Source: an optimization exercise on an open RTL-to-GDS flow (aim: small area and a short achievable clock period). Production flows keep margins and buffers that such runs may drop.
The RTL was checked by simulation tests, not by an equivalence proof against the original design.
Some runs may be left out. An edit can pass the tests and still lose a function that they never use.
Power and IR drop assume default switching activity.

<file path="flow/run.sh">
#!/bin/bash
# synth_recipe.tcl (not shown) runs the flow's synth.tcl, then flattens the netlist and writes it again
# the make line also repeats each setting of config.mk as NAME=value (left out here)
make -C /OpenROAD-flow-scripts/flow DESIGN_CONFIG=/design/flow/config.mk WORK_HOME=/design/flow/orfs CLKGATE_MAP_FILE= SYNTH_SCRIPT=/design/flow/synth_recipe.tcl finish
</file>
<file path="flow/config.mk">
export PLATFORM = sky130hd
export DESIGN_NAME = Prefetch
export DESIGN_NICKNAME = Prefetch
export VERILOG_FILES = /design/flow/design.v
export SDC_FILE = /design/flow/constraint.sdc
export NUM_CORES = 4
export LEC_CHECK = 0
export CAP_MARGIN = 20
export CORE_MARGIN = 2
export CORE_UTILIZATION = 55
export PLACE_DENSITY = 0.7
export SETUP_SLACK_MARGIN = 5
export SLEW_MARGIN = 20
</file>
<file path="flow/constraint.sdc">
create_clock -name core_clock -period 80.0 [get_ports {clock}]
set_input_delay 16.0000 -clock core_clock [delete_from_list [all_inputs] [get_ports {clock}]]
set_output_delay 16.0000 -clock core_clock [all_outputs]
set_load 0.01 [all_outputs]
</file>
<file path="flow/design.v">
module Prefetch(
  input         clock,
  input         reset,
  input  [31:0] io_pc,
  input  [31:0] io_address,
  input         io_enable,
  input         io_reset,
  output [31:0] io_prefetch_address,
  output        io_prefetch_valid,
  output        io_ready,
  output        io_inited
);
  reg        prefetch_valid;
  reg [31:0] prefetch_address;
  reg        ready;
  reg        inited;
  reg        io_ready_REG;
  reg        REG;          
  reg        enable_REG;   
  reg [7:0]   valid;
  reg [255:0] e_pc;
  reg [255:0] e_addr;
  reg [255:0] e_stride;
  reg [255:0] e_rel;
  reg [63:0]  lru;
  wire req = io_enable & ~enable_REG;
  wire clr = io_reset & ~REG;
  wire [7:0] empty;       
  wire [7:0] nonempty;
  wire [7:0] is_lru;
  wire [7:0] rz, rones, rlt4;
  genvar gi, gj;
  generate
    for (gi = 0; gi < 8; gi = gi + 1) begin : g_dec
      assign empty[gi]    = ~valid[gi] | (e_pc[32*gi +: 32] == 32'h0);
      assign nonempty[gi] = ~empty[gi];
      assign rz[gi]       = (e_rel[32*gi +: 32] == 32'h0);
      assign rones[gi]    = (e_rel[32*gi +: 32] == 32'hffffffff);
      assign rlt4[gi]     = (e_rel[32*gi+2 +: 30] == 30'h0);
      wire [7:0] newer;
      for (gj = 0; gj < 8; gj = gj + 1) begin : g_n
        if (gj < gi)       assign newer[gj] = lru[8*gj+gi];
        else if (gj > gi)  assign newer[gj] = ~lru[8*gi+gj];
        else               assign newer[gj] = 1'b1;
      end
      assign is_lru[gi] = &newer;
    end
  endgenerate
  wire any_empty = |empty;
  wire [7:0] lo_empty = empty & ~(empty - 8'd1);
  wire [7:0] hi_empty;
  assign hi_empty[7] = empty[7];
  generate
    for (gi = 0; gi < 7; gi = gi + 1) begin : g_hi
      assign hi_empty[gi] = empty[gi] & ~|empty[7:gi+1];
    end
  endgenerate
  wire [7:0] victim = any_empty ? lo_empty : is_lru;
  wire [7:0] hi_empty_v = hi_empty & valid;
  wire pc_zero = (io_pc == 32'h0);
  wire [7:0] mnz;
  generate
    for (gi = 0; gi < 8; gi = gi + 1) begin : g_m
      assign mnz[gi] = nonempty[gi] & (e_pc[32*gi +: 32] == io_pc);
    end
  endgenerate
  wire any_mnz = |mnz;
  wire found = pc_zero ? any_empty : any_mnz;
  wire [7:0] rd   = pc_zero ? hi_empty_v : mnz;    
  wire [7:0] wsel = any_mnz ? mnz : victim;        
  reg [31:0] A, S, R;
  integer k;
  always @(*) begin
    A = 32'h0; S = 32'h0; R = 32'h0;
    for (k = 0; k < 8; k = k + 1) begin
      A = A | ({32{rd[k]}} & e_addr[32*k +: 32]);
      S = S | ({32{rd[k]}} & e_stride[32*k +: 32]);
      R = R | ({32{rd[k]}} & e_rel[32*k +: 32]);
    end
  end
  wire Rz    = ~|(rd & ~rz);
  wire Rlt4  = ~|(rd & ~rlt4);
  wire Rones = |(rd & rones);
  wire [31:0] hs = A ^ S ^ io_address;
  wire [31:0] cg = (A & S) | ((A ^ S) & ~io_address);
  wire same = (hs == {cg[30:0], 1'b0});
  wire [31:0] newStride = io_address - A;
  wire replace = same ? Rones : (Rlt4 & ~R[1]);
  wire vld = found & (same ? (~Rz & ~Rones) : ~Rlt4);
  wire [31:0] w_stride = ~found ? 32'h0 : replace ? newStride : S;
  wire [31:0] w_rel = ~found ? 32'h0 : replace ? 32'h1 : same ? R + 32'h1 : {1'b0, R[31:1]};
  wire [31:0] pa_next = vld ? io_address + S : 32'h0;
  integer i, j;
  always @(posedge clock) begin
    REG <= io_reset;
    enable_REG <= io_enable;
    io_ready_REG <= ready;
    if (reset) begin
      prefetch_valid <= 1'b0;
      prefetch_address <= 32'h0;
      ready <= 1'b0;
      inited <= 1'b0;
      valid <= 8'h0;
    end else begin
      ready <= io_enable;
      inited <= io_reset & (~REG | inited);
      if (req) begin
        prefetch_valid <= vld;
        prefetch_address <= pa_next;
      end
      for (i = 0; i < 8; i = i + 1) begin
        if (req & wsel[i]) valid[i] <= 1'b1;
        else if (clr) valid[i] <= 1'b0;
      end
    end
    for (i = 0; i < 8; i = i + 1) begin
      if (req & wsel[i]) begin
        e_pc[32*i +: 32] <= io_pc;
        e_addr[32*i +: 32] <= io_address;
        e_stride[32*i +: 32] <= w_stride;
        e_rel[32*i +: 32] <= w_rel;
      end
    end
    if (req) begin
      for (i = 0; i < 8; i = i + 1)
        for (j = i + 1; j < 8; j = j + 1)
          if (wsel[i]) lru[8*i+j] <= 1'b1;
          else if (wsel[j]) lru[8*i+j] <= 1'b0;
    end
  end
  assign io_prefetch_address = prefetch_address;
  assign io_prefetch_valid = prefetch_valid;
  assign io_ready = io_ready_REG;
  assign io_inited = inited;
endmodule
</file>
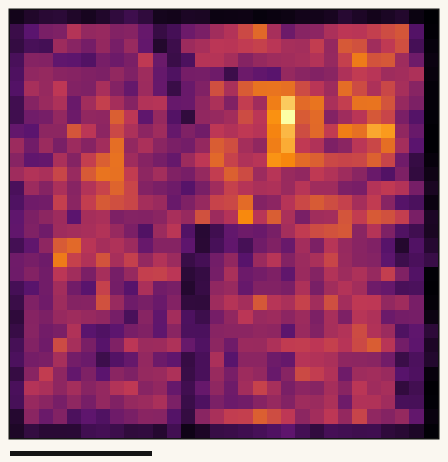
(run_1/metal_density.png)
Bar = 100 µm. The die is cut into 30 by 30 equal tiles; black is low, pale yellow is high, scaled to the fullest tile. Values are wire area over tile area, all layers added.
The mean over all tiles is 0.29. 1.8% of the tiles are nearly empty. 17% of the tiles are over half the peak. The fullest tile reaches 0.78.

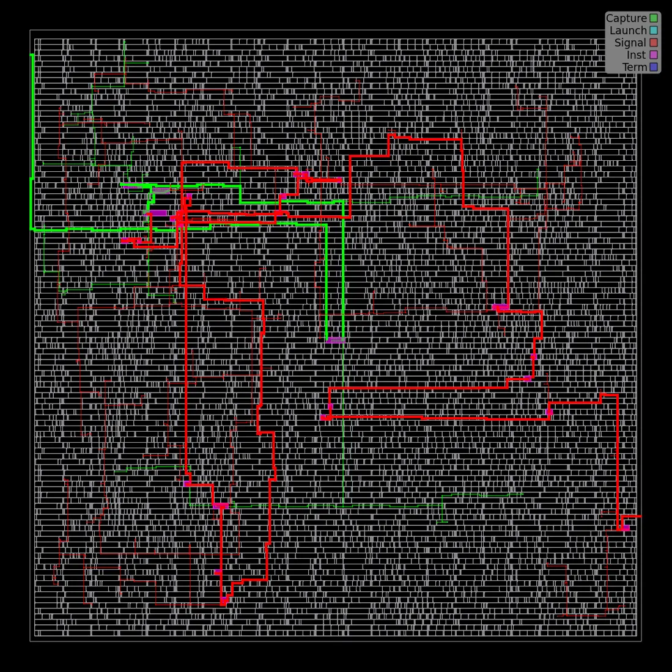
(run_1/worst_path.png)
final worst path period need: 24680 ps
fin worst setup slack: 55320 ps
Final TNS setup: 0 ps
post-route insts no fill: 4729
final core occ: 62.4%

==> flow_summary_export.csv, run 1 <==
group,metric,value,unit
critical_path,cp-startpoint,"io_pc[29]",
global_routing,antenna_found_initial,4,
timing,hold_ws,330,ps
final_layout,clk_share,6.48,%
route,via_per_inst,6.82,
critical_path,worstSetupEndpointType,"register",
pwr,switching_share,21.4,%
timing,fin_skew,34.0,ps
floorplan,io_pins,103,
placed_design,gp_congestion,0.975,
final_layout,design.seq.count,1098,
final_layout,fillers,6507,
synth,syn-instance-count,3361,
synth,synthFlopType,"edfxtp_1",
critical_path,path_class,"in -> reg",
final_layout,multi_input_area_share,27.7,%
clock_tree,clkSlewWorstSetupHoldPaths,60,ps
route,postRouteAntennaNets,0,
global_routing,grt_pass1_vias,31500,
synth,synth-compound-area-share,9.08,%
critical_path,r2r-start,"e_pc[179]",
critical_path,critPathMostFrequentCell,"buf_4",
placed_design,preCtsSetupSlack,54820,ps
global_routing,use_met1,50.0,%
final_layout,num-nets-final,3655,
critical_path,critPathMaxStageDelay,900,ps
placed_design,postPlaceCellArea,50800,µm²
final_layout,multi_input_cells,2043,
synth,yosys.area_share.simple,10.9,%
route,drc,0,
global_routing,gr-max-usage-layer,"met2",
job,cap_violations,0,
final_layout,layout-drive-gt1-share,7.39,%
global_routing,grt_pass1_wl,221,mm
placed_design,hpwlAfterDp,99.8,mm
timing,hold_viol,0,
floorplan,placementRows,108,
pwr,powerDensity,21.7,nW/µm²
synth,synthAdderAreaFrac,3.22,%
critical_path,critical-path-top-delay-family,"simple AND/OR/NAND/NOR gates",
critical_path,worstSetupStartpointType,"input port",
global_routing,grt_use_met3,6.94,%
final_layout,largestClassByArea,"registers",
status,status,"timing/DRC/antenna clean",
final_layout,final_common_cell,"edfxtp_1",
critical_path,path_cells,"clkdlybuf4s50_1 > xnor2_1 > nand4_1 > nor4_1 > and4_1 > buf_4 > a41o_4 > buf_4 > a222oi_1 > and4_1 > fa_1 > xnor2_1 > nor4_1 > nand4_1 > nor4_1 > o21ai_2 > buf_4 > o21ai_1 > o21a_2 > buf_4 > or3b_1 > a21oi_1",
synth,synth_edf_count,1052,
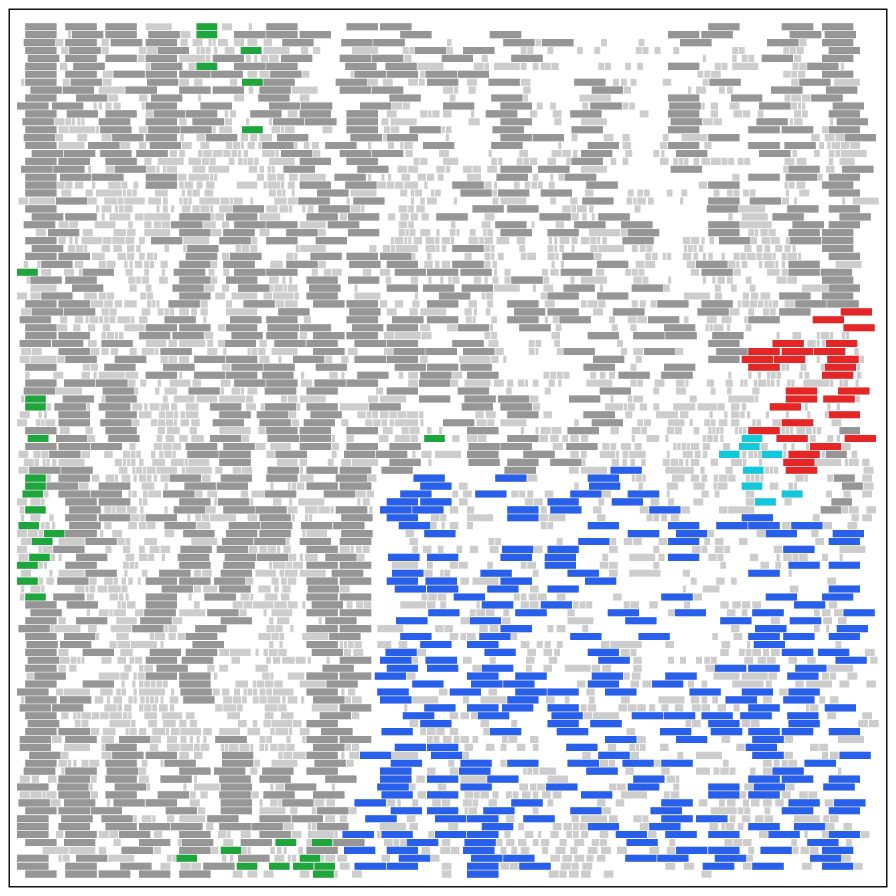
(run_1/flops_by_reg.png)
Other sequential cells in the stronger gray, the rest of the logic in the fainter gray.
Green marks prefetch_address, flops 32. Cyan marks valid, flops 8, where right middle. Blue marks e_pc, flops 256. Red marks g_dec.newer, flops 28, where right middle.
Another 774 sequential cells are not colored.
register area: 32500 µm²
Seq. pwr: 0.000633 W
Seq/total area: 59.9%

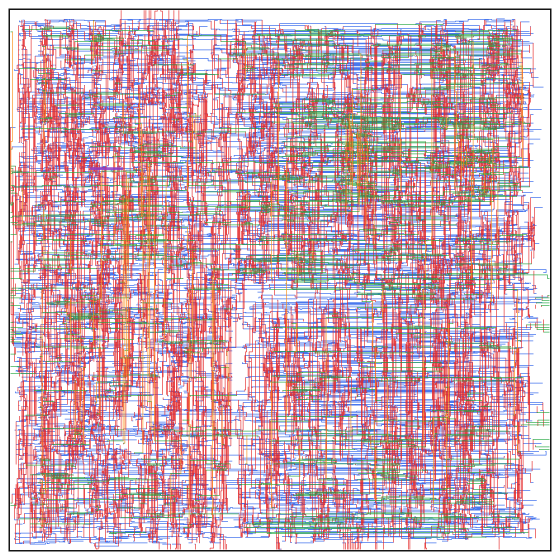
(run_1/wires.png)
Purple marks metal 5, wire length 16.6 µm. Green marks metal 3, wire length 17100 µm. Red marks metal 2, wire length 68.5 mm. Orange marks metal 4, wire length 4930 µm. Blue marks metal 1, wire length 63.0 mm.
vias: 32300
Avg WL per Cell: 32.5 µm

## run 1: power groups by stage
stage / registers [W] / clock network, W / logic, W
4_1_cts: 0.000633 / 0.000505 / 0.0000414
3_5_place_dp: 0.000645 / 0 / 0.0000410
2_1_floorplan: 0.000645 / 0 / 0.0000218
3_3_place_gp: 0.000645 / 0 / 0.0000410
6_report: 0.000633 / 0.000501 / 0.0000421
5_1_grt: 0.000633 / 0.000527 / 0.0000448
## run 1: path summary, 6_finish.rpt
path / end / slack, ps / cells past startpoint
setup / recovery: e_stride[116] / 55320 / 22
setup reg to reg: e_stride[116] / 71280 / 21
hold / removal: io_ready_REG / 330 / 0
hold reg to reg: io_ready_REG / 330 / 0
## run 1: synth_stat cells (all sizes together), types with 66 or more instances
library cell,n,area share [%]
nand2,244,1.9
buf,87,1.1
and4,67,1.2
ha,72,1.9
a21oi,79,0.82
xor2,237,4.3
inv,71,0.55
nand4,165,2.1
a222oi,115,2.4
o21ai,66,0.69
nor2,99,0.77
xnor2,131,2.4
nor4,212,2.8
edfxtp,1052,65
a22oi,172,2.7
## run 1: layer usage
layer,wire [µm],vias up
met4,4930,2
met5,16,-
met3,17100,273
met2,68500,2029
met1,63000,16200
li1,-,13700
==> run_1/io_placement.png <==
Bar = 100 µm. Pins as bars across the die edge, other pins in gray.
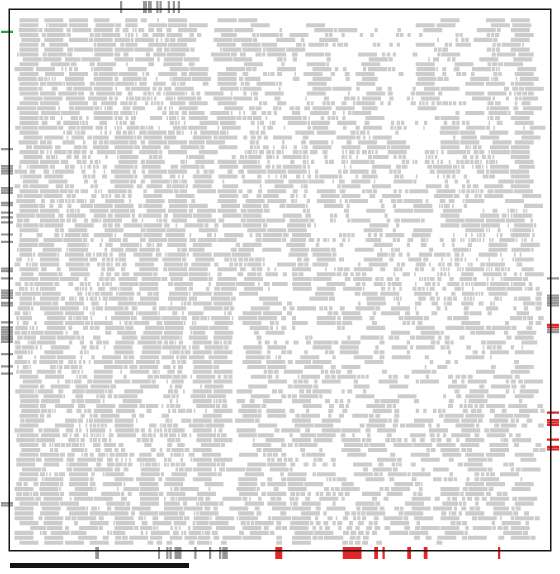

==> run 2: changes to the inputs <==
==> flow/flow/run.sh (new file) <==
#!/bin/bash
# The standard layout (standard.sh: the standard flow's synthesis, floorplan, placement,
# CTS, routing and finish, unchanged), with two optimisation knobs passed to
# ORFS: repair_timing aims for extra setup slack on the worst path only
# (TNS_END_PERCENT=0), and the port buffers start as buf_1 (the resizer
# upsizes those on critical paths). The SDC and clock period are the standard flow's.
set -euo pipefail
bash standard.sh \
  SETUP_SLACK_MARGIN=59 \
  TNS_END_PERCENT=0 \
  "BUFFER_PORTS_ARGS=-buffer_cell sky130_fd_sc_hd__buf_1" \
  finish > flow_make.log 2>&1
==> flow/standard.sh (new file) <==
#!/bin/bash
# synth_recipe.tcl (not shown) runs the flow's synth.tcl, then flattens the netlist and writes it again
# the make line also repeats each setting of config.mk as NAME=value (left out here)
make -C /OpenROAD-flow-scripts/flow DESIGN_CONFIG=/design/flow/config.mk WORK_HOME=/design/flow/orfs CLKGATE_MAP_FILE= SYNTH_SCRIPT=/design/flow/synth_recipe.tcl "${@:-finish}"
--- a/flow/config.mk
+++ b/flow/config.mk
@@ -8,6 +8,8 @@
 export CAP_MARGIN = 20
 export CORE_MARGIN = 2
 export CORE_UTILIZATION = 55
+export CTS_CLUSTER_DIAMETER = 80
+export CTS_CLUSTER_SIZE = 30
 export PLACE_DENSITY = 0.7
 export SETUP_SLACK_MARGIN = 5
 export SLEW_MARGIN = 20
removed: flow/run.sh
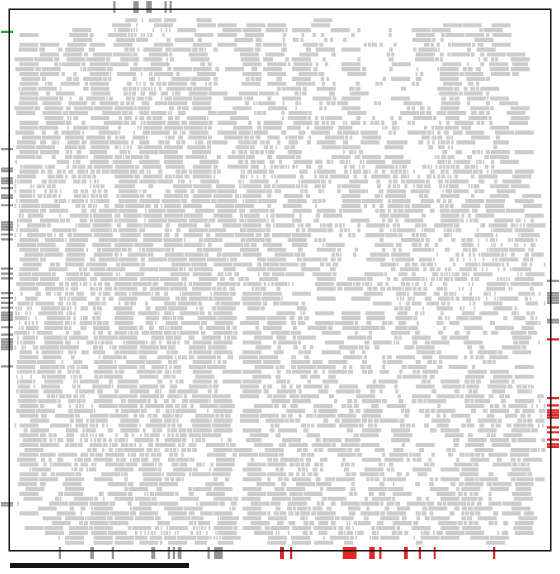
(run_2/io_placement.png)
Bar = 100 µm. Pins as bars across the die edge, other pins in gray.
Red marks io_pc, pins 32, direction input, edge 20 bottom, 12 right. Green marks clock, pins 1, direction input, edge left.
All pins by edge: 38 left, 36 bottom, 20 right, 9 top.
die width: 301 µm
die height: 301 µm
IO Port Bufs: 102

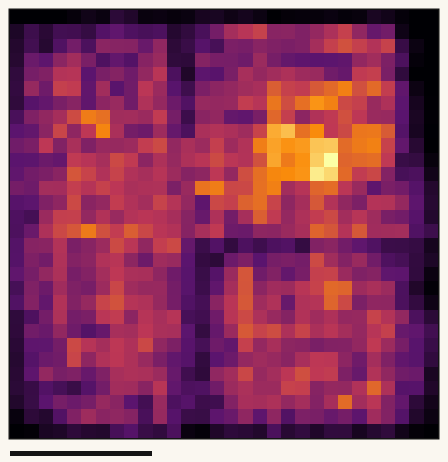
(run_2/metal_density.png)
Bar = 100 µm. The die is cut into 30 by 30 equal tiles; black is low, pale yellow is high, scaled to the fullest tile. Values are wire area over tile area, all layers added.
The mean over all tiles is 0.32. The fullest tile reaches 0.89. 18% of the tiles are over half the peak. 3.6% of the tiles are nearly empty.
vias: 33400
total track usage: 36.4%
routed wire length: 165 mm
Avg WL per Cell: 34.9 µm

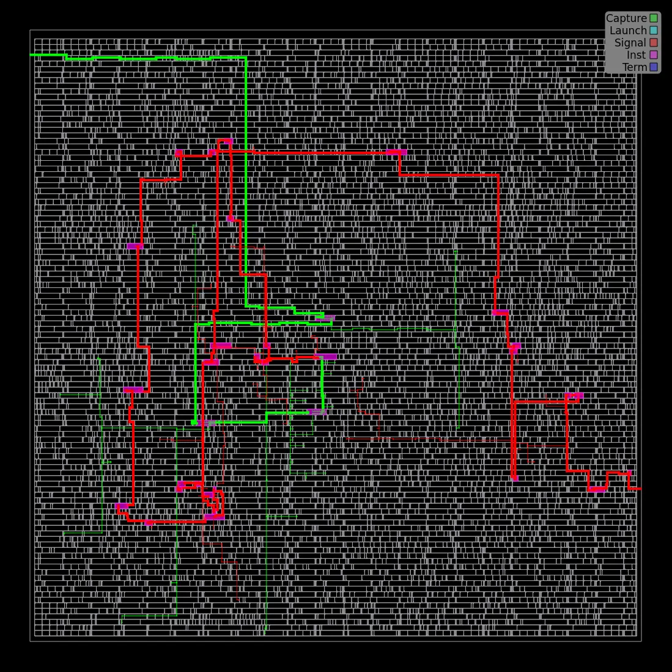
(run_2/worst_path.png)
fin worst setup slack: 58740 ps
post-route insts no fill: 4738
final core occ: 62.9%
final worst path period need: 21260 ps

==> run 2 against run 1 <==
Compared with the run above: worst setup slack improved by 3400 ps; sequential cell count unchanged; fmax up 16%; area after synthesis unchanged; synthesized cell count unchanged; critical endpoint is now e_stride[255]; largest power group unchanged.
==> flow_summary_export.csv, run 2 <==
group,metric,value,unit
status,status,"timing/DRC/antenna clean",
synth,synth_warnings,1,
synth,syn_area,48500,µm²
route,via_per_inst,7.04,
floorplan,placementRows,108,
synth,avgSynthCellArea,14.4,µm²
final_layout,num-nets-final,3713,
timing,hold_viol,0,
placed_design,postPlaceCellArea,50300,µm²
placed_design,preCtsSetupSlack,55230,ps
timing,rsz0062_at_grt,"yes",
critical_path,r2r_end,"e_stride[190]",
critical_path,critPathMaxStageDelay,450,ps
critical_path,worstSetupStartpointType,"input port",
timing,tightest_slew,1130,ps
critical_path,cp-endpoint,"e_stride[255]",
global_routing,antenna_found_initial,6,
timing,fmax,47.0,MHz
route,drc,0,
critical_path,cp_num_buf_inv,8,
clock_tree,tritoncts,"built",
global_routing,grt_pass1_vias,32300,
placed_design,gp_congestion,0.977,
timing,hold_ws,347,ps
final_layout,final_cell_mix,"1052 x edfxtp_1, 243 x nand2_1, 228 x xor2_1",
floorplan,start_util,55.7,%
critical_path,critPathRequiredTime,80430,ps
min_path,min_path_cells,0,
synth,synthArstFlopShare,0,%
clock_tree,post_cts_buffers,64,
clock_tree,ctsHoldBuffers,0,
synth,synth_edf_count,1052,
clock_tree,cts_resized,311,
synth,synth.most_common_cell,"edfxtp_1",
timing,setup-tns-final,0,ps
timing,post-route-period-util,26.6,%
clock_tree,cts_sinks,1098,
critical_path,worstSetupEndpointType,"register",
critical_path,critical-path-top-delay-family,"compound AO/OA/AOI/OAI gates",
min_path,hp-start,"ready",
synth,synth_seq_cells,1098,
floorplan,core_area,87000,µm²
critical_path,worstPathMaxFanout,14,
final_layout,layout-drive-gt1-share,12.5,%
synth,ys_seq_area_share,67.1,%
synth,synthFlopType,"edfxtp_1",
placed_design,placed_cells,4542,
min_path,hold-path-endpoint,"io_ready_REG",
critical_path,r2r-start,"e_pc[194]",
clock_tree,clkSlewWorstSetupHoldPaths,100,ps
route,drtIter0Drc,5741,
synth,synthTopCellsByArea,"edfxtp_1 65%, xor2_1 4.3%, nor4_1 2.7%",
pwr,p_total,0.000986,W
clock_tree,cts_made_buffers,48,
route,postRouteAntennaNets,0,
synth,syn-instance-count,3361,
synth,synth_fp_nets,3534,
placed_design,hpwlAfterDp,99.9,mm
critical_path,critical_path.slowest_cell,"nor4_2",
job,cap_violations,0,
pwr,ir_drop,0.0259,mV
timing,fin_skew,30.8,ps
pwr,powerDensity,18.0,nW/µm²
synth,ys_top_cells_by_count,"1052 x edfxtp_1, 244 x nand2_1, 237 x xor2_1",
critical_path,cp.depth,29,
synth,yosys.area.top_type,"edfxtp_1",
critical_path,cp-startpoint,"io_pc[0]",
critical_path,path_class,"in -> reg",
global_routing,grt_pass1_wl,235,mm
floorplan,die_area,90500,µm²
floorplan,io_pins,103,
critical_path,critPathMostFrequentCell,"a21oi_2",
critical_path,regToRegSetupSlack,72250,ps
global_routing,grt_max_degree,78,
synth,synth.top_cell.area_share,65.2,%
final_layout,final_common_cell,"edfxtp_1",
final_layout,design_area,54700,µm²
synth,synth_cell_type_count,85,
critical_path,rr_worst_depth,25,
==> run 2: cell count changes in the layout (fill, tap and decap cells not counted), sizes merged, moves of 5 or more <==
cell	before	now
bufbuf	0	17
clkdlybuf4s50	102	0
bufinv	5	0
buf	57	253
clkbuf	154	66
clkinv	33	5
inv	73	84
==> run 2: cells by family after synthesis <==
kind of cell,Yosys count,share of synthesized area [%]
fa+ha+maj,105,3.22
xor+xnor,369,6.70
mux,44,0.914
buf+inv,220,2.10
compound gates,583,9.08
flops,1098,67.1
simple gates,942,10.9
==> run 2: final cells by class <==
class	count	area [µm²]
Sequential cell	1098	32500
Fill cell	6423	32300
Multi-Input combinational cell	2051	16200
Timing Repair Buffer	270	2750
Tap cell	1155	1450
Clock buffer	66	1270
Inverter	71	305
Clock inverter	23	263
Antenna cell	4	10.0
==> run 2: layer usage <==
layer	up-vias	GRT usage [%]	wire length (µm)
li1	13800	-	-
met1	16800	51.7	64000
met2	2371	54.9	73600
met3	372	8.69	20500
met4	8	13.1	6960
met5	-	0	60
==> run 2: power by group <==
part	switching, W	internal (W)
Combinational	0.0000307	0.0000142
Clock	0.000190	0.000119
Sequential	0.00000287	0.000629
==> run_2/flops_by_reg.png <==
Other sequential cells in the stronger gray, the rest of the logic in the fainter gray.
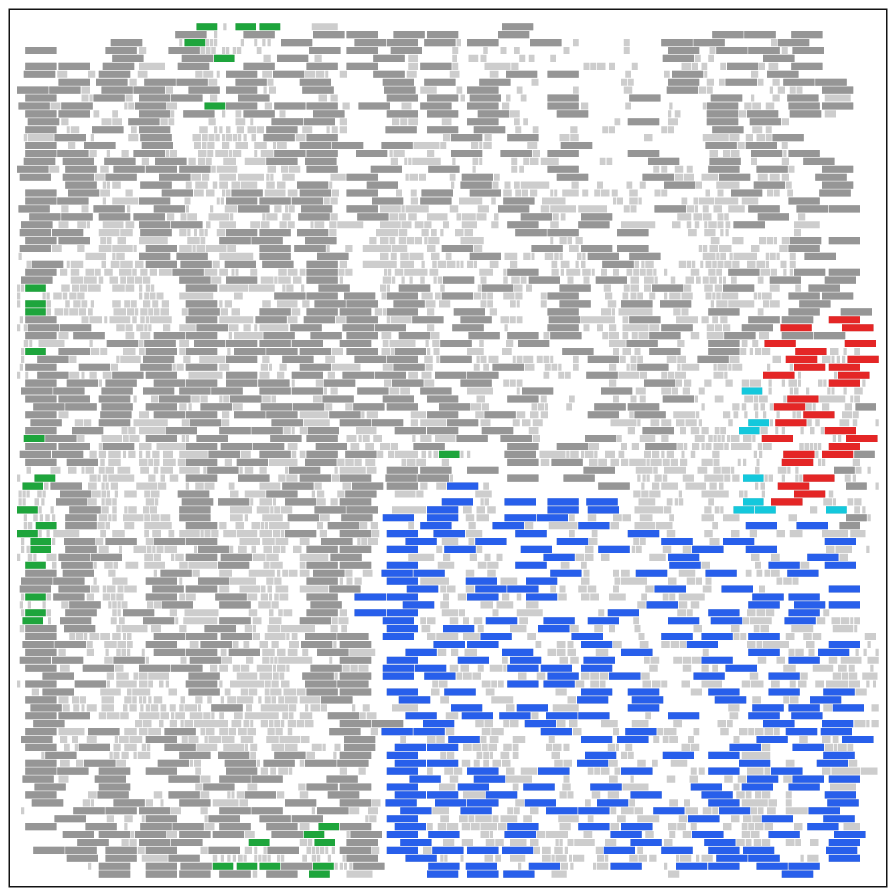

==> run 3: changes to the inputs <==
--- a/flow/design.v
+++ b/flow/design.v
@@ -18,6 +18,7 @@
   reg        REG;          
   reg        enable_REG;   
   reg [7:0]   valid;
+  reg [7:0]   nonempty;    
   reg [255:0] e_pc;
   reg [255:0] e_addr;
   reg [255:0] e_stride;
@@ -25,18 +26,11 @@
   reg [63:0]  lru;
   wire req = io_enable & ~enable_REG;
   wire clr = io_reset & ~REG;
-  wire [7:0] empty;       
-  wire [7:0] nonempty;
+  wire [7:0] empty = ~nonempty;    
   wire [7:0] is_lru;
-  wire [7:0] rz, rones, rlt4;
   genvar gi, gj;
   generate
     for (gi = 0; gi < 8; gi = gi + 1) begin : g_dec
-      assign empty[gi]    = ~valid[gi] | (e_pc[32*gi +: 32] == 32'h0);
-      assign nonempty[gi] = ~empty[gi];
-      assign rz[gi]       = (e_rel[32*gi +: 32] == 32'h0);
-      assign rones[gi]    = (e_rel[32*gi +: 32] == 32'hffffffff);
-      assign rlt4[gi]     = (e_rel[32*gi+2 +: 30] == 30'h0);
       wire [7:0] newer;
       for (gj = 0; gj < 8; gj = gj + 1) begin : g_n
         if (gj < gi)       assign newer[gj] = lru[8*gj+gi];
@@ -65,9 +59,9 @@
     end
   endgenerate
   wire any_mnz = |mnz;
-  wire found = pc_zero ? any_empty : any_mnz;
-  wire [7:0] rd   = pc_zero ? hi_empty_v : mnz;    
-  wire [7:0] wsel = any_mnz ? mnz : victim;        
+  wire found = any_mnz | (pc_zero & any_empty);
+  wire [7:0] rd   = mnz | ({8{pc_zero}} & hi_empty_v);    
+  wire [7:0] wsel = any_mnz ? mnz : victim;                
   reg [31:0] A, S, R;
   integer k;
   always @(*) begin
@@ -78,18 +72,28 @@
       R = R | ({32{rd[k]}} & e_rel[32*k +: 32]);
     end
   end
-  wire Rz    = ~|(rd & ~rz);
-  wire Rlt4  = ~|(rd & ~rlt4);
-  wire Rones = |(rd & rones);
+  wire Rz    = (R == 32'h0);
+  wire Rle1  = (R[31:1] == 31'h0);
+  wire Rlt4  = (R[31:2] == 30'h0);
+  wire Rones = (R == 32'hffffffff);
   wire [31:0] hs = A ^ S ^ io_address;
   wire [31:0] cg = (A & S) | ((A ^ S) & ~io_address);
   wire same = (hs == {cg[30:0], 1'b0});
   wire [31:0] newStride = io_address - A;
-  wire replace = same ? Rones : (Rlt4 & ~R[1]);
-  wire vld = found & (same ? (~Rz & ~Rones) : ~Rlt4);
-  wire [31:0] w_stride = ~found ? 32'h0 : replace ? newStride : S;
-  wire [31:0] w_rel = ~found ? 32'h0 : replace ? 32'h1 : same ? R + 32'h1 : {1'b0, R[31:1]};
-  wire [31:0] pa_next = vld ? io_address + S : 32'h0;
+  wire [31:0] sum = io_address + S;
+  wire [31:0] Rinc = R + 32'h1;
+  wire [31:0] ws_s = ~found ? 32'h0 : Rones ? newStride : S;
+  wire [31:0] ws_d = ~found ? 32'h0 : Rle1 ? newStride : S;
+  wire [31:0] wr_s = ~found ? 32'h0 : Rones ? 32'h1 : Rinc;
+  wire [31:0] wr_d = ~found ? 32'h0 : Rle1 ? 32'h1 : {1'b0, R[31:1]};
+  wire vld_s = found & ~Rz & ~Rones;
+  wire vld_d = found & ~Rlt4;
+  wire [31:0] pa_s = vld_s ? sum : 32'h0;
+  wire [31:0] pa_d = vld_d ? sum : 32'h0;
+  wire [31:0] w_stride = same ? ws_s : ws_d;
+  wire [31:0] w_rel    = same ? wr_s : wr_d;
+  wire        vld      = same ? vld_s : vld_d;
+  wire [31:0] pa_next  = same ? pa_s : pa_d;
   integer i, j;
   always @(posedge clock) begin
     REG <= io_reset;
@@ -101,6 +105,7 @@
       ready <= 1'b0;
       inited <= 1'b0;
       valid <= 8'h0;
+      nonempty <= 8'h0;
     end else begin
       ready <= io_enable;
       inited <= io_reset & (~REG | inited);
@@ -109,8 +114,13 @@
         prefetch_address <= pa_next;
       end
       for (i = 0; i < 8; i = i + 1) begin
-        if (req & wsel[i]) valid[i] <= 1'b1;
-        else if (clr) valid[i] <= 1'b0;
+        if (req & wsel[i]) begin
+          valid[i] <= 1'b1;
+          nonempty[i] <= ~pc_zero;
+        end else if (clr) begin
+          valid[i] <= 1'b0;
+          nonempty[i] <= 1'b0;
+        end
       end
     end
     for (i = 0; i < 8; i = i + 1) begin
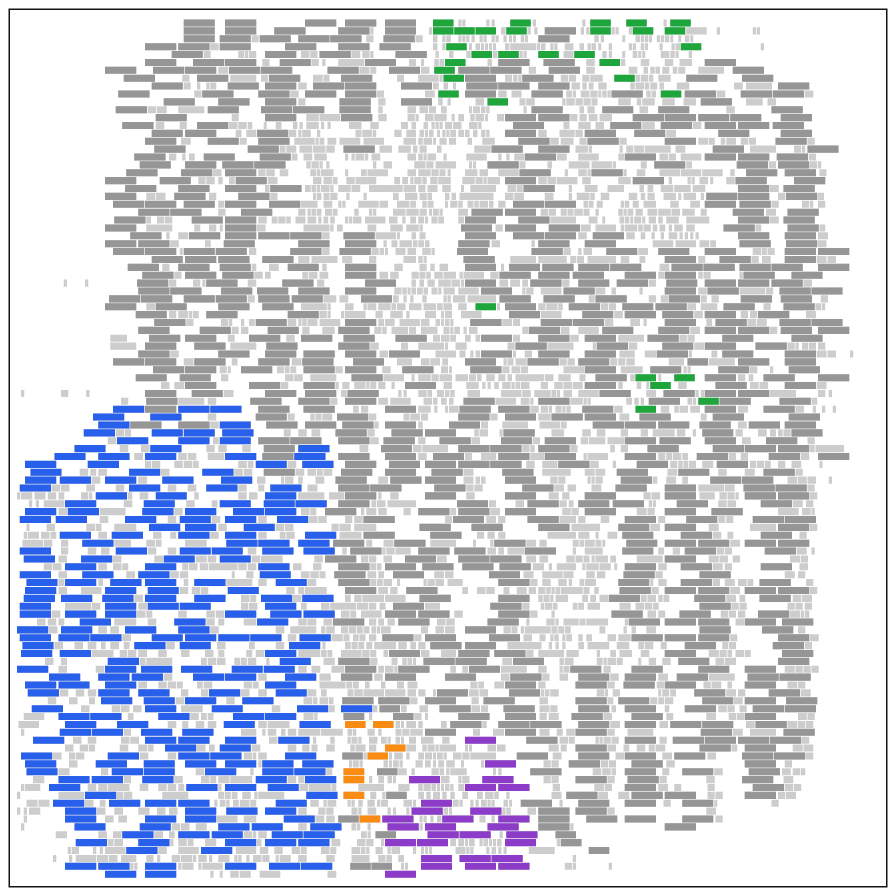
(run_3/flops_by_reg.png)
Other sequential cells in the stronger gray, the rest of the logic in the fainter gray.
Green marks prefetch_address, flops 32. Purple marks g_dec.newer, flops 28, where bottom middle. Orange marks nonempty, flops 8, where bottom middle. Blue marks e_pc, flops 256.
Another 782 sequential cells are not colored.

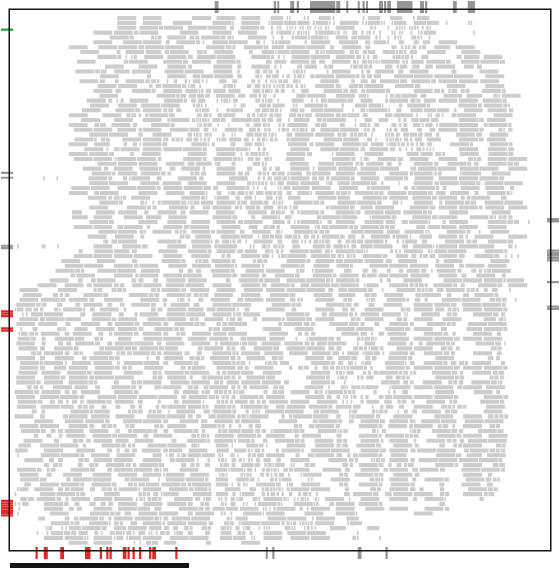
(run_3/io_placement.png)
Bar = 100 µm. Pins as bars across the die edge, other pins in gray.
Green marks clock, pins 1, direction input, edge left. Red marks io_pc, pins 32, direction input, edge 20 bottom, 12 left.
All pins by edge: 51 top, 25 bottom, 17 left, 10 right.
die height: 302 µm
die width: 302 µm

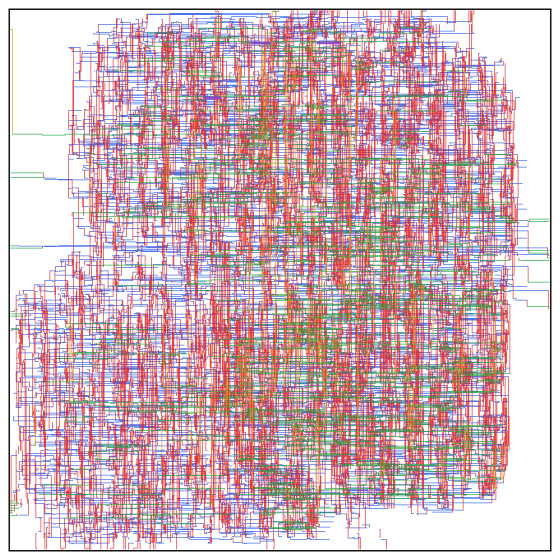
(run_3/wires.png)
Red marks metal 2, wire length 65.0 mm. Blue marks metal 1, wire length 54.1 mm. Purple marks metal 5, wire length 29.4 µm. Green marks metal 3, wire length 16000 µm. Orange marks metal 4, wire length 5550 µm.

==> run 3 against run 2 <==
Compared with the run above: global-route usage down 6.0 points; critical endpoint is now e_stride[227]; register-to-register slack better by 1500 ps; synthesized cell count rose by 0.12%; sequential share of layout area is 1.6 points higher; final area fell by 2.2%; final cell count fell by 2.0%; critical path type unchanged; non-clock buffer count is 32 lower.
==> flow_summary_export.csv, run 3 <==
group,metric,value,unit
global_routing,grt_pass1_vias,31100,
final_layout,fillers,6457,
route,via_per_inst,6.85,
critical_path,path_class,"in -> reg",
pwr,pg_seq,0.000634,W
synth,syn-instance-count,3365,
critical_path,critical_path.slowest_cell,"fa_1",
critical_path,worstSetupEndpointType,"register",
final_layout,layout-drive-gt1-share,11.3,%
pwr,p_comb_share,4.5,%
global_routing,gr-max-usage-layer,"met2",
global_routing,grtUsageMet2,48.2,%
pwr,intPower,0.000764,W
floorplan,io_pins,103,
pwr,comb_power,0.0000439,W
critical_path,critPathRequiredTime,80360,ps
critical_path,r2r_end,"e_stride[159]",
synth,ys_top_cells_by_count,"1052 x edfxtp_1, 282 x xnor2_1, 233 x a22oi_1",
synth,synth_fp_nets,3531,
placed_design,postPlaceCellArea,50400,µm²
clock_tree,cts_sinks,1106,
clock_tree,tritoncts,"built",
route,dr_wl_met3,16.0,mm
final_layout,num-clock-buffers,55,
critical_path,critPathMaxStageDelay,570,ps
final_layout,buffer_area_share,3.90,%
timing,hold_viol,0,
global_routing,grt_max_degree,86,
timing,setup_ws,58840,ps
global_routing,use_met1,42.5,%
min_path,hp-start,"ready",
synth,yosys.area.top_type,"edfxtp_1",
synth,synth.top_cell.area_share,64.5,%
synth,synth_edf_count,1052,
floorplan,die_area,91400,µm²
route,postRouteAntennaNets,0,
final_layout,seqAreaFraction,61.0,%
status,status,"timing/DRC/antenna clean",
pwr,switching_share,21.3,%
placed_design,hpwlAfterDp,77.0,mm
floorplan,core_area,88200,µm²
route,drtIter0Drc,4872,
global_routing,grt_use_met3,5.16,%
final_layout,design_area,53500,µm²
synth,synthArstFlopShare,0,%
clock_tree,clkSlewWorstSetupHoldPaths,110,ps
pwr,clkPwrFrac,30.3,%
route,wl_per_cell,30.3,µm
final_layout,post-route-util,60.7,%
route,num_vias,31800,
route,wl_met1,54.1,mm
placed_design,numPortBuffers,102,
timing,hold_ws,341,ps
global_routing,grt_usage,30.3,%
synth,synth_seq_cells,1106,
job,cap_violations,0,
floorplan,placementRows,109,
final_layout,nNonClkBuffers,238,
synth,synth_cell_type_count,86,
final_layout,design.seq.count,1106,
placed_design,gp_congestion,0.938,
synth,synthTopCellsByArea,"edfxtp_1 65%, xnor2_1 5.0%, a22oi_1 3.6%",
synth,synthFlopType,"edfxtp_1",
timing,finalCriticalPeriod,21160,ps
final_layout,final_cell_mix,"1052 x edfxtp_1, 282 x xnor2_1, 233 x a22oi_1",
min_path,hold-path-endpoint,"io_ready_REG",
global_routing,antenna_found_initial,6,
final_layout,clk_share,2.71,%
timing,post-route-period-util,26.5,%
synth,synth_warnings,1,
==> run 3: cell types whose count changed in the layout (fill, tap and decap cells not counted), sizes merged, moves of 31 or more <==
| cell | delta |
|---|---|
| and4 | -36 |
| a22o | +85 |
| a22oi | +61 |
| inv | +31 |
| nand4 | -70 |
| nor4 | -167 |
| nand3 | +42 |
| a221o | +37 |
| nand2 | -77 |
| xnor2 | +153 |
| a222oi | -46 |
| xor2 | -164 |
==> run 3: worst max-delay path: cells and delay by family <==
kind            cells  cell delay [ps]
compound gates      4             1110
xor+xnor            1              340
fa+ha+maj           1              570
buf+inv             7             1410
mux                 1              260
simple gates        9             1770
==> run 3: what timing repair did <==
| action | CTS | global route |
|---|---|---|
| gates resized for setup | 141 | 89 |
| cloned | 12 | 0 |
| pin swaps | 16 | 15 |
| setup buffers | 15 | 39 |
| hold endpoints to repair | 0 | 0 |
| setup endpoints to repair | 905 | 905 |
==> run 3: cell families after synthesis <==
family / after synthesis / synth area share [%]
flip-flops: 1106 / 66.7
XOR/XNOR: 357 / 6.42
buffers and inverters: 317 / 3.26
adder cells (fa/ha/maj): 98 / 3.01
AND/OR/NAND/NOR: 672 / 7.67
AO/OA/AOI/OAI: 784 / 12.3
multiplexers: 31 / 0.634
==> run_3/worst_path.png <==
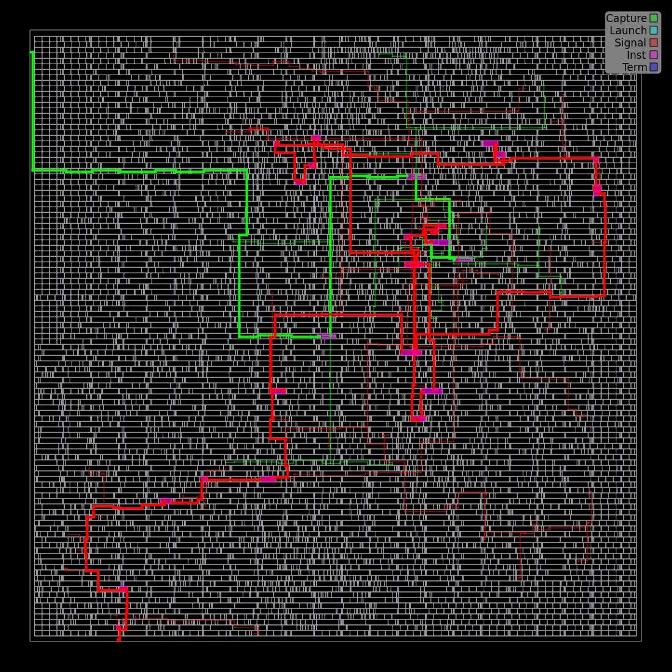

==> run 4: a larger rewrite; changed files in full <==
==> flow/design.v <==
module Prefetch(
  input         clock,
  input         reset,
  input  [31:0] io_pc,
  input  [31:0] io_address,
  input         io_enable,
  input         io_reset,
  output [31:0] io_prefetch_address,
  output        io_prefetch_valid,
  output        io_ready,
  output        io_inited
);
  reg        ready;
  reg        inited;
  reg        io_ready_REG;
  reg        REG;          
  reg        enable_REG;   
  reg        ph;           
  reg        pv_reg;       
  reg [31:0] aq;           
  reg [7:0]  rdq;          
  reg [7:0]  wq;           
  reg        fq;           
  reg [7:0]   valid;
  reg [7:0]   nonempty;    
  reg [255:0] e_pc;
  reg [255:0] e_addr;
  reg [255:0] e_stride;
  reg [255:0] e_rel;
  reg [63:0]  lru;
  wire req = io_enable & ~enable_REG;
  wire clr = io_reset & ~REG;
  wire [7:0] empty = ~nonempty;    
  wire [7:0] is_lru;
  genvar gi, gj;
  generate
    for (gi = 0; gi < 8; gi = gi + 1) begin : g_dec
      wire [7:0] newer;
      for (gj = 0; gj < 8; gj = gj + 1) begin : g_n
        if (gj < gi)       assign newer[gj] = lru[8*gj+gi];
        else if (gj > gi)  assign newer[gj] = ~lru[8*gi+gj];
        else               assign newer[gj] = 1'b1;
      end
      assign is_lru[gi] = &newer;
    end
  endgenerate
  wire any_empty = |empty;
  wire [7:0] lo_empty = empty & ~(empty - 8'd1);
  wire [7:0] hi_empty;
  assign hi_empty[7] = empty[7];
  generate
    for (gi = 0; gi < 7; gi = gi + 1) begin : g_hi
      assign hi_empty[gi] = empty[gi] & ~|empty[7:gi+1];
    end
  endgenerate
  wire [7:0] victim = any_empty ? lo_empty : is_lru;
  wire [7:0] hi_empty_v = hi_empty & valid;
  wire pc_zero = (io_pc == 32'h0);
  wire [7:0] mnz;
  generate
    for (gi = 0; gi < 8; gi = gi + 1) begin : g_m
      assign mnz[gi] = nonempty[gi] & (e_pc[32*gi +: 32] == io_pc);
    end
  endgenerate
  wire any_mnz = |mnz;
  wire found = any_mnz | (pc_zero & any_empty);
  wire [7:0] rd   = mnz | ({8{pc_zero}} & hi_empty_v);
  wire [7:0] wsel = any_mnz ? mnz : victim;
  reg [31:0] A, S, R;
  integer k;
  always @(*) begin
    A = 32'h0; S = 32'h0; R = 32'h0;
    for (k = 0; k < 8; k = k + 1) begin
      A = A | ({32{rdq[k]}} & e_addr[32*k +: 32]);
      S = S | ({32{rdq[k]}} & e_stride[32*k +: 32]);
      R = R | ({32{rdq[k]}} & e_rel[32*k +: 32]);
    end
  end
  wire Rz    = (R == 32'h0);
  wire Rle1  = (R[31:1] == 31'h0);
  wire Rlt4  = (R[31:2] == 30'h0);
  wire Rones = (R == 32'hffffffff);
  wire [31:0] hs = A ^ S ^ aq;
  wire [31:0] cg = (A & S) | ((A ^ S) & ~aq);
  wire same = (hs == {cg[30:0], 1'b0});
  reg [31:0] newStride, Rinc;
  reg        cs, ci;
  integer b;
  always @(*) begin
    cs = 1'b1; ci = 1'b1;
    for (b = 0; b < 32; b = b + 1) begin
      newStride[b] = aq[b] ^ ~A[b] ^ cs;
      cs = (aq[b] & ~A[b]) | (aq[b] & cs) | (~A[b] & cs);
      Rinc[b] = R[b] ^ ci;
      ci = R[b] & ci;
    end
  end
  wire replace = same ? Rones : Rle1;
  wire vld = fq & (same ? (~Rz & ~Rones) : ~Rlt4);
  wire [31:0] w_stride = ~fq ? 32'h0 : replace ? newStride : S;
  wire [31:0] w_rel = ~fq ? 32'h0 : replace ? 32'h1 : same ? Rinc : {1'b0, R[31:1]};
  wire pv_out = ph ? vld : pv_reg;
  wire [31:0] sum = aq + S;
  integer i, j;
  always @(posedge clock) begin
    REG <= io_reset;
    enable_REG <= io_enable;
    io_ready_REG <= ready;
    if (req) begin
      aq <= io_address;
      rdq <= rd;
      wq <= wsel;
      fq <= found;
    end
    if (reset) begin
      ph <= 1'b0;
      pv_reg <= 1'b0;
      ready <= 1'b0;
      inited <= 1'b0;
      valid <= 8'h0;
      nonempty <= 8'h0;
    end else begin
      ph <= req;
      if (ph) pv_reg <= vld;
      ready <= io_enable;
      inited <= io_reset & (~REG | inited);
      for (i = 0; i < 8; i = i + 1) begin
        if (req & wsel[i]) begin
          valid[i] <= 1'b1;
          nonempty[i] <= ~pc_zero;
        end else if (clr) begin
          valid[i] <= 1'b0;
          nonempty[i] <= 1'b0;
        end
      end
    end
    for (i = 0; i < 8; i = i + 1) begin
      if (req & wsel[i])
        e_pc[32*i +: 32] <= io_pc;
      if (ph & wq[i]) begin
        e_addr[32*i +: 32] <= aq;
        e_stride[32*i +: 32] <= w_stride;
        e_rel[32*i +: 32] <= w_rel;
      end
    end
    if (req) begin
      for (i = 0; i < 8; i = i + 1)
        for (j = i + 1; j < 8; j = j + 1)
          if (wsel[i]) lru[8*i+j] <= 1'b1;
          else if (wsel[j]) lru[8*i+j] <= 1'b0;
    end
  end
  assign io_prefetch_address = {32{pv_out}} & sum;
  assign io_prefetch_valid = pv_out;
  assign io_ready = io_ready_REG;
  assign io_inited = inited;
endmodule
==> flow/flow/run.sh <==
#!/bin/bash
# The standard layout (standard.sh: the standard flow's synthesis, floorplan, placement,
# CTS, routing and finish, unchanged), with two optimisation knobs passed to
# ORFS: repair_timing aims for extra setup slack on the worst path only
# (TNS_END_PERCENT=0), and the port buffers start as buf_1 (the resizer
# upsizes those on critical paths). The SDC and clock period are the standard flow's.
set -euo pipefail
bash standard.sh \
  SETUP_SLACK_MARGIN=60 \
  TNS_END_PERCENT=0 \
  "BUFFER_PORTS_ARGS=-buffer_cell sky130_fd_sc_hd__buf_1" \
  finish > flow_make.log 2>&1
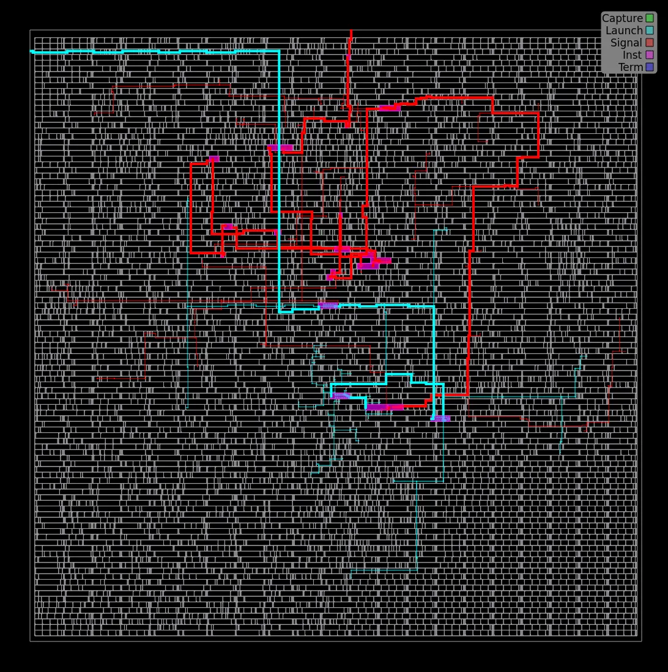
(run_4/worst_path.png)
final worst path period need: 21310 ps
fin worst setup slack: 58690 ps
post-route insts no fill: 4206
final core occ: 61.0%

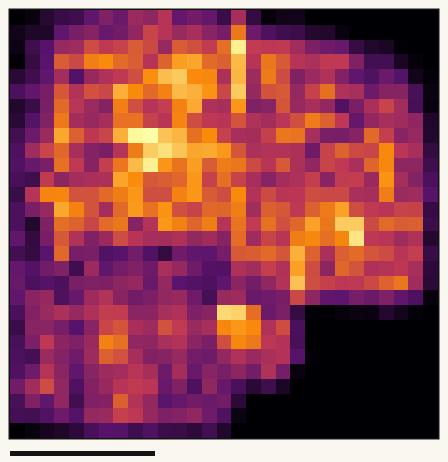
(run_4/metal_density.png)
Bar = 100 µm. The die is cut into 29 by 29 equal tiles; black is low, pale yellow is high, scaled to the fullest tile. Values are wire area over tile area, all layers added.
The mean over all tiles is 0.23. 14% of the tiles are nearly empty. 31% of the tiles are over half the peak. The emptiest ninth of the die: bottom right.
total track usage: 27.7%
Avg WL per Cell: 28.5 µm
vias: 27300

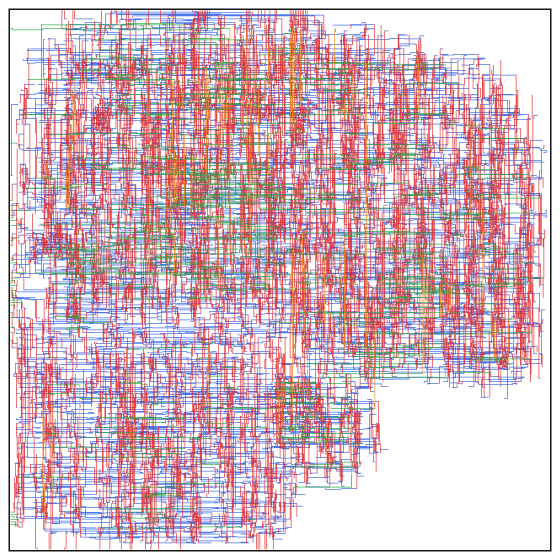
(run_4/wires.png)
Green marks metal 3, wire length 11100 µm. Orange marks metal 4, wire length 4000 µm. Red marks metal 2, wire length 57.3 mm. Blue marks metal 1, wire length 47.7 mm.

==> run 4 against run 3 <==
Compared with the run above: count of clock-buffer cells in the layout up 12; non-clock buffer count shrank 7; register-to-register slack lost 9800 ps; final cell count fell by 9.5%; global-route usage is 2.6 points lower; critical path type is now reg -> out; highest routed layer is now met4.
==> flow_summary_export.csv, run 4 <==
group,metric,value,unit
status,status,"timing/DRC/antenna clean",
synth,yosys.area.top_type,"edfxtp_1",
critical_path,r2r_end,"e_stride[159]",
clock_tree,cts_sinks,1124,
pwr,p_comb_share,6.9,%
floorplan,core_area,83700,µm²
pwr,clkPwrFrac,29.8,%
timing,setup-tns-final,0,ps
final_layout,layout-drive-gt1-share,8.73,%
final_layout,syn_to_final_growth,9.83,%
final_layout,fillers,6073,
synth,synth_cell_type_count,70,
synth,yosys.area_share.simple,6.60,%
synth,synth_edf_count,1101,
floorplan,die_x,295,µm
timing,post-route-period-util,26.6,%
job,cap_violations,0,
synth,synth_top_family_by_area,"compound AO/OA/AOI/OAI gates",
synth,syn-instance-count,2904,
synth,synth-compound-area-share,8.69,%
global_routing,grt_pass1_vias,27300,
pwr,pg_seq,0.000658,W
synth,synthAdderAreaFrac,4.36,%
clock_tree,clkSlewWorstSetupHoldPaths,110,ps
synth,synth_fp_nets,3097,
global_routing,antenna_found_initial,1,
route,postRouteAntennaNets,0,
placed_design,gp_congestion,0.891,
synth,synth-xor-area-share,5.91,%
pwr,intPower,0.000806,W
synth,synthTopCellsByArea,"edfxtp_1 71%, a22oi_1 6.2%, xnor2_1 3.0%",
critical_path,worstSetupEndpointType,"output pin",
timing,hold_ws,320,ps
clock_tree,post_cts_buffers,40,
floorplan,io_pins,103,
synth,synth_mux_area_share,0.0431,%
synth,synthFlopType,"edfxtp_1",
synth,ys_seq_area_share,72.1,%
synth,synth_warnings,1,
route,via_per_inst,6.50,
final_layout,seqAreaFraction,65.6,%
floorplan,placementRows,106,
synth,ys_top_cells_by_count,"1101 x edfxtp_1, 384 x a22oi_1, 157 x xnor2_1, 157 x xor2_1, 143 x nand4_1",
placed_design,numPortBuffers,102,
placed_design,hpwlAfterDp,62.9,mm
final_layout,nNonClkBuffers,231,
synth,synthArstFlopShare,0,%
clock_tree,cts_resized,83,
final_layout,clk_share,3.10,%
final_layout,buffer_area_share,4.23,%
clock_tree,tritoncts,"built",
floorplan,die_area,86900,µm²
pwr,switching_share,22.6,%
final_layout,num-clock-buffers,67,
route,drc,0,
timing,hold_viol,0,
final_layout,final_cell_mix,"1101 x edfxtp_1, 383 x a22oi_1, 153 x xnor2_1",
pwr,comb_power,0.0000720,W
synth,synth_seq_cells,1124,
critical_path,path_class,"reg -> out",
final_layout,design_area,51100,µm²
run 4: cell count changes in the layout (fill, tap and decap cells not counted), sizes merged, moves of 37 or more:
cell    delta
nand2     -92
nand3     -37
inv       -46
a222oi    -69
xor2      +84
a22o      -83
edfxtp    +49
a22oi    +151
nand4     +48
a21oi     -45
xnor2    -127
o21ai     -52
run 4: metal layers:
metal	track usage [%]	routed length, µm
met5	0	0
met4	9.17	4000
met3	4.44	11100
met2	45.0	57300
met1	38.5	47700
run 4: worst max-delay path: stages (launching register included):
cell,delay [ps]
edfxtp_1,440
buf_12,220
buf_16,220
a22oi_1,190
nand4_1,230
inv_2,160
fa_1,480
xnor2_1,240
nor4_2,450
nand2_1,120
or4_4,560
o311ai_4,270
a41oi_4,190
buf_12,190
bufbuf_16,290
nor2_1,190
buf_1,180
run 4: worst min-delay path by stage:
stage | startpoint | endpoint | slack [ps] | cells past startpoint
floorplan | ready | io_ready_REG | 310 | 0
global placement | ready | io_ready_REG | 320 | 0
detailed placement | ready | io_ready_REG | 320 | 0
CTS | ready | io_ready_REG | 320 | 0
global route | ready | io_ready_REG | 310 | 0
finish | ready | io_ready_REG | 320 | 0
==> run_4/flops_by_reg.png <==
Other sequential cells in the stronger gray, the rest of the logic in the fainter gray.
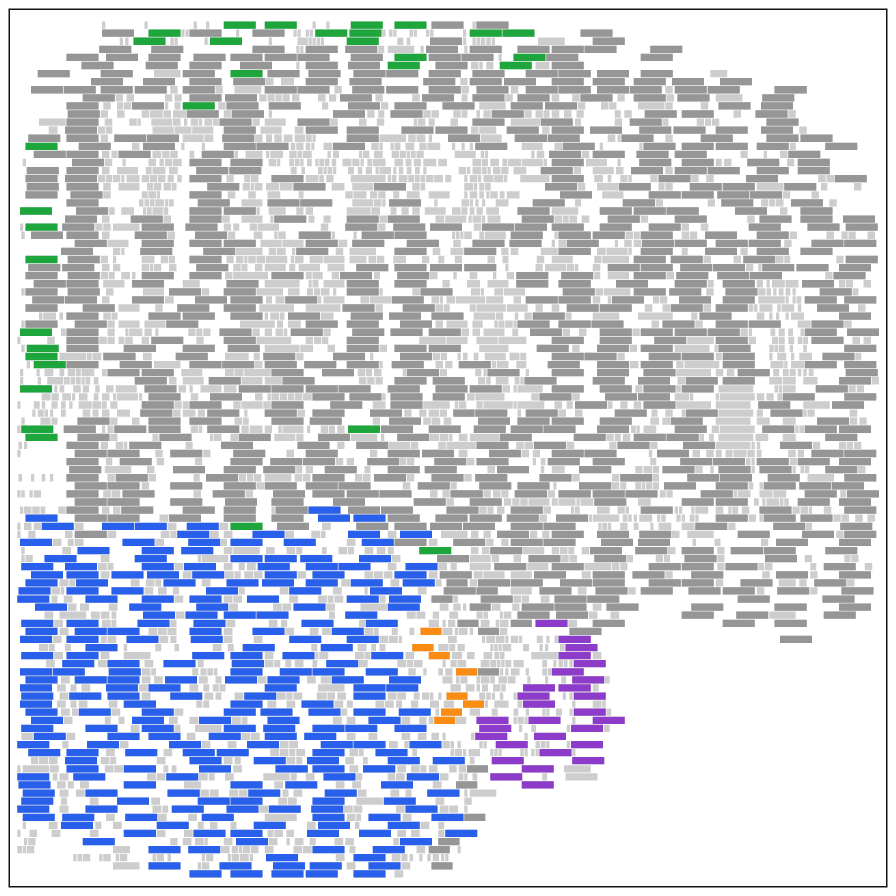

==> run 5: changes to the inputs <==
--- a/flow/design.v
+++ b/flow/design.v
@@ -19,8 +19,9 @@
   reg        pv_reg;       
   reg [31:0] aq;           
   reg [7:0]  rdq;          
-  reg [7:0]  wq;           
-  reg        fq;           
+  reg        mq;           
+  reg        zq;           
+  reg        cq;           
   reg [7:0]   valid;
   reg [7:0]   nonempty;    
   reg [255:0] e_pc;
@@ -66,13 +67,15 @@
   wire found = any_mnz | (pc_zero & any_empty);
   wire [7:0] rd   = mnz | ({8{pc_zero}} & hi_empty_v);
   wire [7:0] wsel = any_mnz ? mnz : victim;
-  reg [31:0] A, S, R;
+  wire       fq = mq | (zq & any_empty);
+  wire [7:0] wq = mq ? rdq : victim;
+  reg [31:0] A1, S1, A, S, R;
   integer k;
   always @(*) begin
-    A = 32'h0; S = 32'h0; R = 32'h0;
+    A1 = 32'h0; S1 = 32'h0; R = 32'h0;
     for (k = 0; k < 8; k = k + 1) begin
-      A = A | ({32{rdq[k]}} & e_addr[32*k +: 32]);
-      S = S | ({32{rdq[k]}} & e_stride[32*k +: 32]);
+      A1 = A1 | ({32{rd[k]}} & e_addr[32*k +: 32]);
+      S1 = S1 | ({32{rd[k]}} & e_stride[32*k +: 32]);
       R = R | ({32{rdq[k]}} & e_rel[32*k +: 32]);
     end
   end
@@ -108,12 +111,15 @@
     io_ready_REG <= ready;
     if (req) begin
       aq <= io_address;
+      A <= A1;
+      S <= S1;
       rdq <= rd;
-      wq <= wsel;
-      fq <= found;
+      mq <= any_mnz;
+      zq <= pc_zero;
     end
     if (reset) begin
       ph <= 1'b0;
+      cq <= 1'b0;
       pv_reg <= 1'b0;
       ready <= 1'b0;
       inited <= 1'b0;
@@ -124,13 +130,14 @@
       if (ph) pv_reg <= vld;
       ready <= io_enable;
       inited <= io_reset & (~REG | inited);
+      cq <= clr & req;
       for (i = 0; i < 8; i = i + 1) begin
-        if (req & wsel[i]) begin
-          valid[i] <= 1'b1;
-          nonempty[i] <= ~pc_zero;
-        end else if (clr) begin
+        if ((clr & ~req) | (ph & cq & ~wq[i])) begin
           valid[i] <= 1'b0;
           nonempty[i] <= 1'b0;
+        end else if (ph & wq[i]) begin
+          valid[i] <= 1'b1;
+          nonempty[i] <= ~zq;
         end
       end
     end
@@ -143,11 +150,11 @@
         e_rel[32*i +: 32] <= w_rel;
       end
     end
-    if (req) begin
+    if (ph) begin
       for (i = 0; i < 8; i = i + 1)
         for (j = i + 1; j < 8; j = j + 1)
-          if (wsel[i]) lru[8*i+j] <= 1'b1;
-          else if (wsel[j]) lru[8*i+j] <= 1'b0;
+          if (wq[i]) lru[8*i+j] <= 1'b1;
+          else if (wq[j]) lru[8*i+j] <= 1'b0;
     end
   end
   assign io_prefetch_address = {32{pv_out}} & sum;
--- a/flow/config.mk
+++ b/flow/config.mk
@@ -7,9 +7,9 @@
 export LEC_CHECK = 0
 export CAP_MARGIN = 20
 export CORE_MARGIN = 2
-export CORE_UTILIZATION = 55
-export CTS_CLUSTER_DIAMETER = 80
-export CTS_CLUSTER_SIZE = 30
-export PLACE_DENSITY = 0.7
+export CORE_UTILIZATION = 65
+export CTS_CLUSTER_DIAMETER = 70
+export CTS_CLUSTER_SIZE = 27
+export PLACE_DENSITY = 0.75
 export SETUP_SLACK_MARGIN = 5
 export SLEW_MARGIN = 20
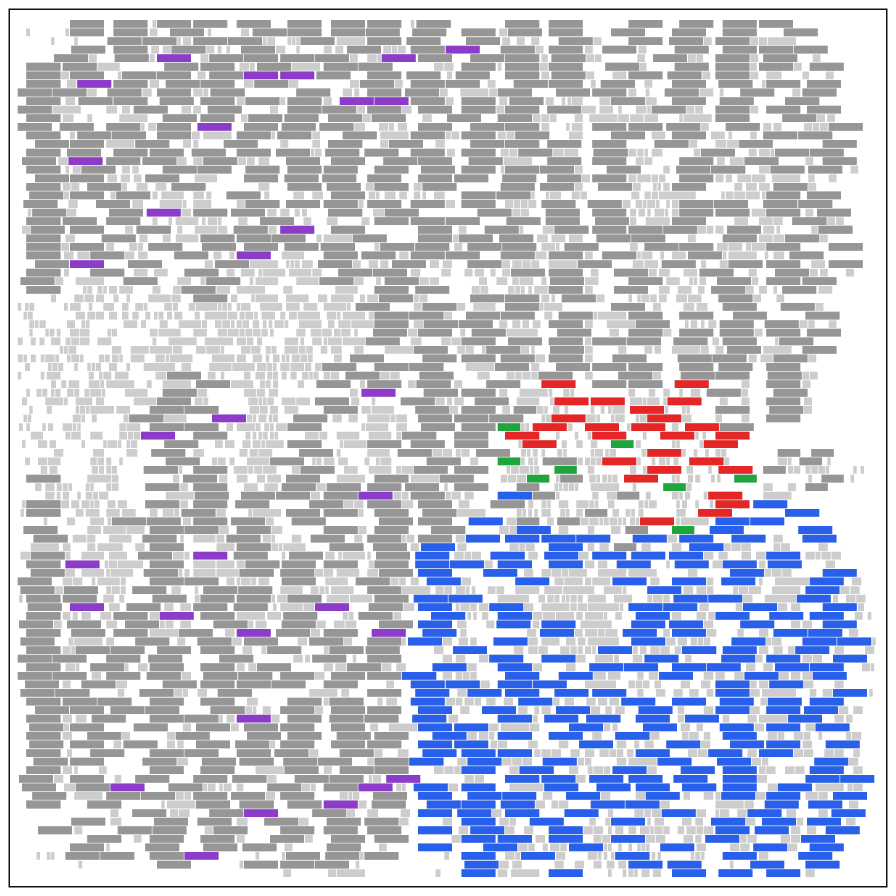
(run_5/flops_by_reg.png)
Other sequential cells in the stronger gray, the rest of the logic in the fainter gray.
Blue marks e_pc, flops 256. Green marks nonempty, flops 8. Purple marks A, flops 32. Red marks g_dec.newer, flops 28, where right middle.
Another 858 sequential cells are not colored.

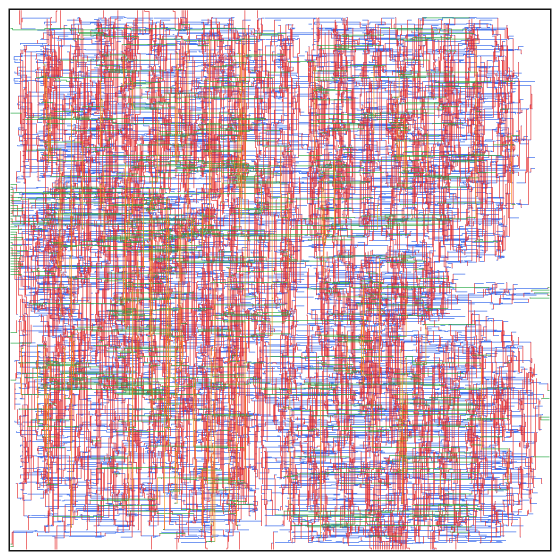
(run_5/wires.png)
Orange marks metal 4, wire length 4860 µm. Blue marks metal 1, wire length 46.3 mm. Red marks metal 2, wire length 59.4 mm. Green marks metal 3, wire length 11300 µm.
vias: 28300
total track usage: 31.5%

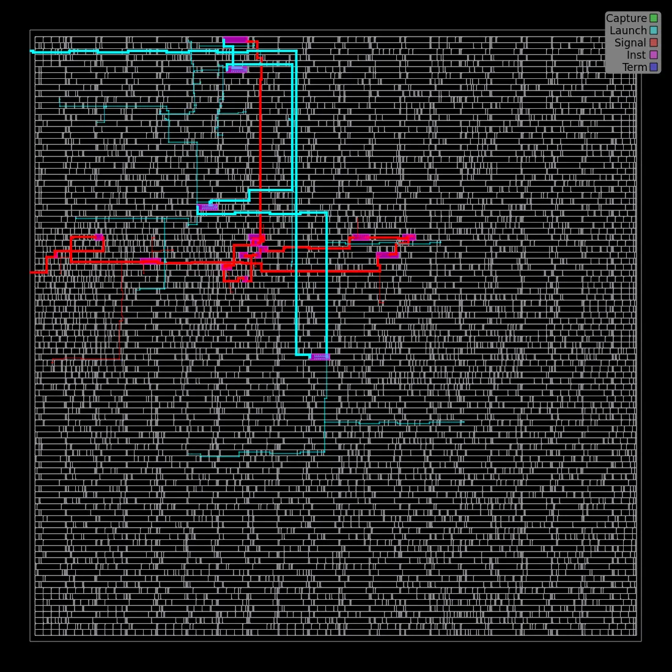
(run_5/worst_path.png)
fin worst setup slack: 59910 ps
final worst path period need: 20090 ps
final core occ: 71.0%

==> run 5 against run 4 <==
Compared with the run above: sequential share of layout area increased by 1.2 points; still clean on timing, DRC and antenna; hold slack improved by 28 ps; critical path type unchanged; via count increased by 3.5%; largest cell class unchanged.
==> flow_summary_export.csv, run 5 <==
group,metric,value,unit
synth,syn-instance-count,3017,
critical_path,path_class,"reg -> out",
synth,synth_cell_type_count,74,
synth,ys_top_cells_by_count,"1158 x edfxtp_1, 236 x a22oi_1, 179 x xnor2_1",
status,status,"timing/DRC/antenna clean",
floorplan,core_area,74300,µm²
pwr,comb_power,0.0000609,W
placed_design,gp_congestion,0.913,
critical_path,path_cells,"inv_2 > fa_1 > xnor2_1 > nor4_2 > nand4_1 > nor3_2 > nand4_1 > buf_6 > buf_12 > o21ai_4 > a41oi_4 > clkbuf_16 > nor3_2 > buf_1",
pwr,intPower,0.000849,W
route,wl_met1,46.3,mm
timing,hold_viol,0,
pwr,clkPwrFrac,30.8,%
critical_path,critical-path-top-delay-family,"simple AND/OR/NAND/NOR gates",
final_layout,final_cell_mix,"1158 x edfxtp_1, 236 x a22oi_1, 174 x xnor2_1",
critical_path,critPathRequiredTime,64000,ps
route,wl_met2,59.4,mm
global_routing,gr-max-usage-layer,"met2",
synth,synthAdderAreaFrac,4.17,%
pwr,pg_seq,0.000689,W
global_routing,use_met1,43.5,%
synth,synthTopCellsByArea,"edfxtp_1 71%, a22oi_1 3.6%, xnor2_1 3.2%",
synth,synth_warnings,1,
synth,ys_seq_area_share,72.4,%
synth,yosys.area.top_type,"edfxtp_1",
critical_path,worstSetupEndpointType,"output pin",
pwr,power_switching,0.000234,W
route,drc,0,
critical_path,regToRegSetupSlack,65790,ps
route,dr_wl_met3,11.3,mm
synth,synth_mux_area_share,0.771,%
timing,slew_violations,0,
placed_design,numPortBuffers,102,
pwr,switching_share,21.6,%
final_layout,syn_to_final_growth,8.32,%
critical_path,critPathMaxStageDelay,490,ps
floorplan,placementRows,100,
synth,synth_fp_nets,3210,
synth,yosys.area_share.simple,5.95,%
synth,synthArstFlopShare,0,%
global_routing,grtUsageMet2,51.8,%
synth,synth-xor-area-share,5.41,%
floorplan,die_area,77100,µm²
route,dr.max_layer_used,"met4",
synth,synth-compound-area-share,9.04,%
critical_path,cp_num_buf_inv,5,
synth,synth_top_family_by_area,"compound AO/OA/AOI/OAI gates",
timing,hold_ws,348,ps
global_routing,grt_pass1_vias,28100,
placed_design,hpwlAfterDp,67.9,mm
global_routing,grt_pass1_wl,180,mm
final_layout,fin_cells,4126,
route,postRouteAntennaNets,0,
timing,post-route-period-util,25.1,%
global_routing,grt_use_met3,4.83,%
critical_path,critical_path.slowest_cell,"fa_1",
final_layout,design_area,52800,µm²
timing,setup-tns-final,0,ps
clock_tree,tritoncts,"built",
floorplan,die_x,278,µm
min_path,hp-start,"ready",
floorplan,io_pins,103,
global_routing,antenna_found_initial,0,
final_layout,fillers,4755,
job,cap_violations,0,
-- run 5: cell types whose count changed after synthesis, moves of 30 or more --
cell / before / now
nand2_1: 68 / 121
mux2i_1: 2 / 33
nor2_1: 142 / 101
a22o_1: 7 / 49
nor3_1: 62 / 28
nand4_1: 143 / 107
nand3_1: 27 / 78
a22oi_1: 384 / 236
edfxtp_1: 1101 / 1158
o311a_1: 0 / 31
a221oi_1: 0 / 47
o21ai_1: 0 / 30
buf_2: 40 / 73
xor2_1: 157 / 122
-- run 5: final cells by class --
class                   instances  area [µm²]  share of cell area [%]
clock buffers                  64        1460                    2.77
clock inverters                25         287                   0.543
inverters                      64         268                   0.507
multi-input cells            1610       12800                    24.2
flip-flops and latches       1182       35300                    66.8
well taps                     969        1210                    2.30
repair buffers                212        1500                    2.85
-- run 5: final timing paths --
path	endpoint	depth (start not counted)
setup / recovery	io_prefetch_address[19]	14
hold / removal	io_ready_REG	0
setup reg to reg	e_stride[31]	35
hold reg to reg	io_ready_REG	0
-- run 5: timing repair --
item                       in CTS  in global routing
pin swaps                      12                 12
setup endpoints to repair      33                 33
setup buffers                  42                  9
cloned                          3                  1
resized for setup              51                 40
==> run_5/io_placement.png <==
Bar = 100 µm. Pins as bars across the die edge, other pins in gray.
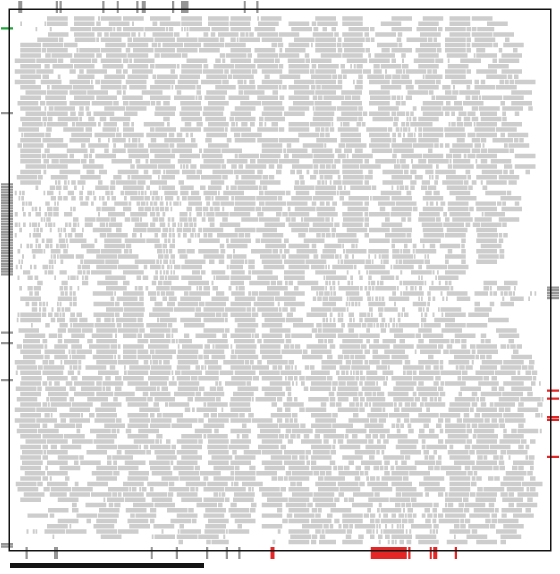

==> run 6: changes to the inputs <==
--- a/flow/design.v
+++ b/flow/design.v
@@ -98,10 +98,11 @@
       ci = R[b] & ci;
     end
   end
-  wire replace = same ? Rones : Rle1;
+  wire same_w = (newStride == S);
+  wire replace = same_w ? Rones : Rle1;
   wire vld = fq & (same ? (~Rz & ~Rones) : ~Rlt4);
   wire [31:0] w_stride = ~fq ? 32'h0 : replace ? newStride : S;
-  wire [31:0] w_rel = ~fq ? 32'h0 : replace ? 32'h1 : same ? Rinc : {1'b0, R[31:1]};
+  wire [31:0] w_rel = ~fq ? 32'h0 : replace ? 32'h1 : same_w ? Rinc : {1'b0, R[31:1]};
   wire pv_out = ph ? vld : pv_reg;
   wire [31:0] sum = aq + S;
   integer i, j;
--- a/flow/flow/run.sh
+++ b/flow/flow/run.sh
@@ -6,7 +6,7 @@
 # upsizes those on critical paths). The SDC and clock period are the standard flow's.
 set -euo pipefail
 bash standard.sh \
-  SETUP_SLACK_MARGIN=60 \
+  SETUP_SLACK_MARGIN=61 \
   TNS_END_PERCENT=0 \
   "BUFFER_PORTS_ARGS=-buffer_cell sky130_fd_sc_hd__buf_1" \
   finish > flow_make.log 2>&1
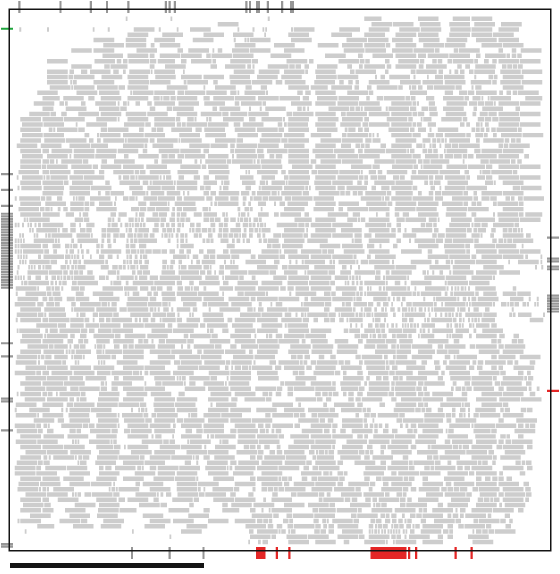
(run_6/io_placement.png)
Bar = 100 µm. Pins as bars across the die edge, other pins in gray.
Green marks clock, pins 1, direction input, edge left. Red marks io_pc, pins 32, direction input, edge 31 bottom, 1 right.

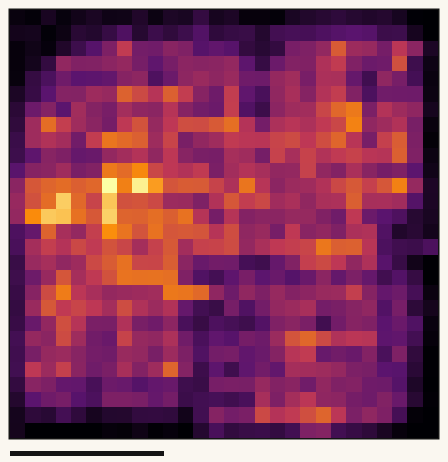
(run_6/metal_density.png)
Bar = 100 µm. The die is cut into 28 by 28 equal tiles; black is low, pale yellow is high, scaled to the fullest tile. Values are wire area over tile area, all layers added.
20% of the tiles are over half the peak. The fullest tile reaches 0.78. 4.3% of the tiles are nearly empty. The mean over all tiles is 0.27.
total track usage: 31.5%
vias: 28700
routed wire length: 122 mm
Avg WL per Cell: 29.1 µm

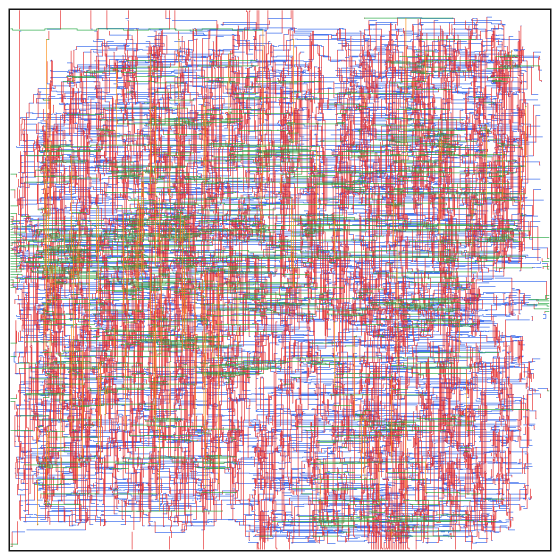
(run_6/wires.png)
Red marks metal 2, wire length 58.5 mm. Blue marks metal 1, wire length 45.6 mm. Orange marks metal 4, wire length 3850 µm. Green marks metal 3, wire length 14100 µm.

==> run 6 against run 5 <==
Compared with the run above: hold slack lost 14 ps; clock skew is 6.9 ps higher; final area about the same; worst setup slack improved by 140 ps; total power shrank 0.58%; largest power group unchanged; sequential cell count did not move.
==> flow_summary_export.csv, run 6 <==
group,metric,value,unit
status,status,"timing/DRC/antenna clean",
placed_design,gp_congestion,1.00,
floorplan,die_x,278,µm
final_layout,final_cell_mix,"1158 x edfxtp_1, 192 x xor2_1, 174 x a22oi_1",
synth,synthAdderAreaFrac,4.16,%
route,postRouteAntennaNets,0,
synth,synth.top_cell.area_share,71.3,%
synth,synth_fp_nets,3243,
final_layout,clk_share,3.11,%
floorplan,start_util,65.6,%
final_layout,num-clock-buffers,62,
placed_design,placed_cells,4042,
synth,synth_seq_cells,1182,
final_layout,syn_to_final_growth,8.21,%
timing,slew_violations,0,
final_layout,fillers,4703,
global_routing,grt_pass1_wl,180,mm
final_layout,num-nets-final,3385,
clock_tree,cts_max_level,2,
timing,rsz0062_at_grt,"yes",
clock_tree,cts_sinks,1182,
timing,hold_viol,0,
synth,synthTopCellsByArea,"edfxtp_1 71%, xor2_1 3.4%, a22oi_1 2.7%",
route,drtIter0Drc,4179,
critical_path,r2r-start,"aq[0]",
final_layout,multi_input_area_share,24.3,%
timing,setup-tns-final,0,ps
synth,synth_mux_area_share,1.43,%
placed_design,numPortBuffers,102,
global_routing,grt_pass1_vias,28500,
critical_path,path_class,"reg -> out",
timing,setup_ws,60050,ps
critical_path,cp-endpoint,"io_prefetch_address[22]",
final_layout,design_area,52800,µm²
synth,yosys.area_share.simple,6.70,%
synth,syn-instance-count,3050,
synth,synth.most_common_cell,"edfxtp_1",
final_layout,inverters,93,
critical_path,worstSetupStartpointType,"register",
critical_path,critical_path_arrival,3950,ps
global_routing,overflow,0,
floorplan,die_area,77200,µm²
synth,yosys.area.top_type,"edfxtp_1",
final_layout,buffer_area_share,2.82,%
pwr,powerDensity,20.4,nW/µm²
final_layout,seqAreaFraction,66.8,%
synth,synth_warnings,1,
final_layout,layout-drive-gt1-share,8.29,%
min_path,min_path_cells,0,
placed_design,hpwlAfterDp,69.5,mm
placed_design,preCtsSetupSlack,59550,ps
critical_path,r2r_end,"e_rel[182]",
floorplan,placementRows,100,
floorplan,nWellTaps,969,
min_path,hold-path-endpoint,"io_ready_REG",
clock_tree,cts_buffer_depth,3,
timing,setup_violations,0,
min_path,min_path_type,"reg -> reg",
clock_tree,clock_latency,680,ps
critical_path,worstSetupEndpointType,"output pin",
floorplan,core_area,74300,µm²
final_layout,post-route-util,71.0,%
synth,synth-compound-area-share,7.22,%
synth,ys_top_cells_by_count,"1158 x edfxtp_1, 192 x xor2_1, 175 x a22oi_1",
synth,synth_edf_count,1158,
floorplan,io_pins,103,
job,cap_violations,0,
critical_path,regToRegSetupSlack,62850,ps
global_routing,antenna_found_initial,0,
critical_path,worstPathMaxFanout,14,
clock_tree,cts_resized,33,
clock_tree,post_cts_buffers,53,
timing,fin_skew,47.9,ps
global_routing,grt_max_degree,66,
floorplan,die_h,278,µm
synth,synth_cell_type_count,62,
synth,synthFlopType,"edfxtp_1",
critical_path,cp-startpoint,"A[23]",
min_path,hp-start,"ready",
final_layout,nNonClkBuffers,225,
route,via_per_inst,6.85,
timing,finalCriticalPeriod,19950,ps
clock_tree,ctsHoldBuffers,0,
final_layout,diodes,0,
pwr,power_leakage,17.7,nW
critical_path,critPathRequiredTime,64000,ps
synth,synthArstFlopShare,0,%
timing,post-route-period-util,24.9,%
final_layout,multiInputGateArea,12800,µm²
synth,synth-xor-area-share,6.05,%
route,drc,0,
final_layout,design.seq.count,1182,
clock_tree,cts_made_buffers,54,
final_layout,multi_input_cells,1636,
final_layout,largestClassByArea,"registers",
final_layout,final_common_cell,"edfxtp_1",
critical_path,rr_worst_depth,43,
clock_tree,root_buffer,"clkbuf_16",
final_layout,regArea,35300,µm²
synth,ys_seq_area_share,72.3,%
clock_tree,tritoncts,"built",
synth,synth_top_family_by_area,"compound AO/OA/AOI/OAI gates",
final_layout,fin_cells,4188,
## run 6: cell types whose count changed after synthesis, sizes merged, moves of 29 or more
cell / delta
o21ai: -38
xnor2: -34
buf: -72
nand2: +50
o311a: -30
inv: +29
xor2: +70
a222oi: +58
a22oi: -63
clkbuf: +51
mux2i: +30
## run 6: where the power goes
part           internal [W]  switching (W)
logic             0.0000220      0.0000448
registers          0.000684     0.00000430
clock network      0.000133       0.000189
total              0.000840       0.000238
## run 6: metrics by stage
stage	hold slack [ps]	total power, W
finish	334	0.00108
global route	349	0.00110
CTS	337	0.00108
detailed placement	315	0.000764
global placement	312	0.000762
floorplan	310	0.000740
## run 6: worst max-delay path, cell delays in order (launching register included)
cell	delay, ps
edfxtp_1	450
fa_1	530
xnor2_1	220
nor4_2	340
nand4_1	140
buf_4	220
or4_4	640
a41oi_4	290
buf_6	200
nor2_1	70
buf_1	150
## run 6: metal layers
metal,share of wire [%],track usage (%),vias up,wire length (µm)
li1,-,-,12200,-
met1,37,44.8,14400,45600
met2,48,50.3,1871,58500
met3,12,5.66,242,14100
met4,3.2,9.95,0,3850
met5,0,0,-,0
==> run_6/flops_by_reg.png <==
Other sequential cells in the stronger gray, the rest of the logic in the fainter gray.
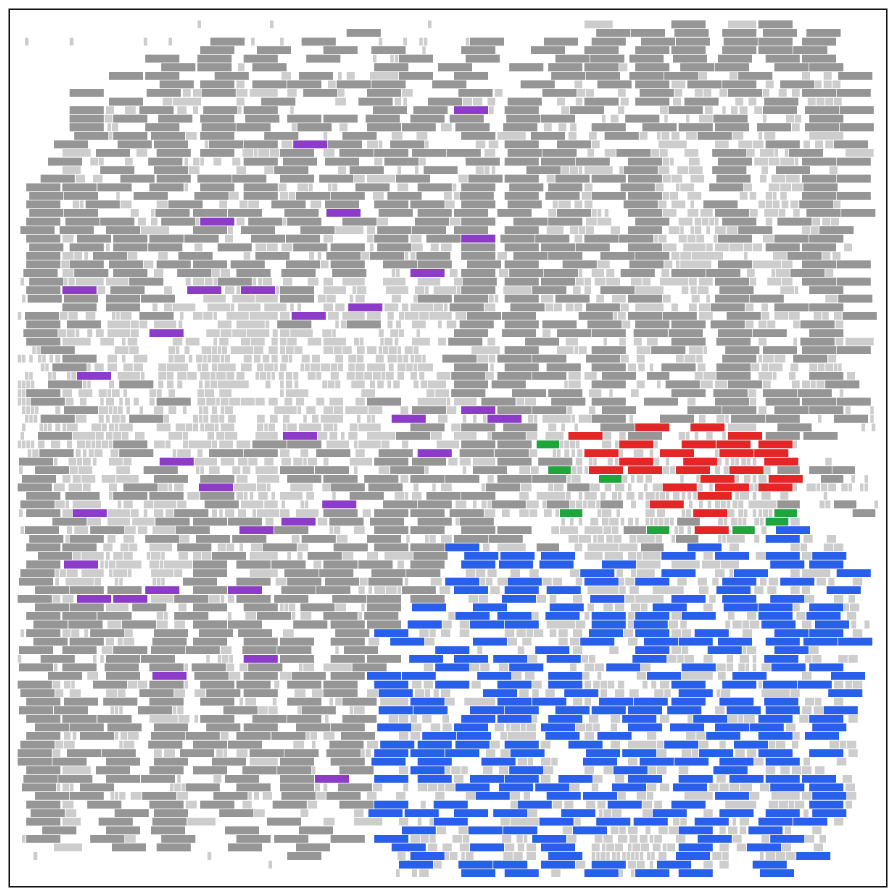

==> run 7: changes to the inputs <==
--- a/flow/design.v
+++ b/flow/design.v
@@ -110,13 +110,13 @@
     REG <= io_reset;
     enable_REG <= io_enable;
     io_ready_REG <= ready;
+    A <= A1;
+    rdq <= rd;
+    mq <= any_mnz;
+    zq <= pc_zero;
     if (req) begin
       aq <= io_address;
-      A <= A1;
       S <= S1;
-      rdq <= rd;
-      mq <= any_mnz;
-      zq <= pc_zero;
     end
     if (reset) begin
       ph <= 1'b0;
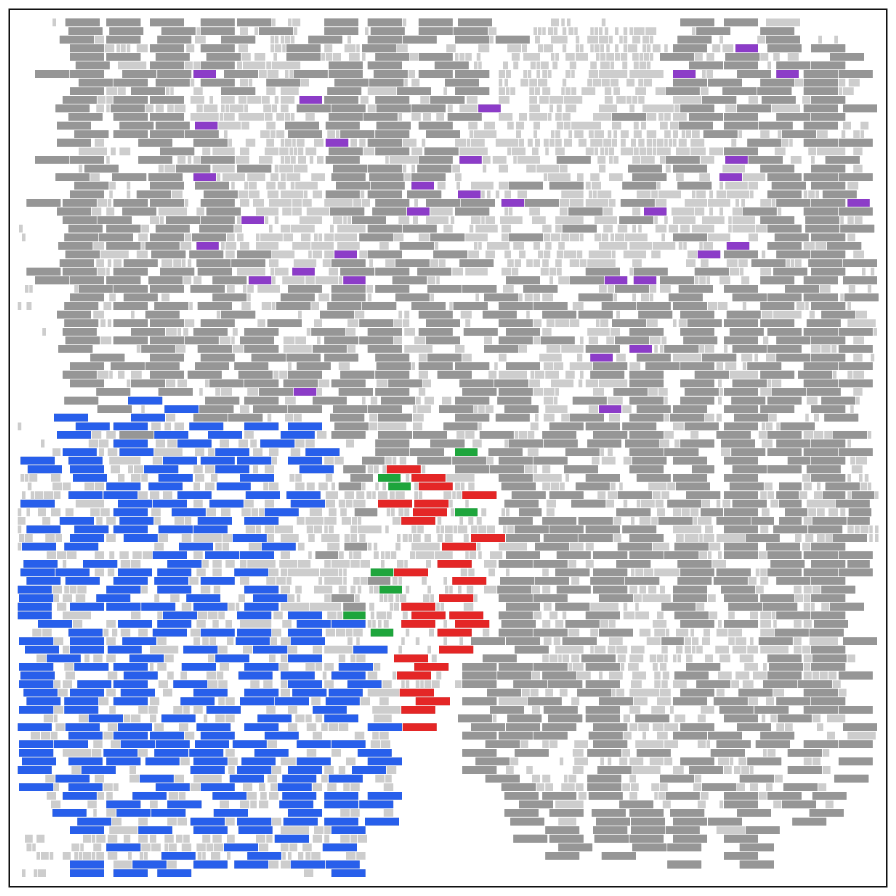
(run_7/flops_by_reg.png)
Other sequential cells in the stronger gray, the rest of the logic in the fainter gray.
Green marks nonempty, flops 8, where middle. Purple marks A, flops 32. Blue marks e_pc, flops 256. Red marks g_dec.newer, flops 28.

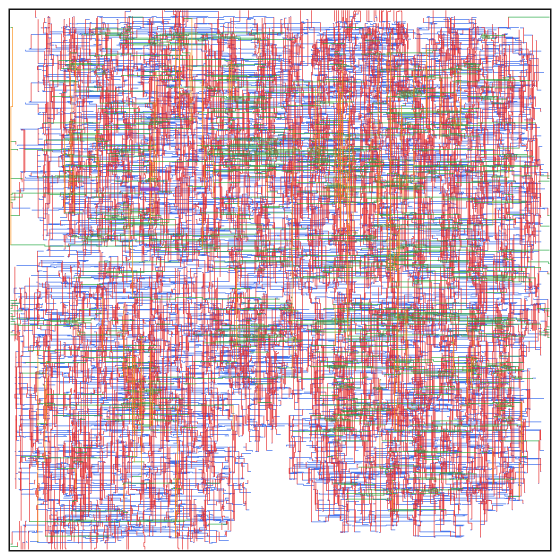
(run_7/wires.png)
Red marks metal 2, wire length 57.7 mm. Purple marks metal 5, wire length 8.30 µm. Orange marks metal 4, wire length 3270 µm. Green marks metal 3, wire length 12300 µm. Blue marks metal 1, wire length 46.5 mm.
vias: 28500
Avg WL per Cell: 28.5 µm
total track usage: 31.1%
routed wire length: 120 mm

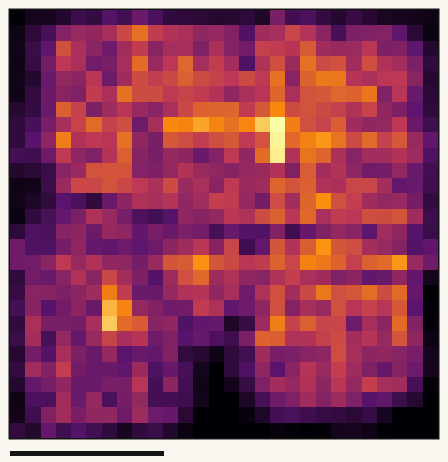
(run_7/metal_density.png)
Bar = 100 µm. The die is cut into 28 by 28 equal tiles; black is low, pale yellow is high, scaled to the fullest tile. Values are wire area over tile area, all layers added.
25% of the tiles are over half the peak. 3.6% of the tiles are nearly empty. The emptiest ninth of the die: bottom middle. The fullest tile reaches 0.71. The mean over all tiles is 0.26.

==> run 7 against run 6 <==
Compared with the run above: clock skew down 9.0 ps; combinational power down 37%; clock power up 5%; via count down 0.75%; utilization down 0.20 points; sequential power down 2%; register-to-register slack worse by 190 ps; largest power group unchanged; count of clock-buffer cells in the layout up 23; final area down 0.44%; worst setup slack worse by 450 ps; area after synthesis down 0.45%.
==> flow_summary_export.csv, run 7 <==
group,metric,value,unit
status,status,"timing/DRC/antenna clean",
global_routing,antenna_found_initial,1,
pwr,pwr-share-seq,64.0,%
final_layout,multiInputGateArea,12900,µm²
synth,syn-instance-count,3080,
timing,fin_skew,39.0,ps
clock_tree,clock_latency,670,ps
final_layout,regArea,34800,µm²
final_layout,final_common_cell,"edfxtp_1",
critical_path,critical_path_arrival,4400,ps
pwr,power_leakage,17.3,nW
route,drtIter0Drc,4137,
floorplan,die_x,277,µm
pwr,switching_share,21.1,%
critical_path,cp-endpoint,"io_prefetch_address[12]",
synth,synth_top_family_by_area,"compound AO/OA/AOI/OAI gates",
synth,ys_seq_area_share,71.7,%
job,cap_violations,0,
critical_path,path_cells,"inv_2 > fa_1 > xnor2_2 > nor4_4 > nand4_1 > or4_4 > a221oi_4 > mux2i_4 > clkbuf_16 > buf_16 > a211oi_4 > buf_2",
critical_path,critical_path.slowest_cell,"or4_4",
synth,ys_top_cells_by_count,"1116 x edfxtp_1, 208 x xor2_1, 175 x a22oi_1, 175 x nand2_1, 132 x xnor2_1",
global_routing,grt_pass1_vias,28400,
synth,yosys.area.top_type,"edfxtp_1",
placed_design,numPortBuffers,102,
synth,synthTopCellsByArea,"edfxtp_1 69%, xor2_1 3.8%, dfxtp_1 2.7%",
critical_path,path_class,"reg -> out",
final_layout,design_area,52500,µm²
synth,synth.most_common_cell,"edfxtp_1",
synth,synthArstFlopShare,0,%
clock_tree,cts_made_buffers,56,
synth,synth-compound-area-share,7.37,%
clock_tree,post_cts_buffers,40,
synth,synth-xor-area-share,6.13,%
floorplan,die_area,76900,µm²
synth,synth_warnings,1,
global_routing,grt_max_degree,66,
route,via_per_inst,6.76,
critical_path,r2r_end,"e_rel[83]",
global_routing,overflow,0,
floorplan,core_area,74200,µm²
synth,synth_mux_area_share,1.37,%
global_routing,grt_pass1_wl,178,mm
synth,synth_seq_cells,1182,
synth,yosys.area_share.simple,6.83,%
==> run 7: cell type report <==
class                           count  share of cell area, %
Multi-Input combinational cell   1657                   24.6
Tap cell                          969                   2.31
Clock buffer                       85                   3.01
Inverter                           87                  0.662
Timing Repair Buffer              212                   2.60
Sequential cell                  1182                   66.3
Clock inverter                     19                  0.481
==> run 7: worst min-delay path by stage <==
stage / to / slack (ps)
final: io_ready_REG / 340
after global routing: io_ready_REG / 350
after CTS: io_ready_REG / 340
after detailed placement: io_ready_REG / 320
after global placement: io_ready_REG / 320
after floorplan: io_ready_REG / 310
==> run 7: layer usage <==
metal,GRT usage [%],share of wire (%)
met3,5.00,10
met1,44.1,39
met5,0,0.0067
met2,50.4,48
met4,9.10,2.7
==> run 7: power groups by stage <==
stage	registers (W)	clock network (W)	logic [W]
6_report	0.000678	0.000339	0.0000422
5_1_grt	0.000678	0.000362	0.0000452
4_1_cts	0.000678	0.000341	0.0000405
3_5_place_dp	0.000693	0	0.0000370
3_3_place_gp	0.000693	0	0.0000361
2_1_floorplan	0.000692	0	0.0000229
==> run_7/io_placement.png <==
Bar = 100 µm. Pins as bars across the die edge, other pins in gray.
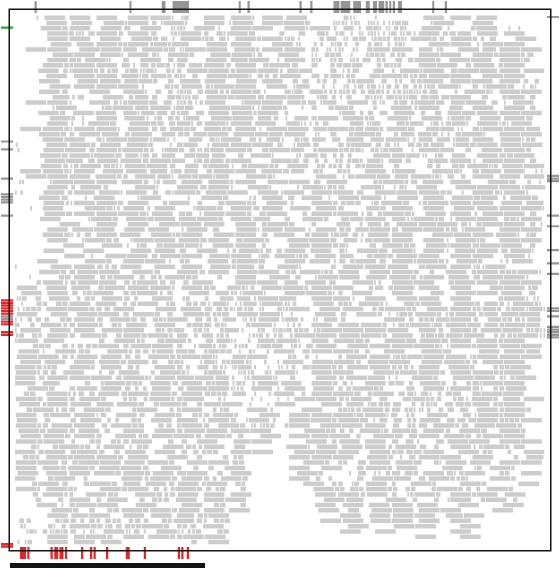

==> run 8: changes to the inputs <==
--- a/flow/design.v
+++ b/flow/design.v
@@ -104,7 +104,23 @@
   wire [31:0] w_stride = ~fq ? 32'h0 : replace ? newStride : S;
   wire [31:0] w_rel = ~fq ? 32'h0 : replace ? 32'h1 : same_w ? Rinc : {1'b0, R[31:1]};
   wire pv_out = ph ? vld : pv_reg;
-  wire [31:0] sum = aq + S;
+  reg [31:0] sum, bg, bp;
+  integer d, e;
+  always @(*) begin
+    bg = aq & S;
+    bp = aq ^ S;
+    for (d = 1; d < 32; d = d * 2)
+      for (e = 2*d-1; e < 32; e = e + 2*d) begin
+        bg[e] = bg[e] | (bp[e] & bg[e-d]);
+        bp[e] = bp[e] & bp[e-d];
+      end
+    for (d = 8; d >= 1; d = d / 2)
+      for (e = 3*d-1; e < 32; e = e + 2*d) begin
+        bg[e] = bg[e] | (bp[e] & bg[e-d]);
+        bp[e] = bp[e] & bp[e-d];
+      end
+    sum = (aq ^ S) ^ {bg[30:0], 1'b0};
+  end
   integer i, j;
   always @(posedge clock) begin
     REG <= io_reset;
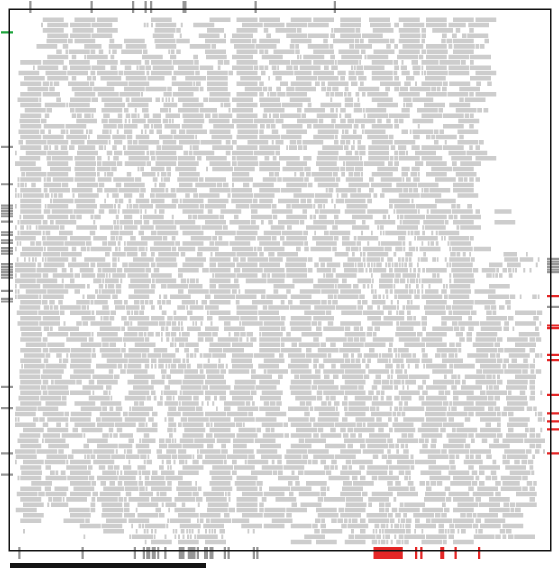
(run_8/io_placement.png)
Bar = 100 µm. Pins as bars across the die edge, other pins in gray.
Red marks io_pc, pins 32, direction input, edge 22 bottom, 10 right. Green marks clock, pins 1, direction input, edge left.
All pins by edge: 48 bottom, 29 left, 17 right, 9 top.
die height: 276 µm
die width: 276 µm

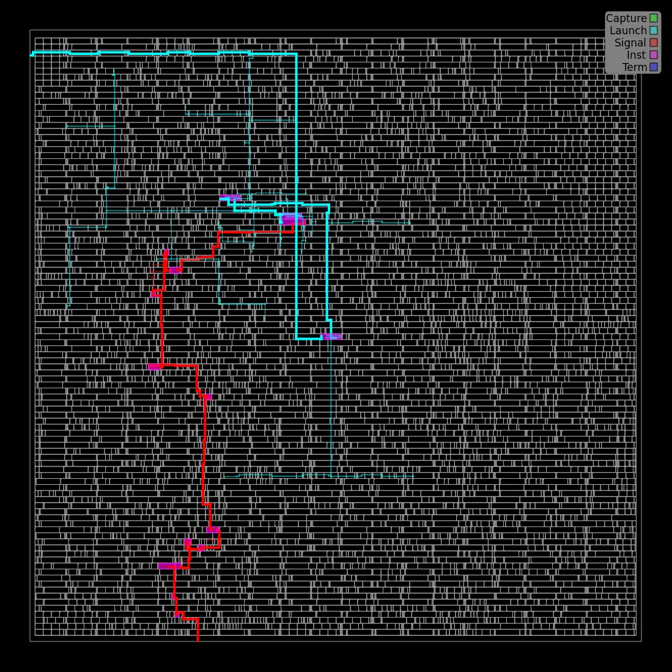
(run_8/worst_path.png)
final worst path period need: 20160 ps
final core occ: 70.8%
fin worst setup slack: 59840 ps

==> run 8 against run 7 <==
Compared with the run above: largest cell class unchanged; critical path depth unchanged; critical path type unchanged; first-iteration DRC count decreased by 21%; total power decreased by 1.1%.
==> flow_summary_export.csv, run 8 <==
group,metric,value,unit
synth,synth_warnings,1,
synth,synth.most_common_cell,"edfxtp_1",
synth,ys_top_cells_by_count,"1116 x edfxtp_1, 256 x a22oi_1, 250 x xor2_1",
final_layout,num-clock-buffers,80,
timing,hold_viol,0,
global_routing,antenna_found_initial,1,
final_layout,multi_input_cells,1517,
clock_tree,cts_made_buffers,54,
clock_tree,cts_buffer_depth,3,
timing,post-route-period-util,25.2,%
synth,synthArstFlopShare,0,%
synth,synth_seq_cells,1182,
min_path,hold-path-endpoint,"io_ready_REG",
synth,syn_area,48000,µm²
route,num_vias,26800,
global_routing,overflow,0,
final_layout,largestClassByArea,"registers",
placed_design,preCtsSetupSlack,60110,ps
critical_path,worstSetupEndpointType,"output pin",
placed_design,hpwlAfterDp,63.0,mm
pwr,power_leakage,17.0,nW
route,wl,113,mm
critical_path,rr_worst_depth,44,
final_layout,buffer_area_share,2.31,%
critical_path,r2r-start,"aq[0]",
route,postRouteAntennaNets,0,
final_layout,nNonClkBuffers,203,
final_layout,clk_share,3.41,%
critical_path,r2r_end,"e_rel[51]",
critical_path,path_cells,"ha_1 > a21oi_1 > o21ai_0 > a221oi_2 > o211ai_1 > a311oi_2 > o21bai_1 > a21oi_2 > o21a_1 > fa_1 > nor2_1 > buf_2",
synth,synth_cell_type_count,56,
timing,fin_skew,41.8,ps
floorplan,nWellTaps,959,
critical_path,worstPathMaxFanout,4,
floorplan,die_area,76000,µm²
synth,ys_seq_area_share,72.6,%
floorplan,start_util,65.7,%
final_layout,multi_input_area_share,23.7,%
critical_path,cp-endpoint,"io_prefetch_address[30]",
critical_path,critical_path_arrival,4160,ps
global_routing,grt_usage,30.0,%
synth,yosys.area.top_type,"edfxtp_1",
clock_tree,clock_latency,660,ps
synth,syn-instance-count,2938,
placed_design,numPortBuffers,102,
route,drtIter0Drc,3257,
final_layout,final_common_cell,"edfxtp_1",
final_layout,regArea,34800,µm²
critical_path,cp.depth,12,
global_routing,grt_max_degree,66,
route,wl_per_cell,27.9,µm
critical_path,critical_path.slowest_cell,"edfxtp_1",
timing,tightest_slew,1140,ps
status,status,"timing/DRC/antenna clean",
timing,fmax,49.6,MHz
final_layout,multiInputGateArea,12300,µm²
final_layout,inverters,95,
critical_path,path_class,"reg -> out",
timing,rsz0062_at_grt,"yes",
clock_tree,cts_sinks,1182,
final_layout,design.seq.count,1182,
global_routing,grt_pass1_vias,26700,
synth,synthTopCellsByArea,"edfxtp_1 70%, xor2_1 4.6%, a22oi_1 4.0%",
floorplan,core_area,73000,µm²
final_layout,diodes,0,
pwr,p_total,0.00105,W
route,via_per_inst,6.61,
timing,slew_violations,0,
global_routing,grt_pass1_wl,168,mm
min_path,hp-start,"ready",
critical_path,cp_num_buf_inv,1,
final_layout,seqAreaFraction,67.5,%
min_path,min_path_type,"reg -> reg",
final_layout,fin_cells,4054,
job,cap_violations,0,
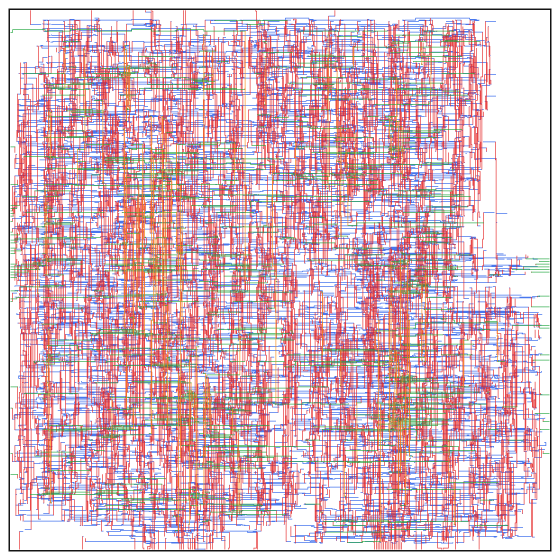
(run_8/wires.png)
Orange marks metal 4, wire length 4150 µm. Red marks metal 2, wire length 55.7 mm. Blue marks metal 1, wire length 43.5 mm. Green marks metal 3, wire length 9640 µm.

run 8: metal layers:
| metal | GRT usage [%] | wire [µm] | vias up |
|---|---|---|---|
| met4 | 10.1 | 4150 | 0 |
| met5 | 0 | 0 | - |
| met2 | 49.9 | 55700 | 1472 |
| met3 | 3.07 | 9640 | 241 |
| met1 | 42.2 | 43500 | 13500 |
| li1 | - | - | 11600 |
run 8: report_power, final:
part | switching (W) | internal, W
Combinational | 0.0000240 | 0.0000129
Clock | 0.000187 | 0.000144
Sequential | 0.00000390 | 0.000675
Total | 0.000215 | 0.000832
run 8: logic make-up after synthesis:
group | count (synthesis) | share of synthesized area [%]
multiplexers | 66 | 1.39
buffers and inverters | 239 | 2.25
AND/OR/NAND/NOR | 523 | 5.51
AO/OA/AOI/OAI | 452 | 7.22
flip-flops | 1182 | 72.6
adder cells (fa/ha/maj) | 138 | 4.81
XOR/XNOR | 338 | 6.17
run 8: stage by stage:
step	util, %	instance area, µm²
after floorplan	-	48000
after global placement	67.8	49400
after detailed placement	67.8	49500
after CTS	70.4	51400
after global routing	70.8	51600
final	70.8	51600
run 8: what timing repair did:
action,4_1_cts,5_1_grt
pin swaps,5,3
setup buffers,11,28
resized for setup,11,2
setup endpoints to repair,279,312
==> run_8/flops_by_reg.png <==
Other sequential cells in the stronger gray, the rest of the logic in the fainter gray.
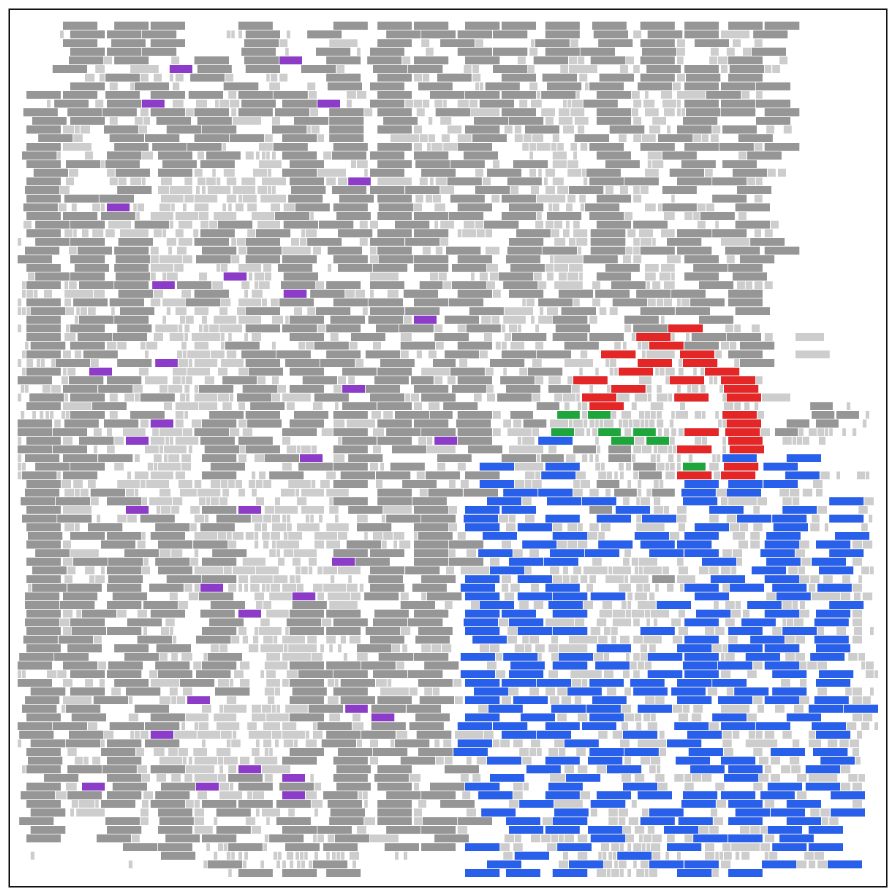

==> run 9: changes to the inputs <==
--- a/flow/design.v
+++ b/flow/design.v
@@ -104,23 +104,7 @@
   wire [31:0] w_stride = ~fq ? 32'h0 : replace ? newStride : S;
   wire [31:0] w_rel = ~fq ? 32'h0 : replace ? 32'h1 : same_w ? Rinc : {1'b0, R[31:1]};
   wire pv_out = ph ? vld : pv_reg;
-  reg [31:0] sum, bg, bp;
-  integer d, e;
-  always @(*) begin
-    bg = aq & S;
-    bp = aq ^ S;
-    for (d = 1; d < 32; d = d * 2)
-      for (e = 2*d-1; e < 32; e = e + 2*d) begin
-        bg[e] = bg[e] | (bp[e] & bg[e-d]);
-        bp[e] = bp[e] & bp[e-d];
-      end
-    for (d = 8; d >= 1; d = d / 2)
-      for (e = 3*d-1; e < 32; e = e + 2*d) begin
-        bg[e] = bg[e] | (bp[e] & bg[e-d]);
-        bp[e] = bp[e] & bp[e-d];
-      end
-    sum = (aq ^ S) ^ {bg[30:0], 1'b0};
-  end
+  wire [31:0] sum = aq + S;
   integer i, j;
   always @(posedge clock) begin
     REG <= io_reset;
==> flow/run.sh (new file) <==
#!/bin/bash
# synth_recipe.tcl (not shown) runs the flow's synth.tcl, then flattens the netlist and writes it again
# the make line also repeats each setting of config.mk as NAME=value (left out here)
make -C /OpenROAD-flow-scripts/flow DESIGN_CONFIG=/design/flow/config.mk WORK_HOME=/design/flow/orfs CLKGATE_MAP_FILE= SYNTH_SCRIPT=/design/flow/synth_recipe.tcl finish
removed: flow/flow/run.sh
removed: flow/standard.sh
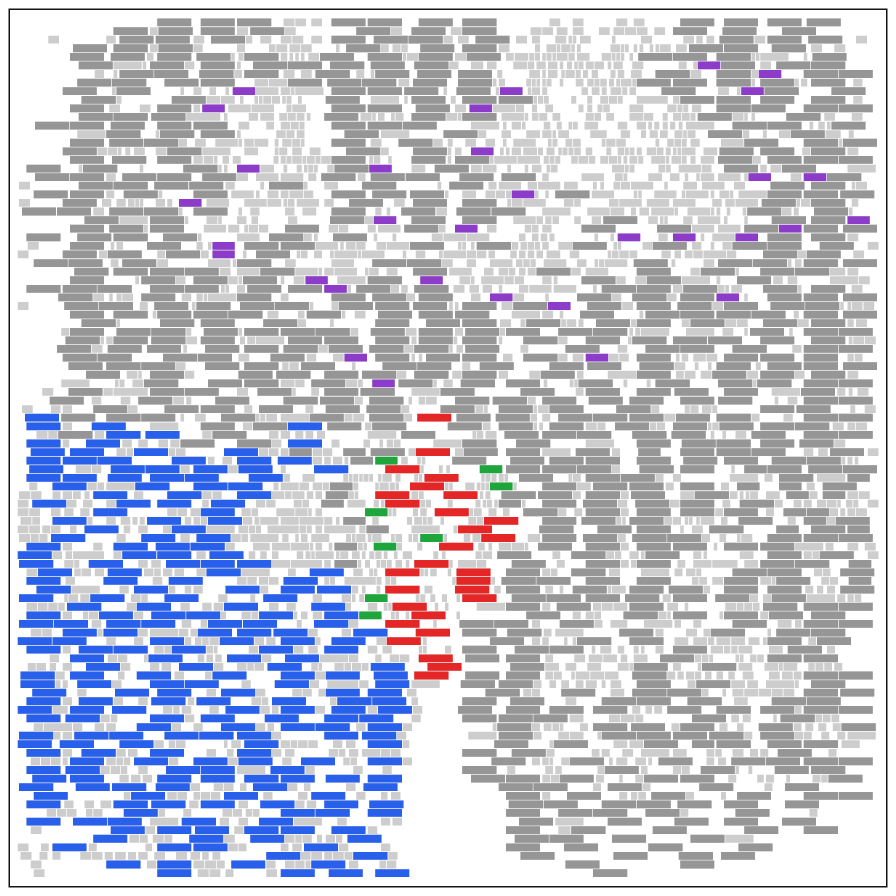
(run_9/flops_by_reg.png)
Other sequential cells in the stronger gray, the rest of the logic in the fainter gray.
Purple marks A, flops 32, where a band across the top. Blue marks e_pc, flops 256. Green marks nonempty, flops 8, where middle. Red marks g_dec.newer, flops 28.

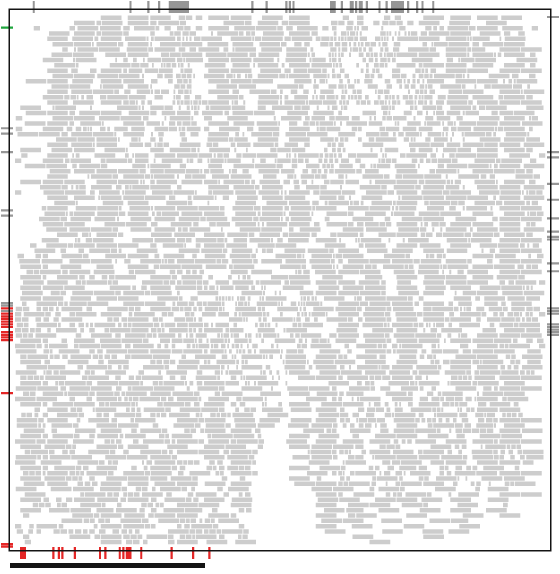
(run_9/io_placement.png)
Bar = 100 µm. Pins as bars across the die edge, other pins in gray.
Red marks io_pc, pins 32, direction input, edge 18 bottom, 14 left. Green marks clock, pins 1, direction input, edge left.

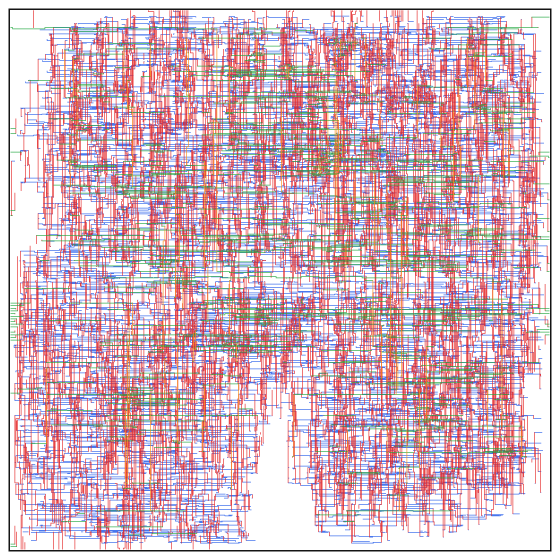
(run_9/wires.png)
Blue marks metal 1, wire length 45.9 mm. Red marks metal 2, wire length 56.8 mm. Green marks metal 3, wire length 11200 µm. Orange marks metal 4, wire length 2750 µm.
Avg WL per Cell: 28.0 µm
routed wire length: 117 mm
total track usage: 30.4%
vias: 27900

==> run 9 against run 8 <==
Compared with the run above: critical path depth down 1; register-to-register slack worse by 270 ps; fmax shrank 7.7%; wire length is 3.2% higher; critical path type unchanged; largest power group unchanged; critical endpoint unchanged; global-route usage is 0.44 points higher; area after synthesis is 1.3% higher.
==> flow_summary_export.csv, run 9 <==
group,metric,value,unit
final_layout,largestClassByArea,"registers",
synth,ys_top_cells_by_count,"1116 x edfxtp_1, 208 x xor2_1, 175 x a22oi_1, 175 x nand2_1, 132 x xnor2_1",
final_layout,diodes,0,
global_routing,antenna_found_initial,0,
final_layout,buffer_area_share,3.12,%
route,drtIter0Drc,4055,
final_layout,inverters,87,
final_layout,post-route-util,71.0,%
synth,ys_seq_area_share,71.7,%
route,dr_wl_met3,11.2,mm
global_routing,grt_use_met3,4.58,%
critical_path,path_cells,"inv_1 > fa_1 > xnor2_1 > nor4_1 > nand4_1 > or4_1 > a221oi_1 > mux2i_4 > buf_16 > a2111oi_0 > clkdlybuf4s50_1",
placed_design,hpwlAfterDp,68.2,mm
timing,slew_violations,0,
timing,post-route-period-util,27.3,%
clock_tree,cts_buffer_depth,3,
global_routing,grt_pass1_vias,27900,
final_layout,multi_input_cells,1657,
synth,synthArstFlopShare,0,%
route,postRouteAntennaNets,0,
final_layout,clk_share,3.52,%
critical_path,worstSetupEndpointType,"output pin",
synth,synth_top_family_by_area,"compound AO/OA/AOI/OAI gates",
status,status,"timing/DRC/antenna clean",
clock_tree,clock_latency,660,ps
synth,yosys.area_share.simple,6.83,%
global_routing,grt_max_degree,66,
final_layout,nNonClkBuffers,165,
critical_path,path_class,"reg -> out",
timing,fin_skew,27.2,ps
floorplan,start_util,65.4,%
synth,synth-compound-area-share,7.37,%
final_layout,multi_input_area_share,24.2,%
final_layout,seqAreaFraction,66.2,%
timing,rsz0062_at_grt,"no",
min_path,min_path_type,"reg -> reg",
clock_tree,post_cts_buffers,0,
synth,synth_mux_area_share,1.37,%
floorplan,nWellTaps,969,
timing,tightest_slew,1110,ps
floorplan,die_area,76900,µm²
global_routing,use_met1,43.8,%
final_layout,regArea,34800,µm²
synth,syn-instance-count,3080,
final_layout,final_common_cell,"edfxtp_1",
floorplan,core_area,74200,µm²
critical_path,worstPathMaxFanout,26,
timing,finalCriticalPeriod,21840,ps
synth,synth_cell_type_count,64,
synth,synth_warnings,1,
job,cap_violations,0,
global_routing,grt_pass1_wl,175,mm
floorplan,die_h,277,µm
global_routing,grtUsageMet2,49.7,%
critical_path,critical_path.slowest_cell,"nor4_1",
timing,hold_viol,0,
route,dr.max_layer_used,"met4",
placed_design,postPlaceCellArea,50700,µm²
timing,setup_ws,58160,ps
synth,synth-xor-area-share,6.13,%
clock_tree,cts_resized,0,
critical_path,cp_num_buf_inv,3,
clock_tree,cts_made_buffers,56,
synth,syn_area,48600,µm²
timing,fmax,45.8,MHz
final_layout,design.seq.count,1182,
critical_path,critical_path_arrival,5840,ps
clock_tree,cts_sinks,1182,
synth,synth.most_common_cell,"edfxtp_1",
synth,yosys.area.top_type,"edfxtp_1",
route,wl_met1,45.9,mm
placed_design,numPortBuffers,102,
synth,synthTopCellsByArea,"edfxtp_1 69%, xor2_1 3.8%, dfxtp_1 2.7%",
synth,synth_seq_cells,1182,
## run 9: cell count changes after synthesis, sizes merged, moves of 9 or more
cell | before | now
a21o | 6 | 20
a21oi | 33 | 53
a222oi | 27 | 68
a22oi | 256 | 175
buf | 65 | 76
fa | 77 | 62
nand2 | 110 | 175
nand3 | 68 | 54
nand4 | 100 | 126
nor2 | 104 | 133
nor4 | 73 | 82
o21ai | 23 | 41
xnor2 | 88 | 132
xor2 | 250 | 208
## run 9: cell families (layout without fill, tap and decap cells)
family,after synthesis,count (layout)
AND/OR/NAND/NOR,656,656
adder cells (fa/ha/maj),125,125
flip-flops,1182,1182
multiplexers,66,66
XOR/XNOR,340,340
AO/OA/AOI/OAI,470,470
buffers and inverters,241,356
## run 9: worst paths after layout
check                                  to   from  cells past startpoint  slack (ps)
setup / recovery  io_prefetch_address[30]  aq[5]                     11       58160
hold / removal               io_ready_REG  ready                      0         350
setup reg to reg               e_rel[211]  aq[0]                     41       62620
hold reg to reg              io_ready_REG  ready                      0         350
## run 9: power by group
group	leakage (nW)	switching, W	internal [W]	total, W
combinational	5.97	0.0000247	0.0000153	0.0000400
clock	0.901	0.000193	0.000150	0.000343
sequential	10.5	0.00000456	0.000675	0.000679

==> layout pictures side by side <==
Wiring heat map.
image #1
Bar = 100 µm. The die is cut into 28 by 28 equal tiles; black is low, pale yellow is high, scaled to the fullest tile. Values are wire area over tile area, all layers added.
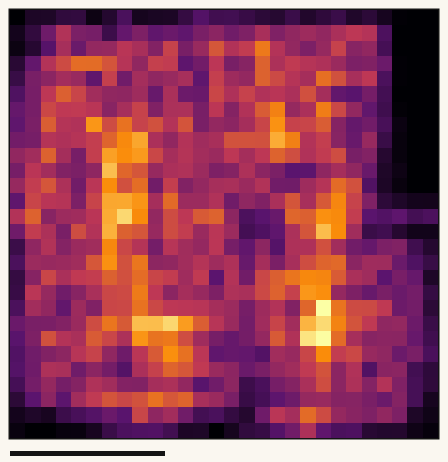
image #2
Bar = 100 µm. The die is cut into 28 by 28 equal tiles; black is low, pale yellow is high, scaled to the fullest tile. Values are wire area over tile area, all layers added.
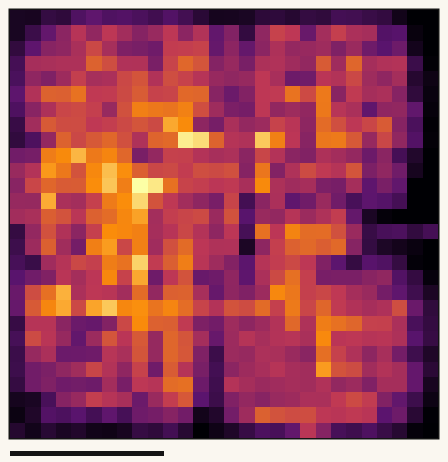
image #3
Bar = 100 µm. The die is cut into 28 by 28 equal tiles; black is low, pale yellow is high, scaled to the fullest tile. Values are wire area over tile area, all layers added.
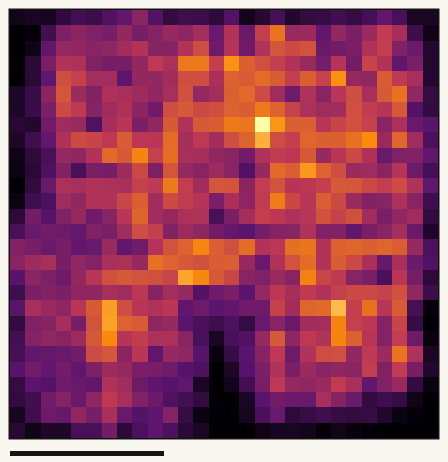
image #4
Bar = 100 µm. The die is cut into 30 by 30 equal tiles; black is low, pale yellow is high, scaled to the fullest tile. Values are wire area over tile area, all layers added.
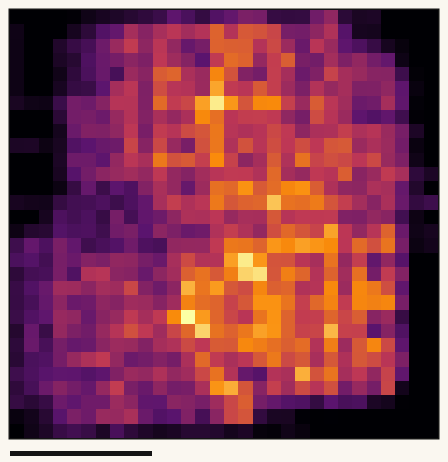
Image #1 comes from run 8.
Image #2 comes from run 5.
Image #4 comes from run 3.
Image #3 comes from run 9.
- largest die: image #4

Key to image #3:
The mean over all tiles is 0.25. 3.3% of the tiles are nearly empty. 26% of the tiles are over half the peak. The fullest tile reaches 0.66.

==> static timing again, ports no longer ideal <==
How much do the figures lean on ideal ports? The routed layouts below were timed once more, with nothing changed but the port constraints. Step 1 sets driving cells, clkbuf_16 on the clock port and buf_2 on the other inputs (assumed; they add their load-dependent delay and slew). Step 2 also shifts input and output timing later by t, the mid clock arrival at the registers, as if the neighbouring blocks saw the same clock. Three values: ideal ports, drivers, drivers and shift; two values: the first two.
run	t (ns)	setup WS [ns]	worst hold slack (ns)	cell pins on the clock port's net
run 1	0.779	55.324 / 55.367 / 54.588	0.330 / 0.330 / 0.330	1
run 2	0.732	58.742 / 58.785 / 58.053	0.347 / 0.347 / 0.347	1
run 3	0.704	58.837 / 58.877 / 58.173	0.341 / 0.341 / 0.341	1
run 4	0.711	58.690 / 58.622 / 59.332	0.320 / 0.320 / 0.320	1
run 5	0.726	59.914 / 59.845 / 59.882	0.348 / 0.348 / 0.348	1
run 6	0.716	60.050 / 59.986 / 59.949	0.334 / 0.334 / 0.334	1
run 7	0.715	59.602 / 59.541 / 59.984	0.345 / 0.345 / 0.345	1
run 8	0.702	59.841 / 59.775 / 60.045	0.315 / 0.315 / 0.315	1
run 9	0.712	58.157 / 58.091 / 58.803	0.348 / 0.348 / 0.348	1
After both steps every run listed still meets setup and hold. For run 1, which loses most, drivers alone change the setup slack by +0.043 ns; drivers and shift together by -0.736 ns.
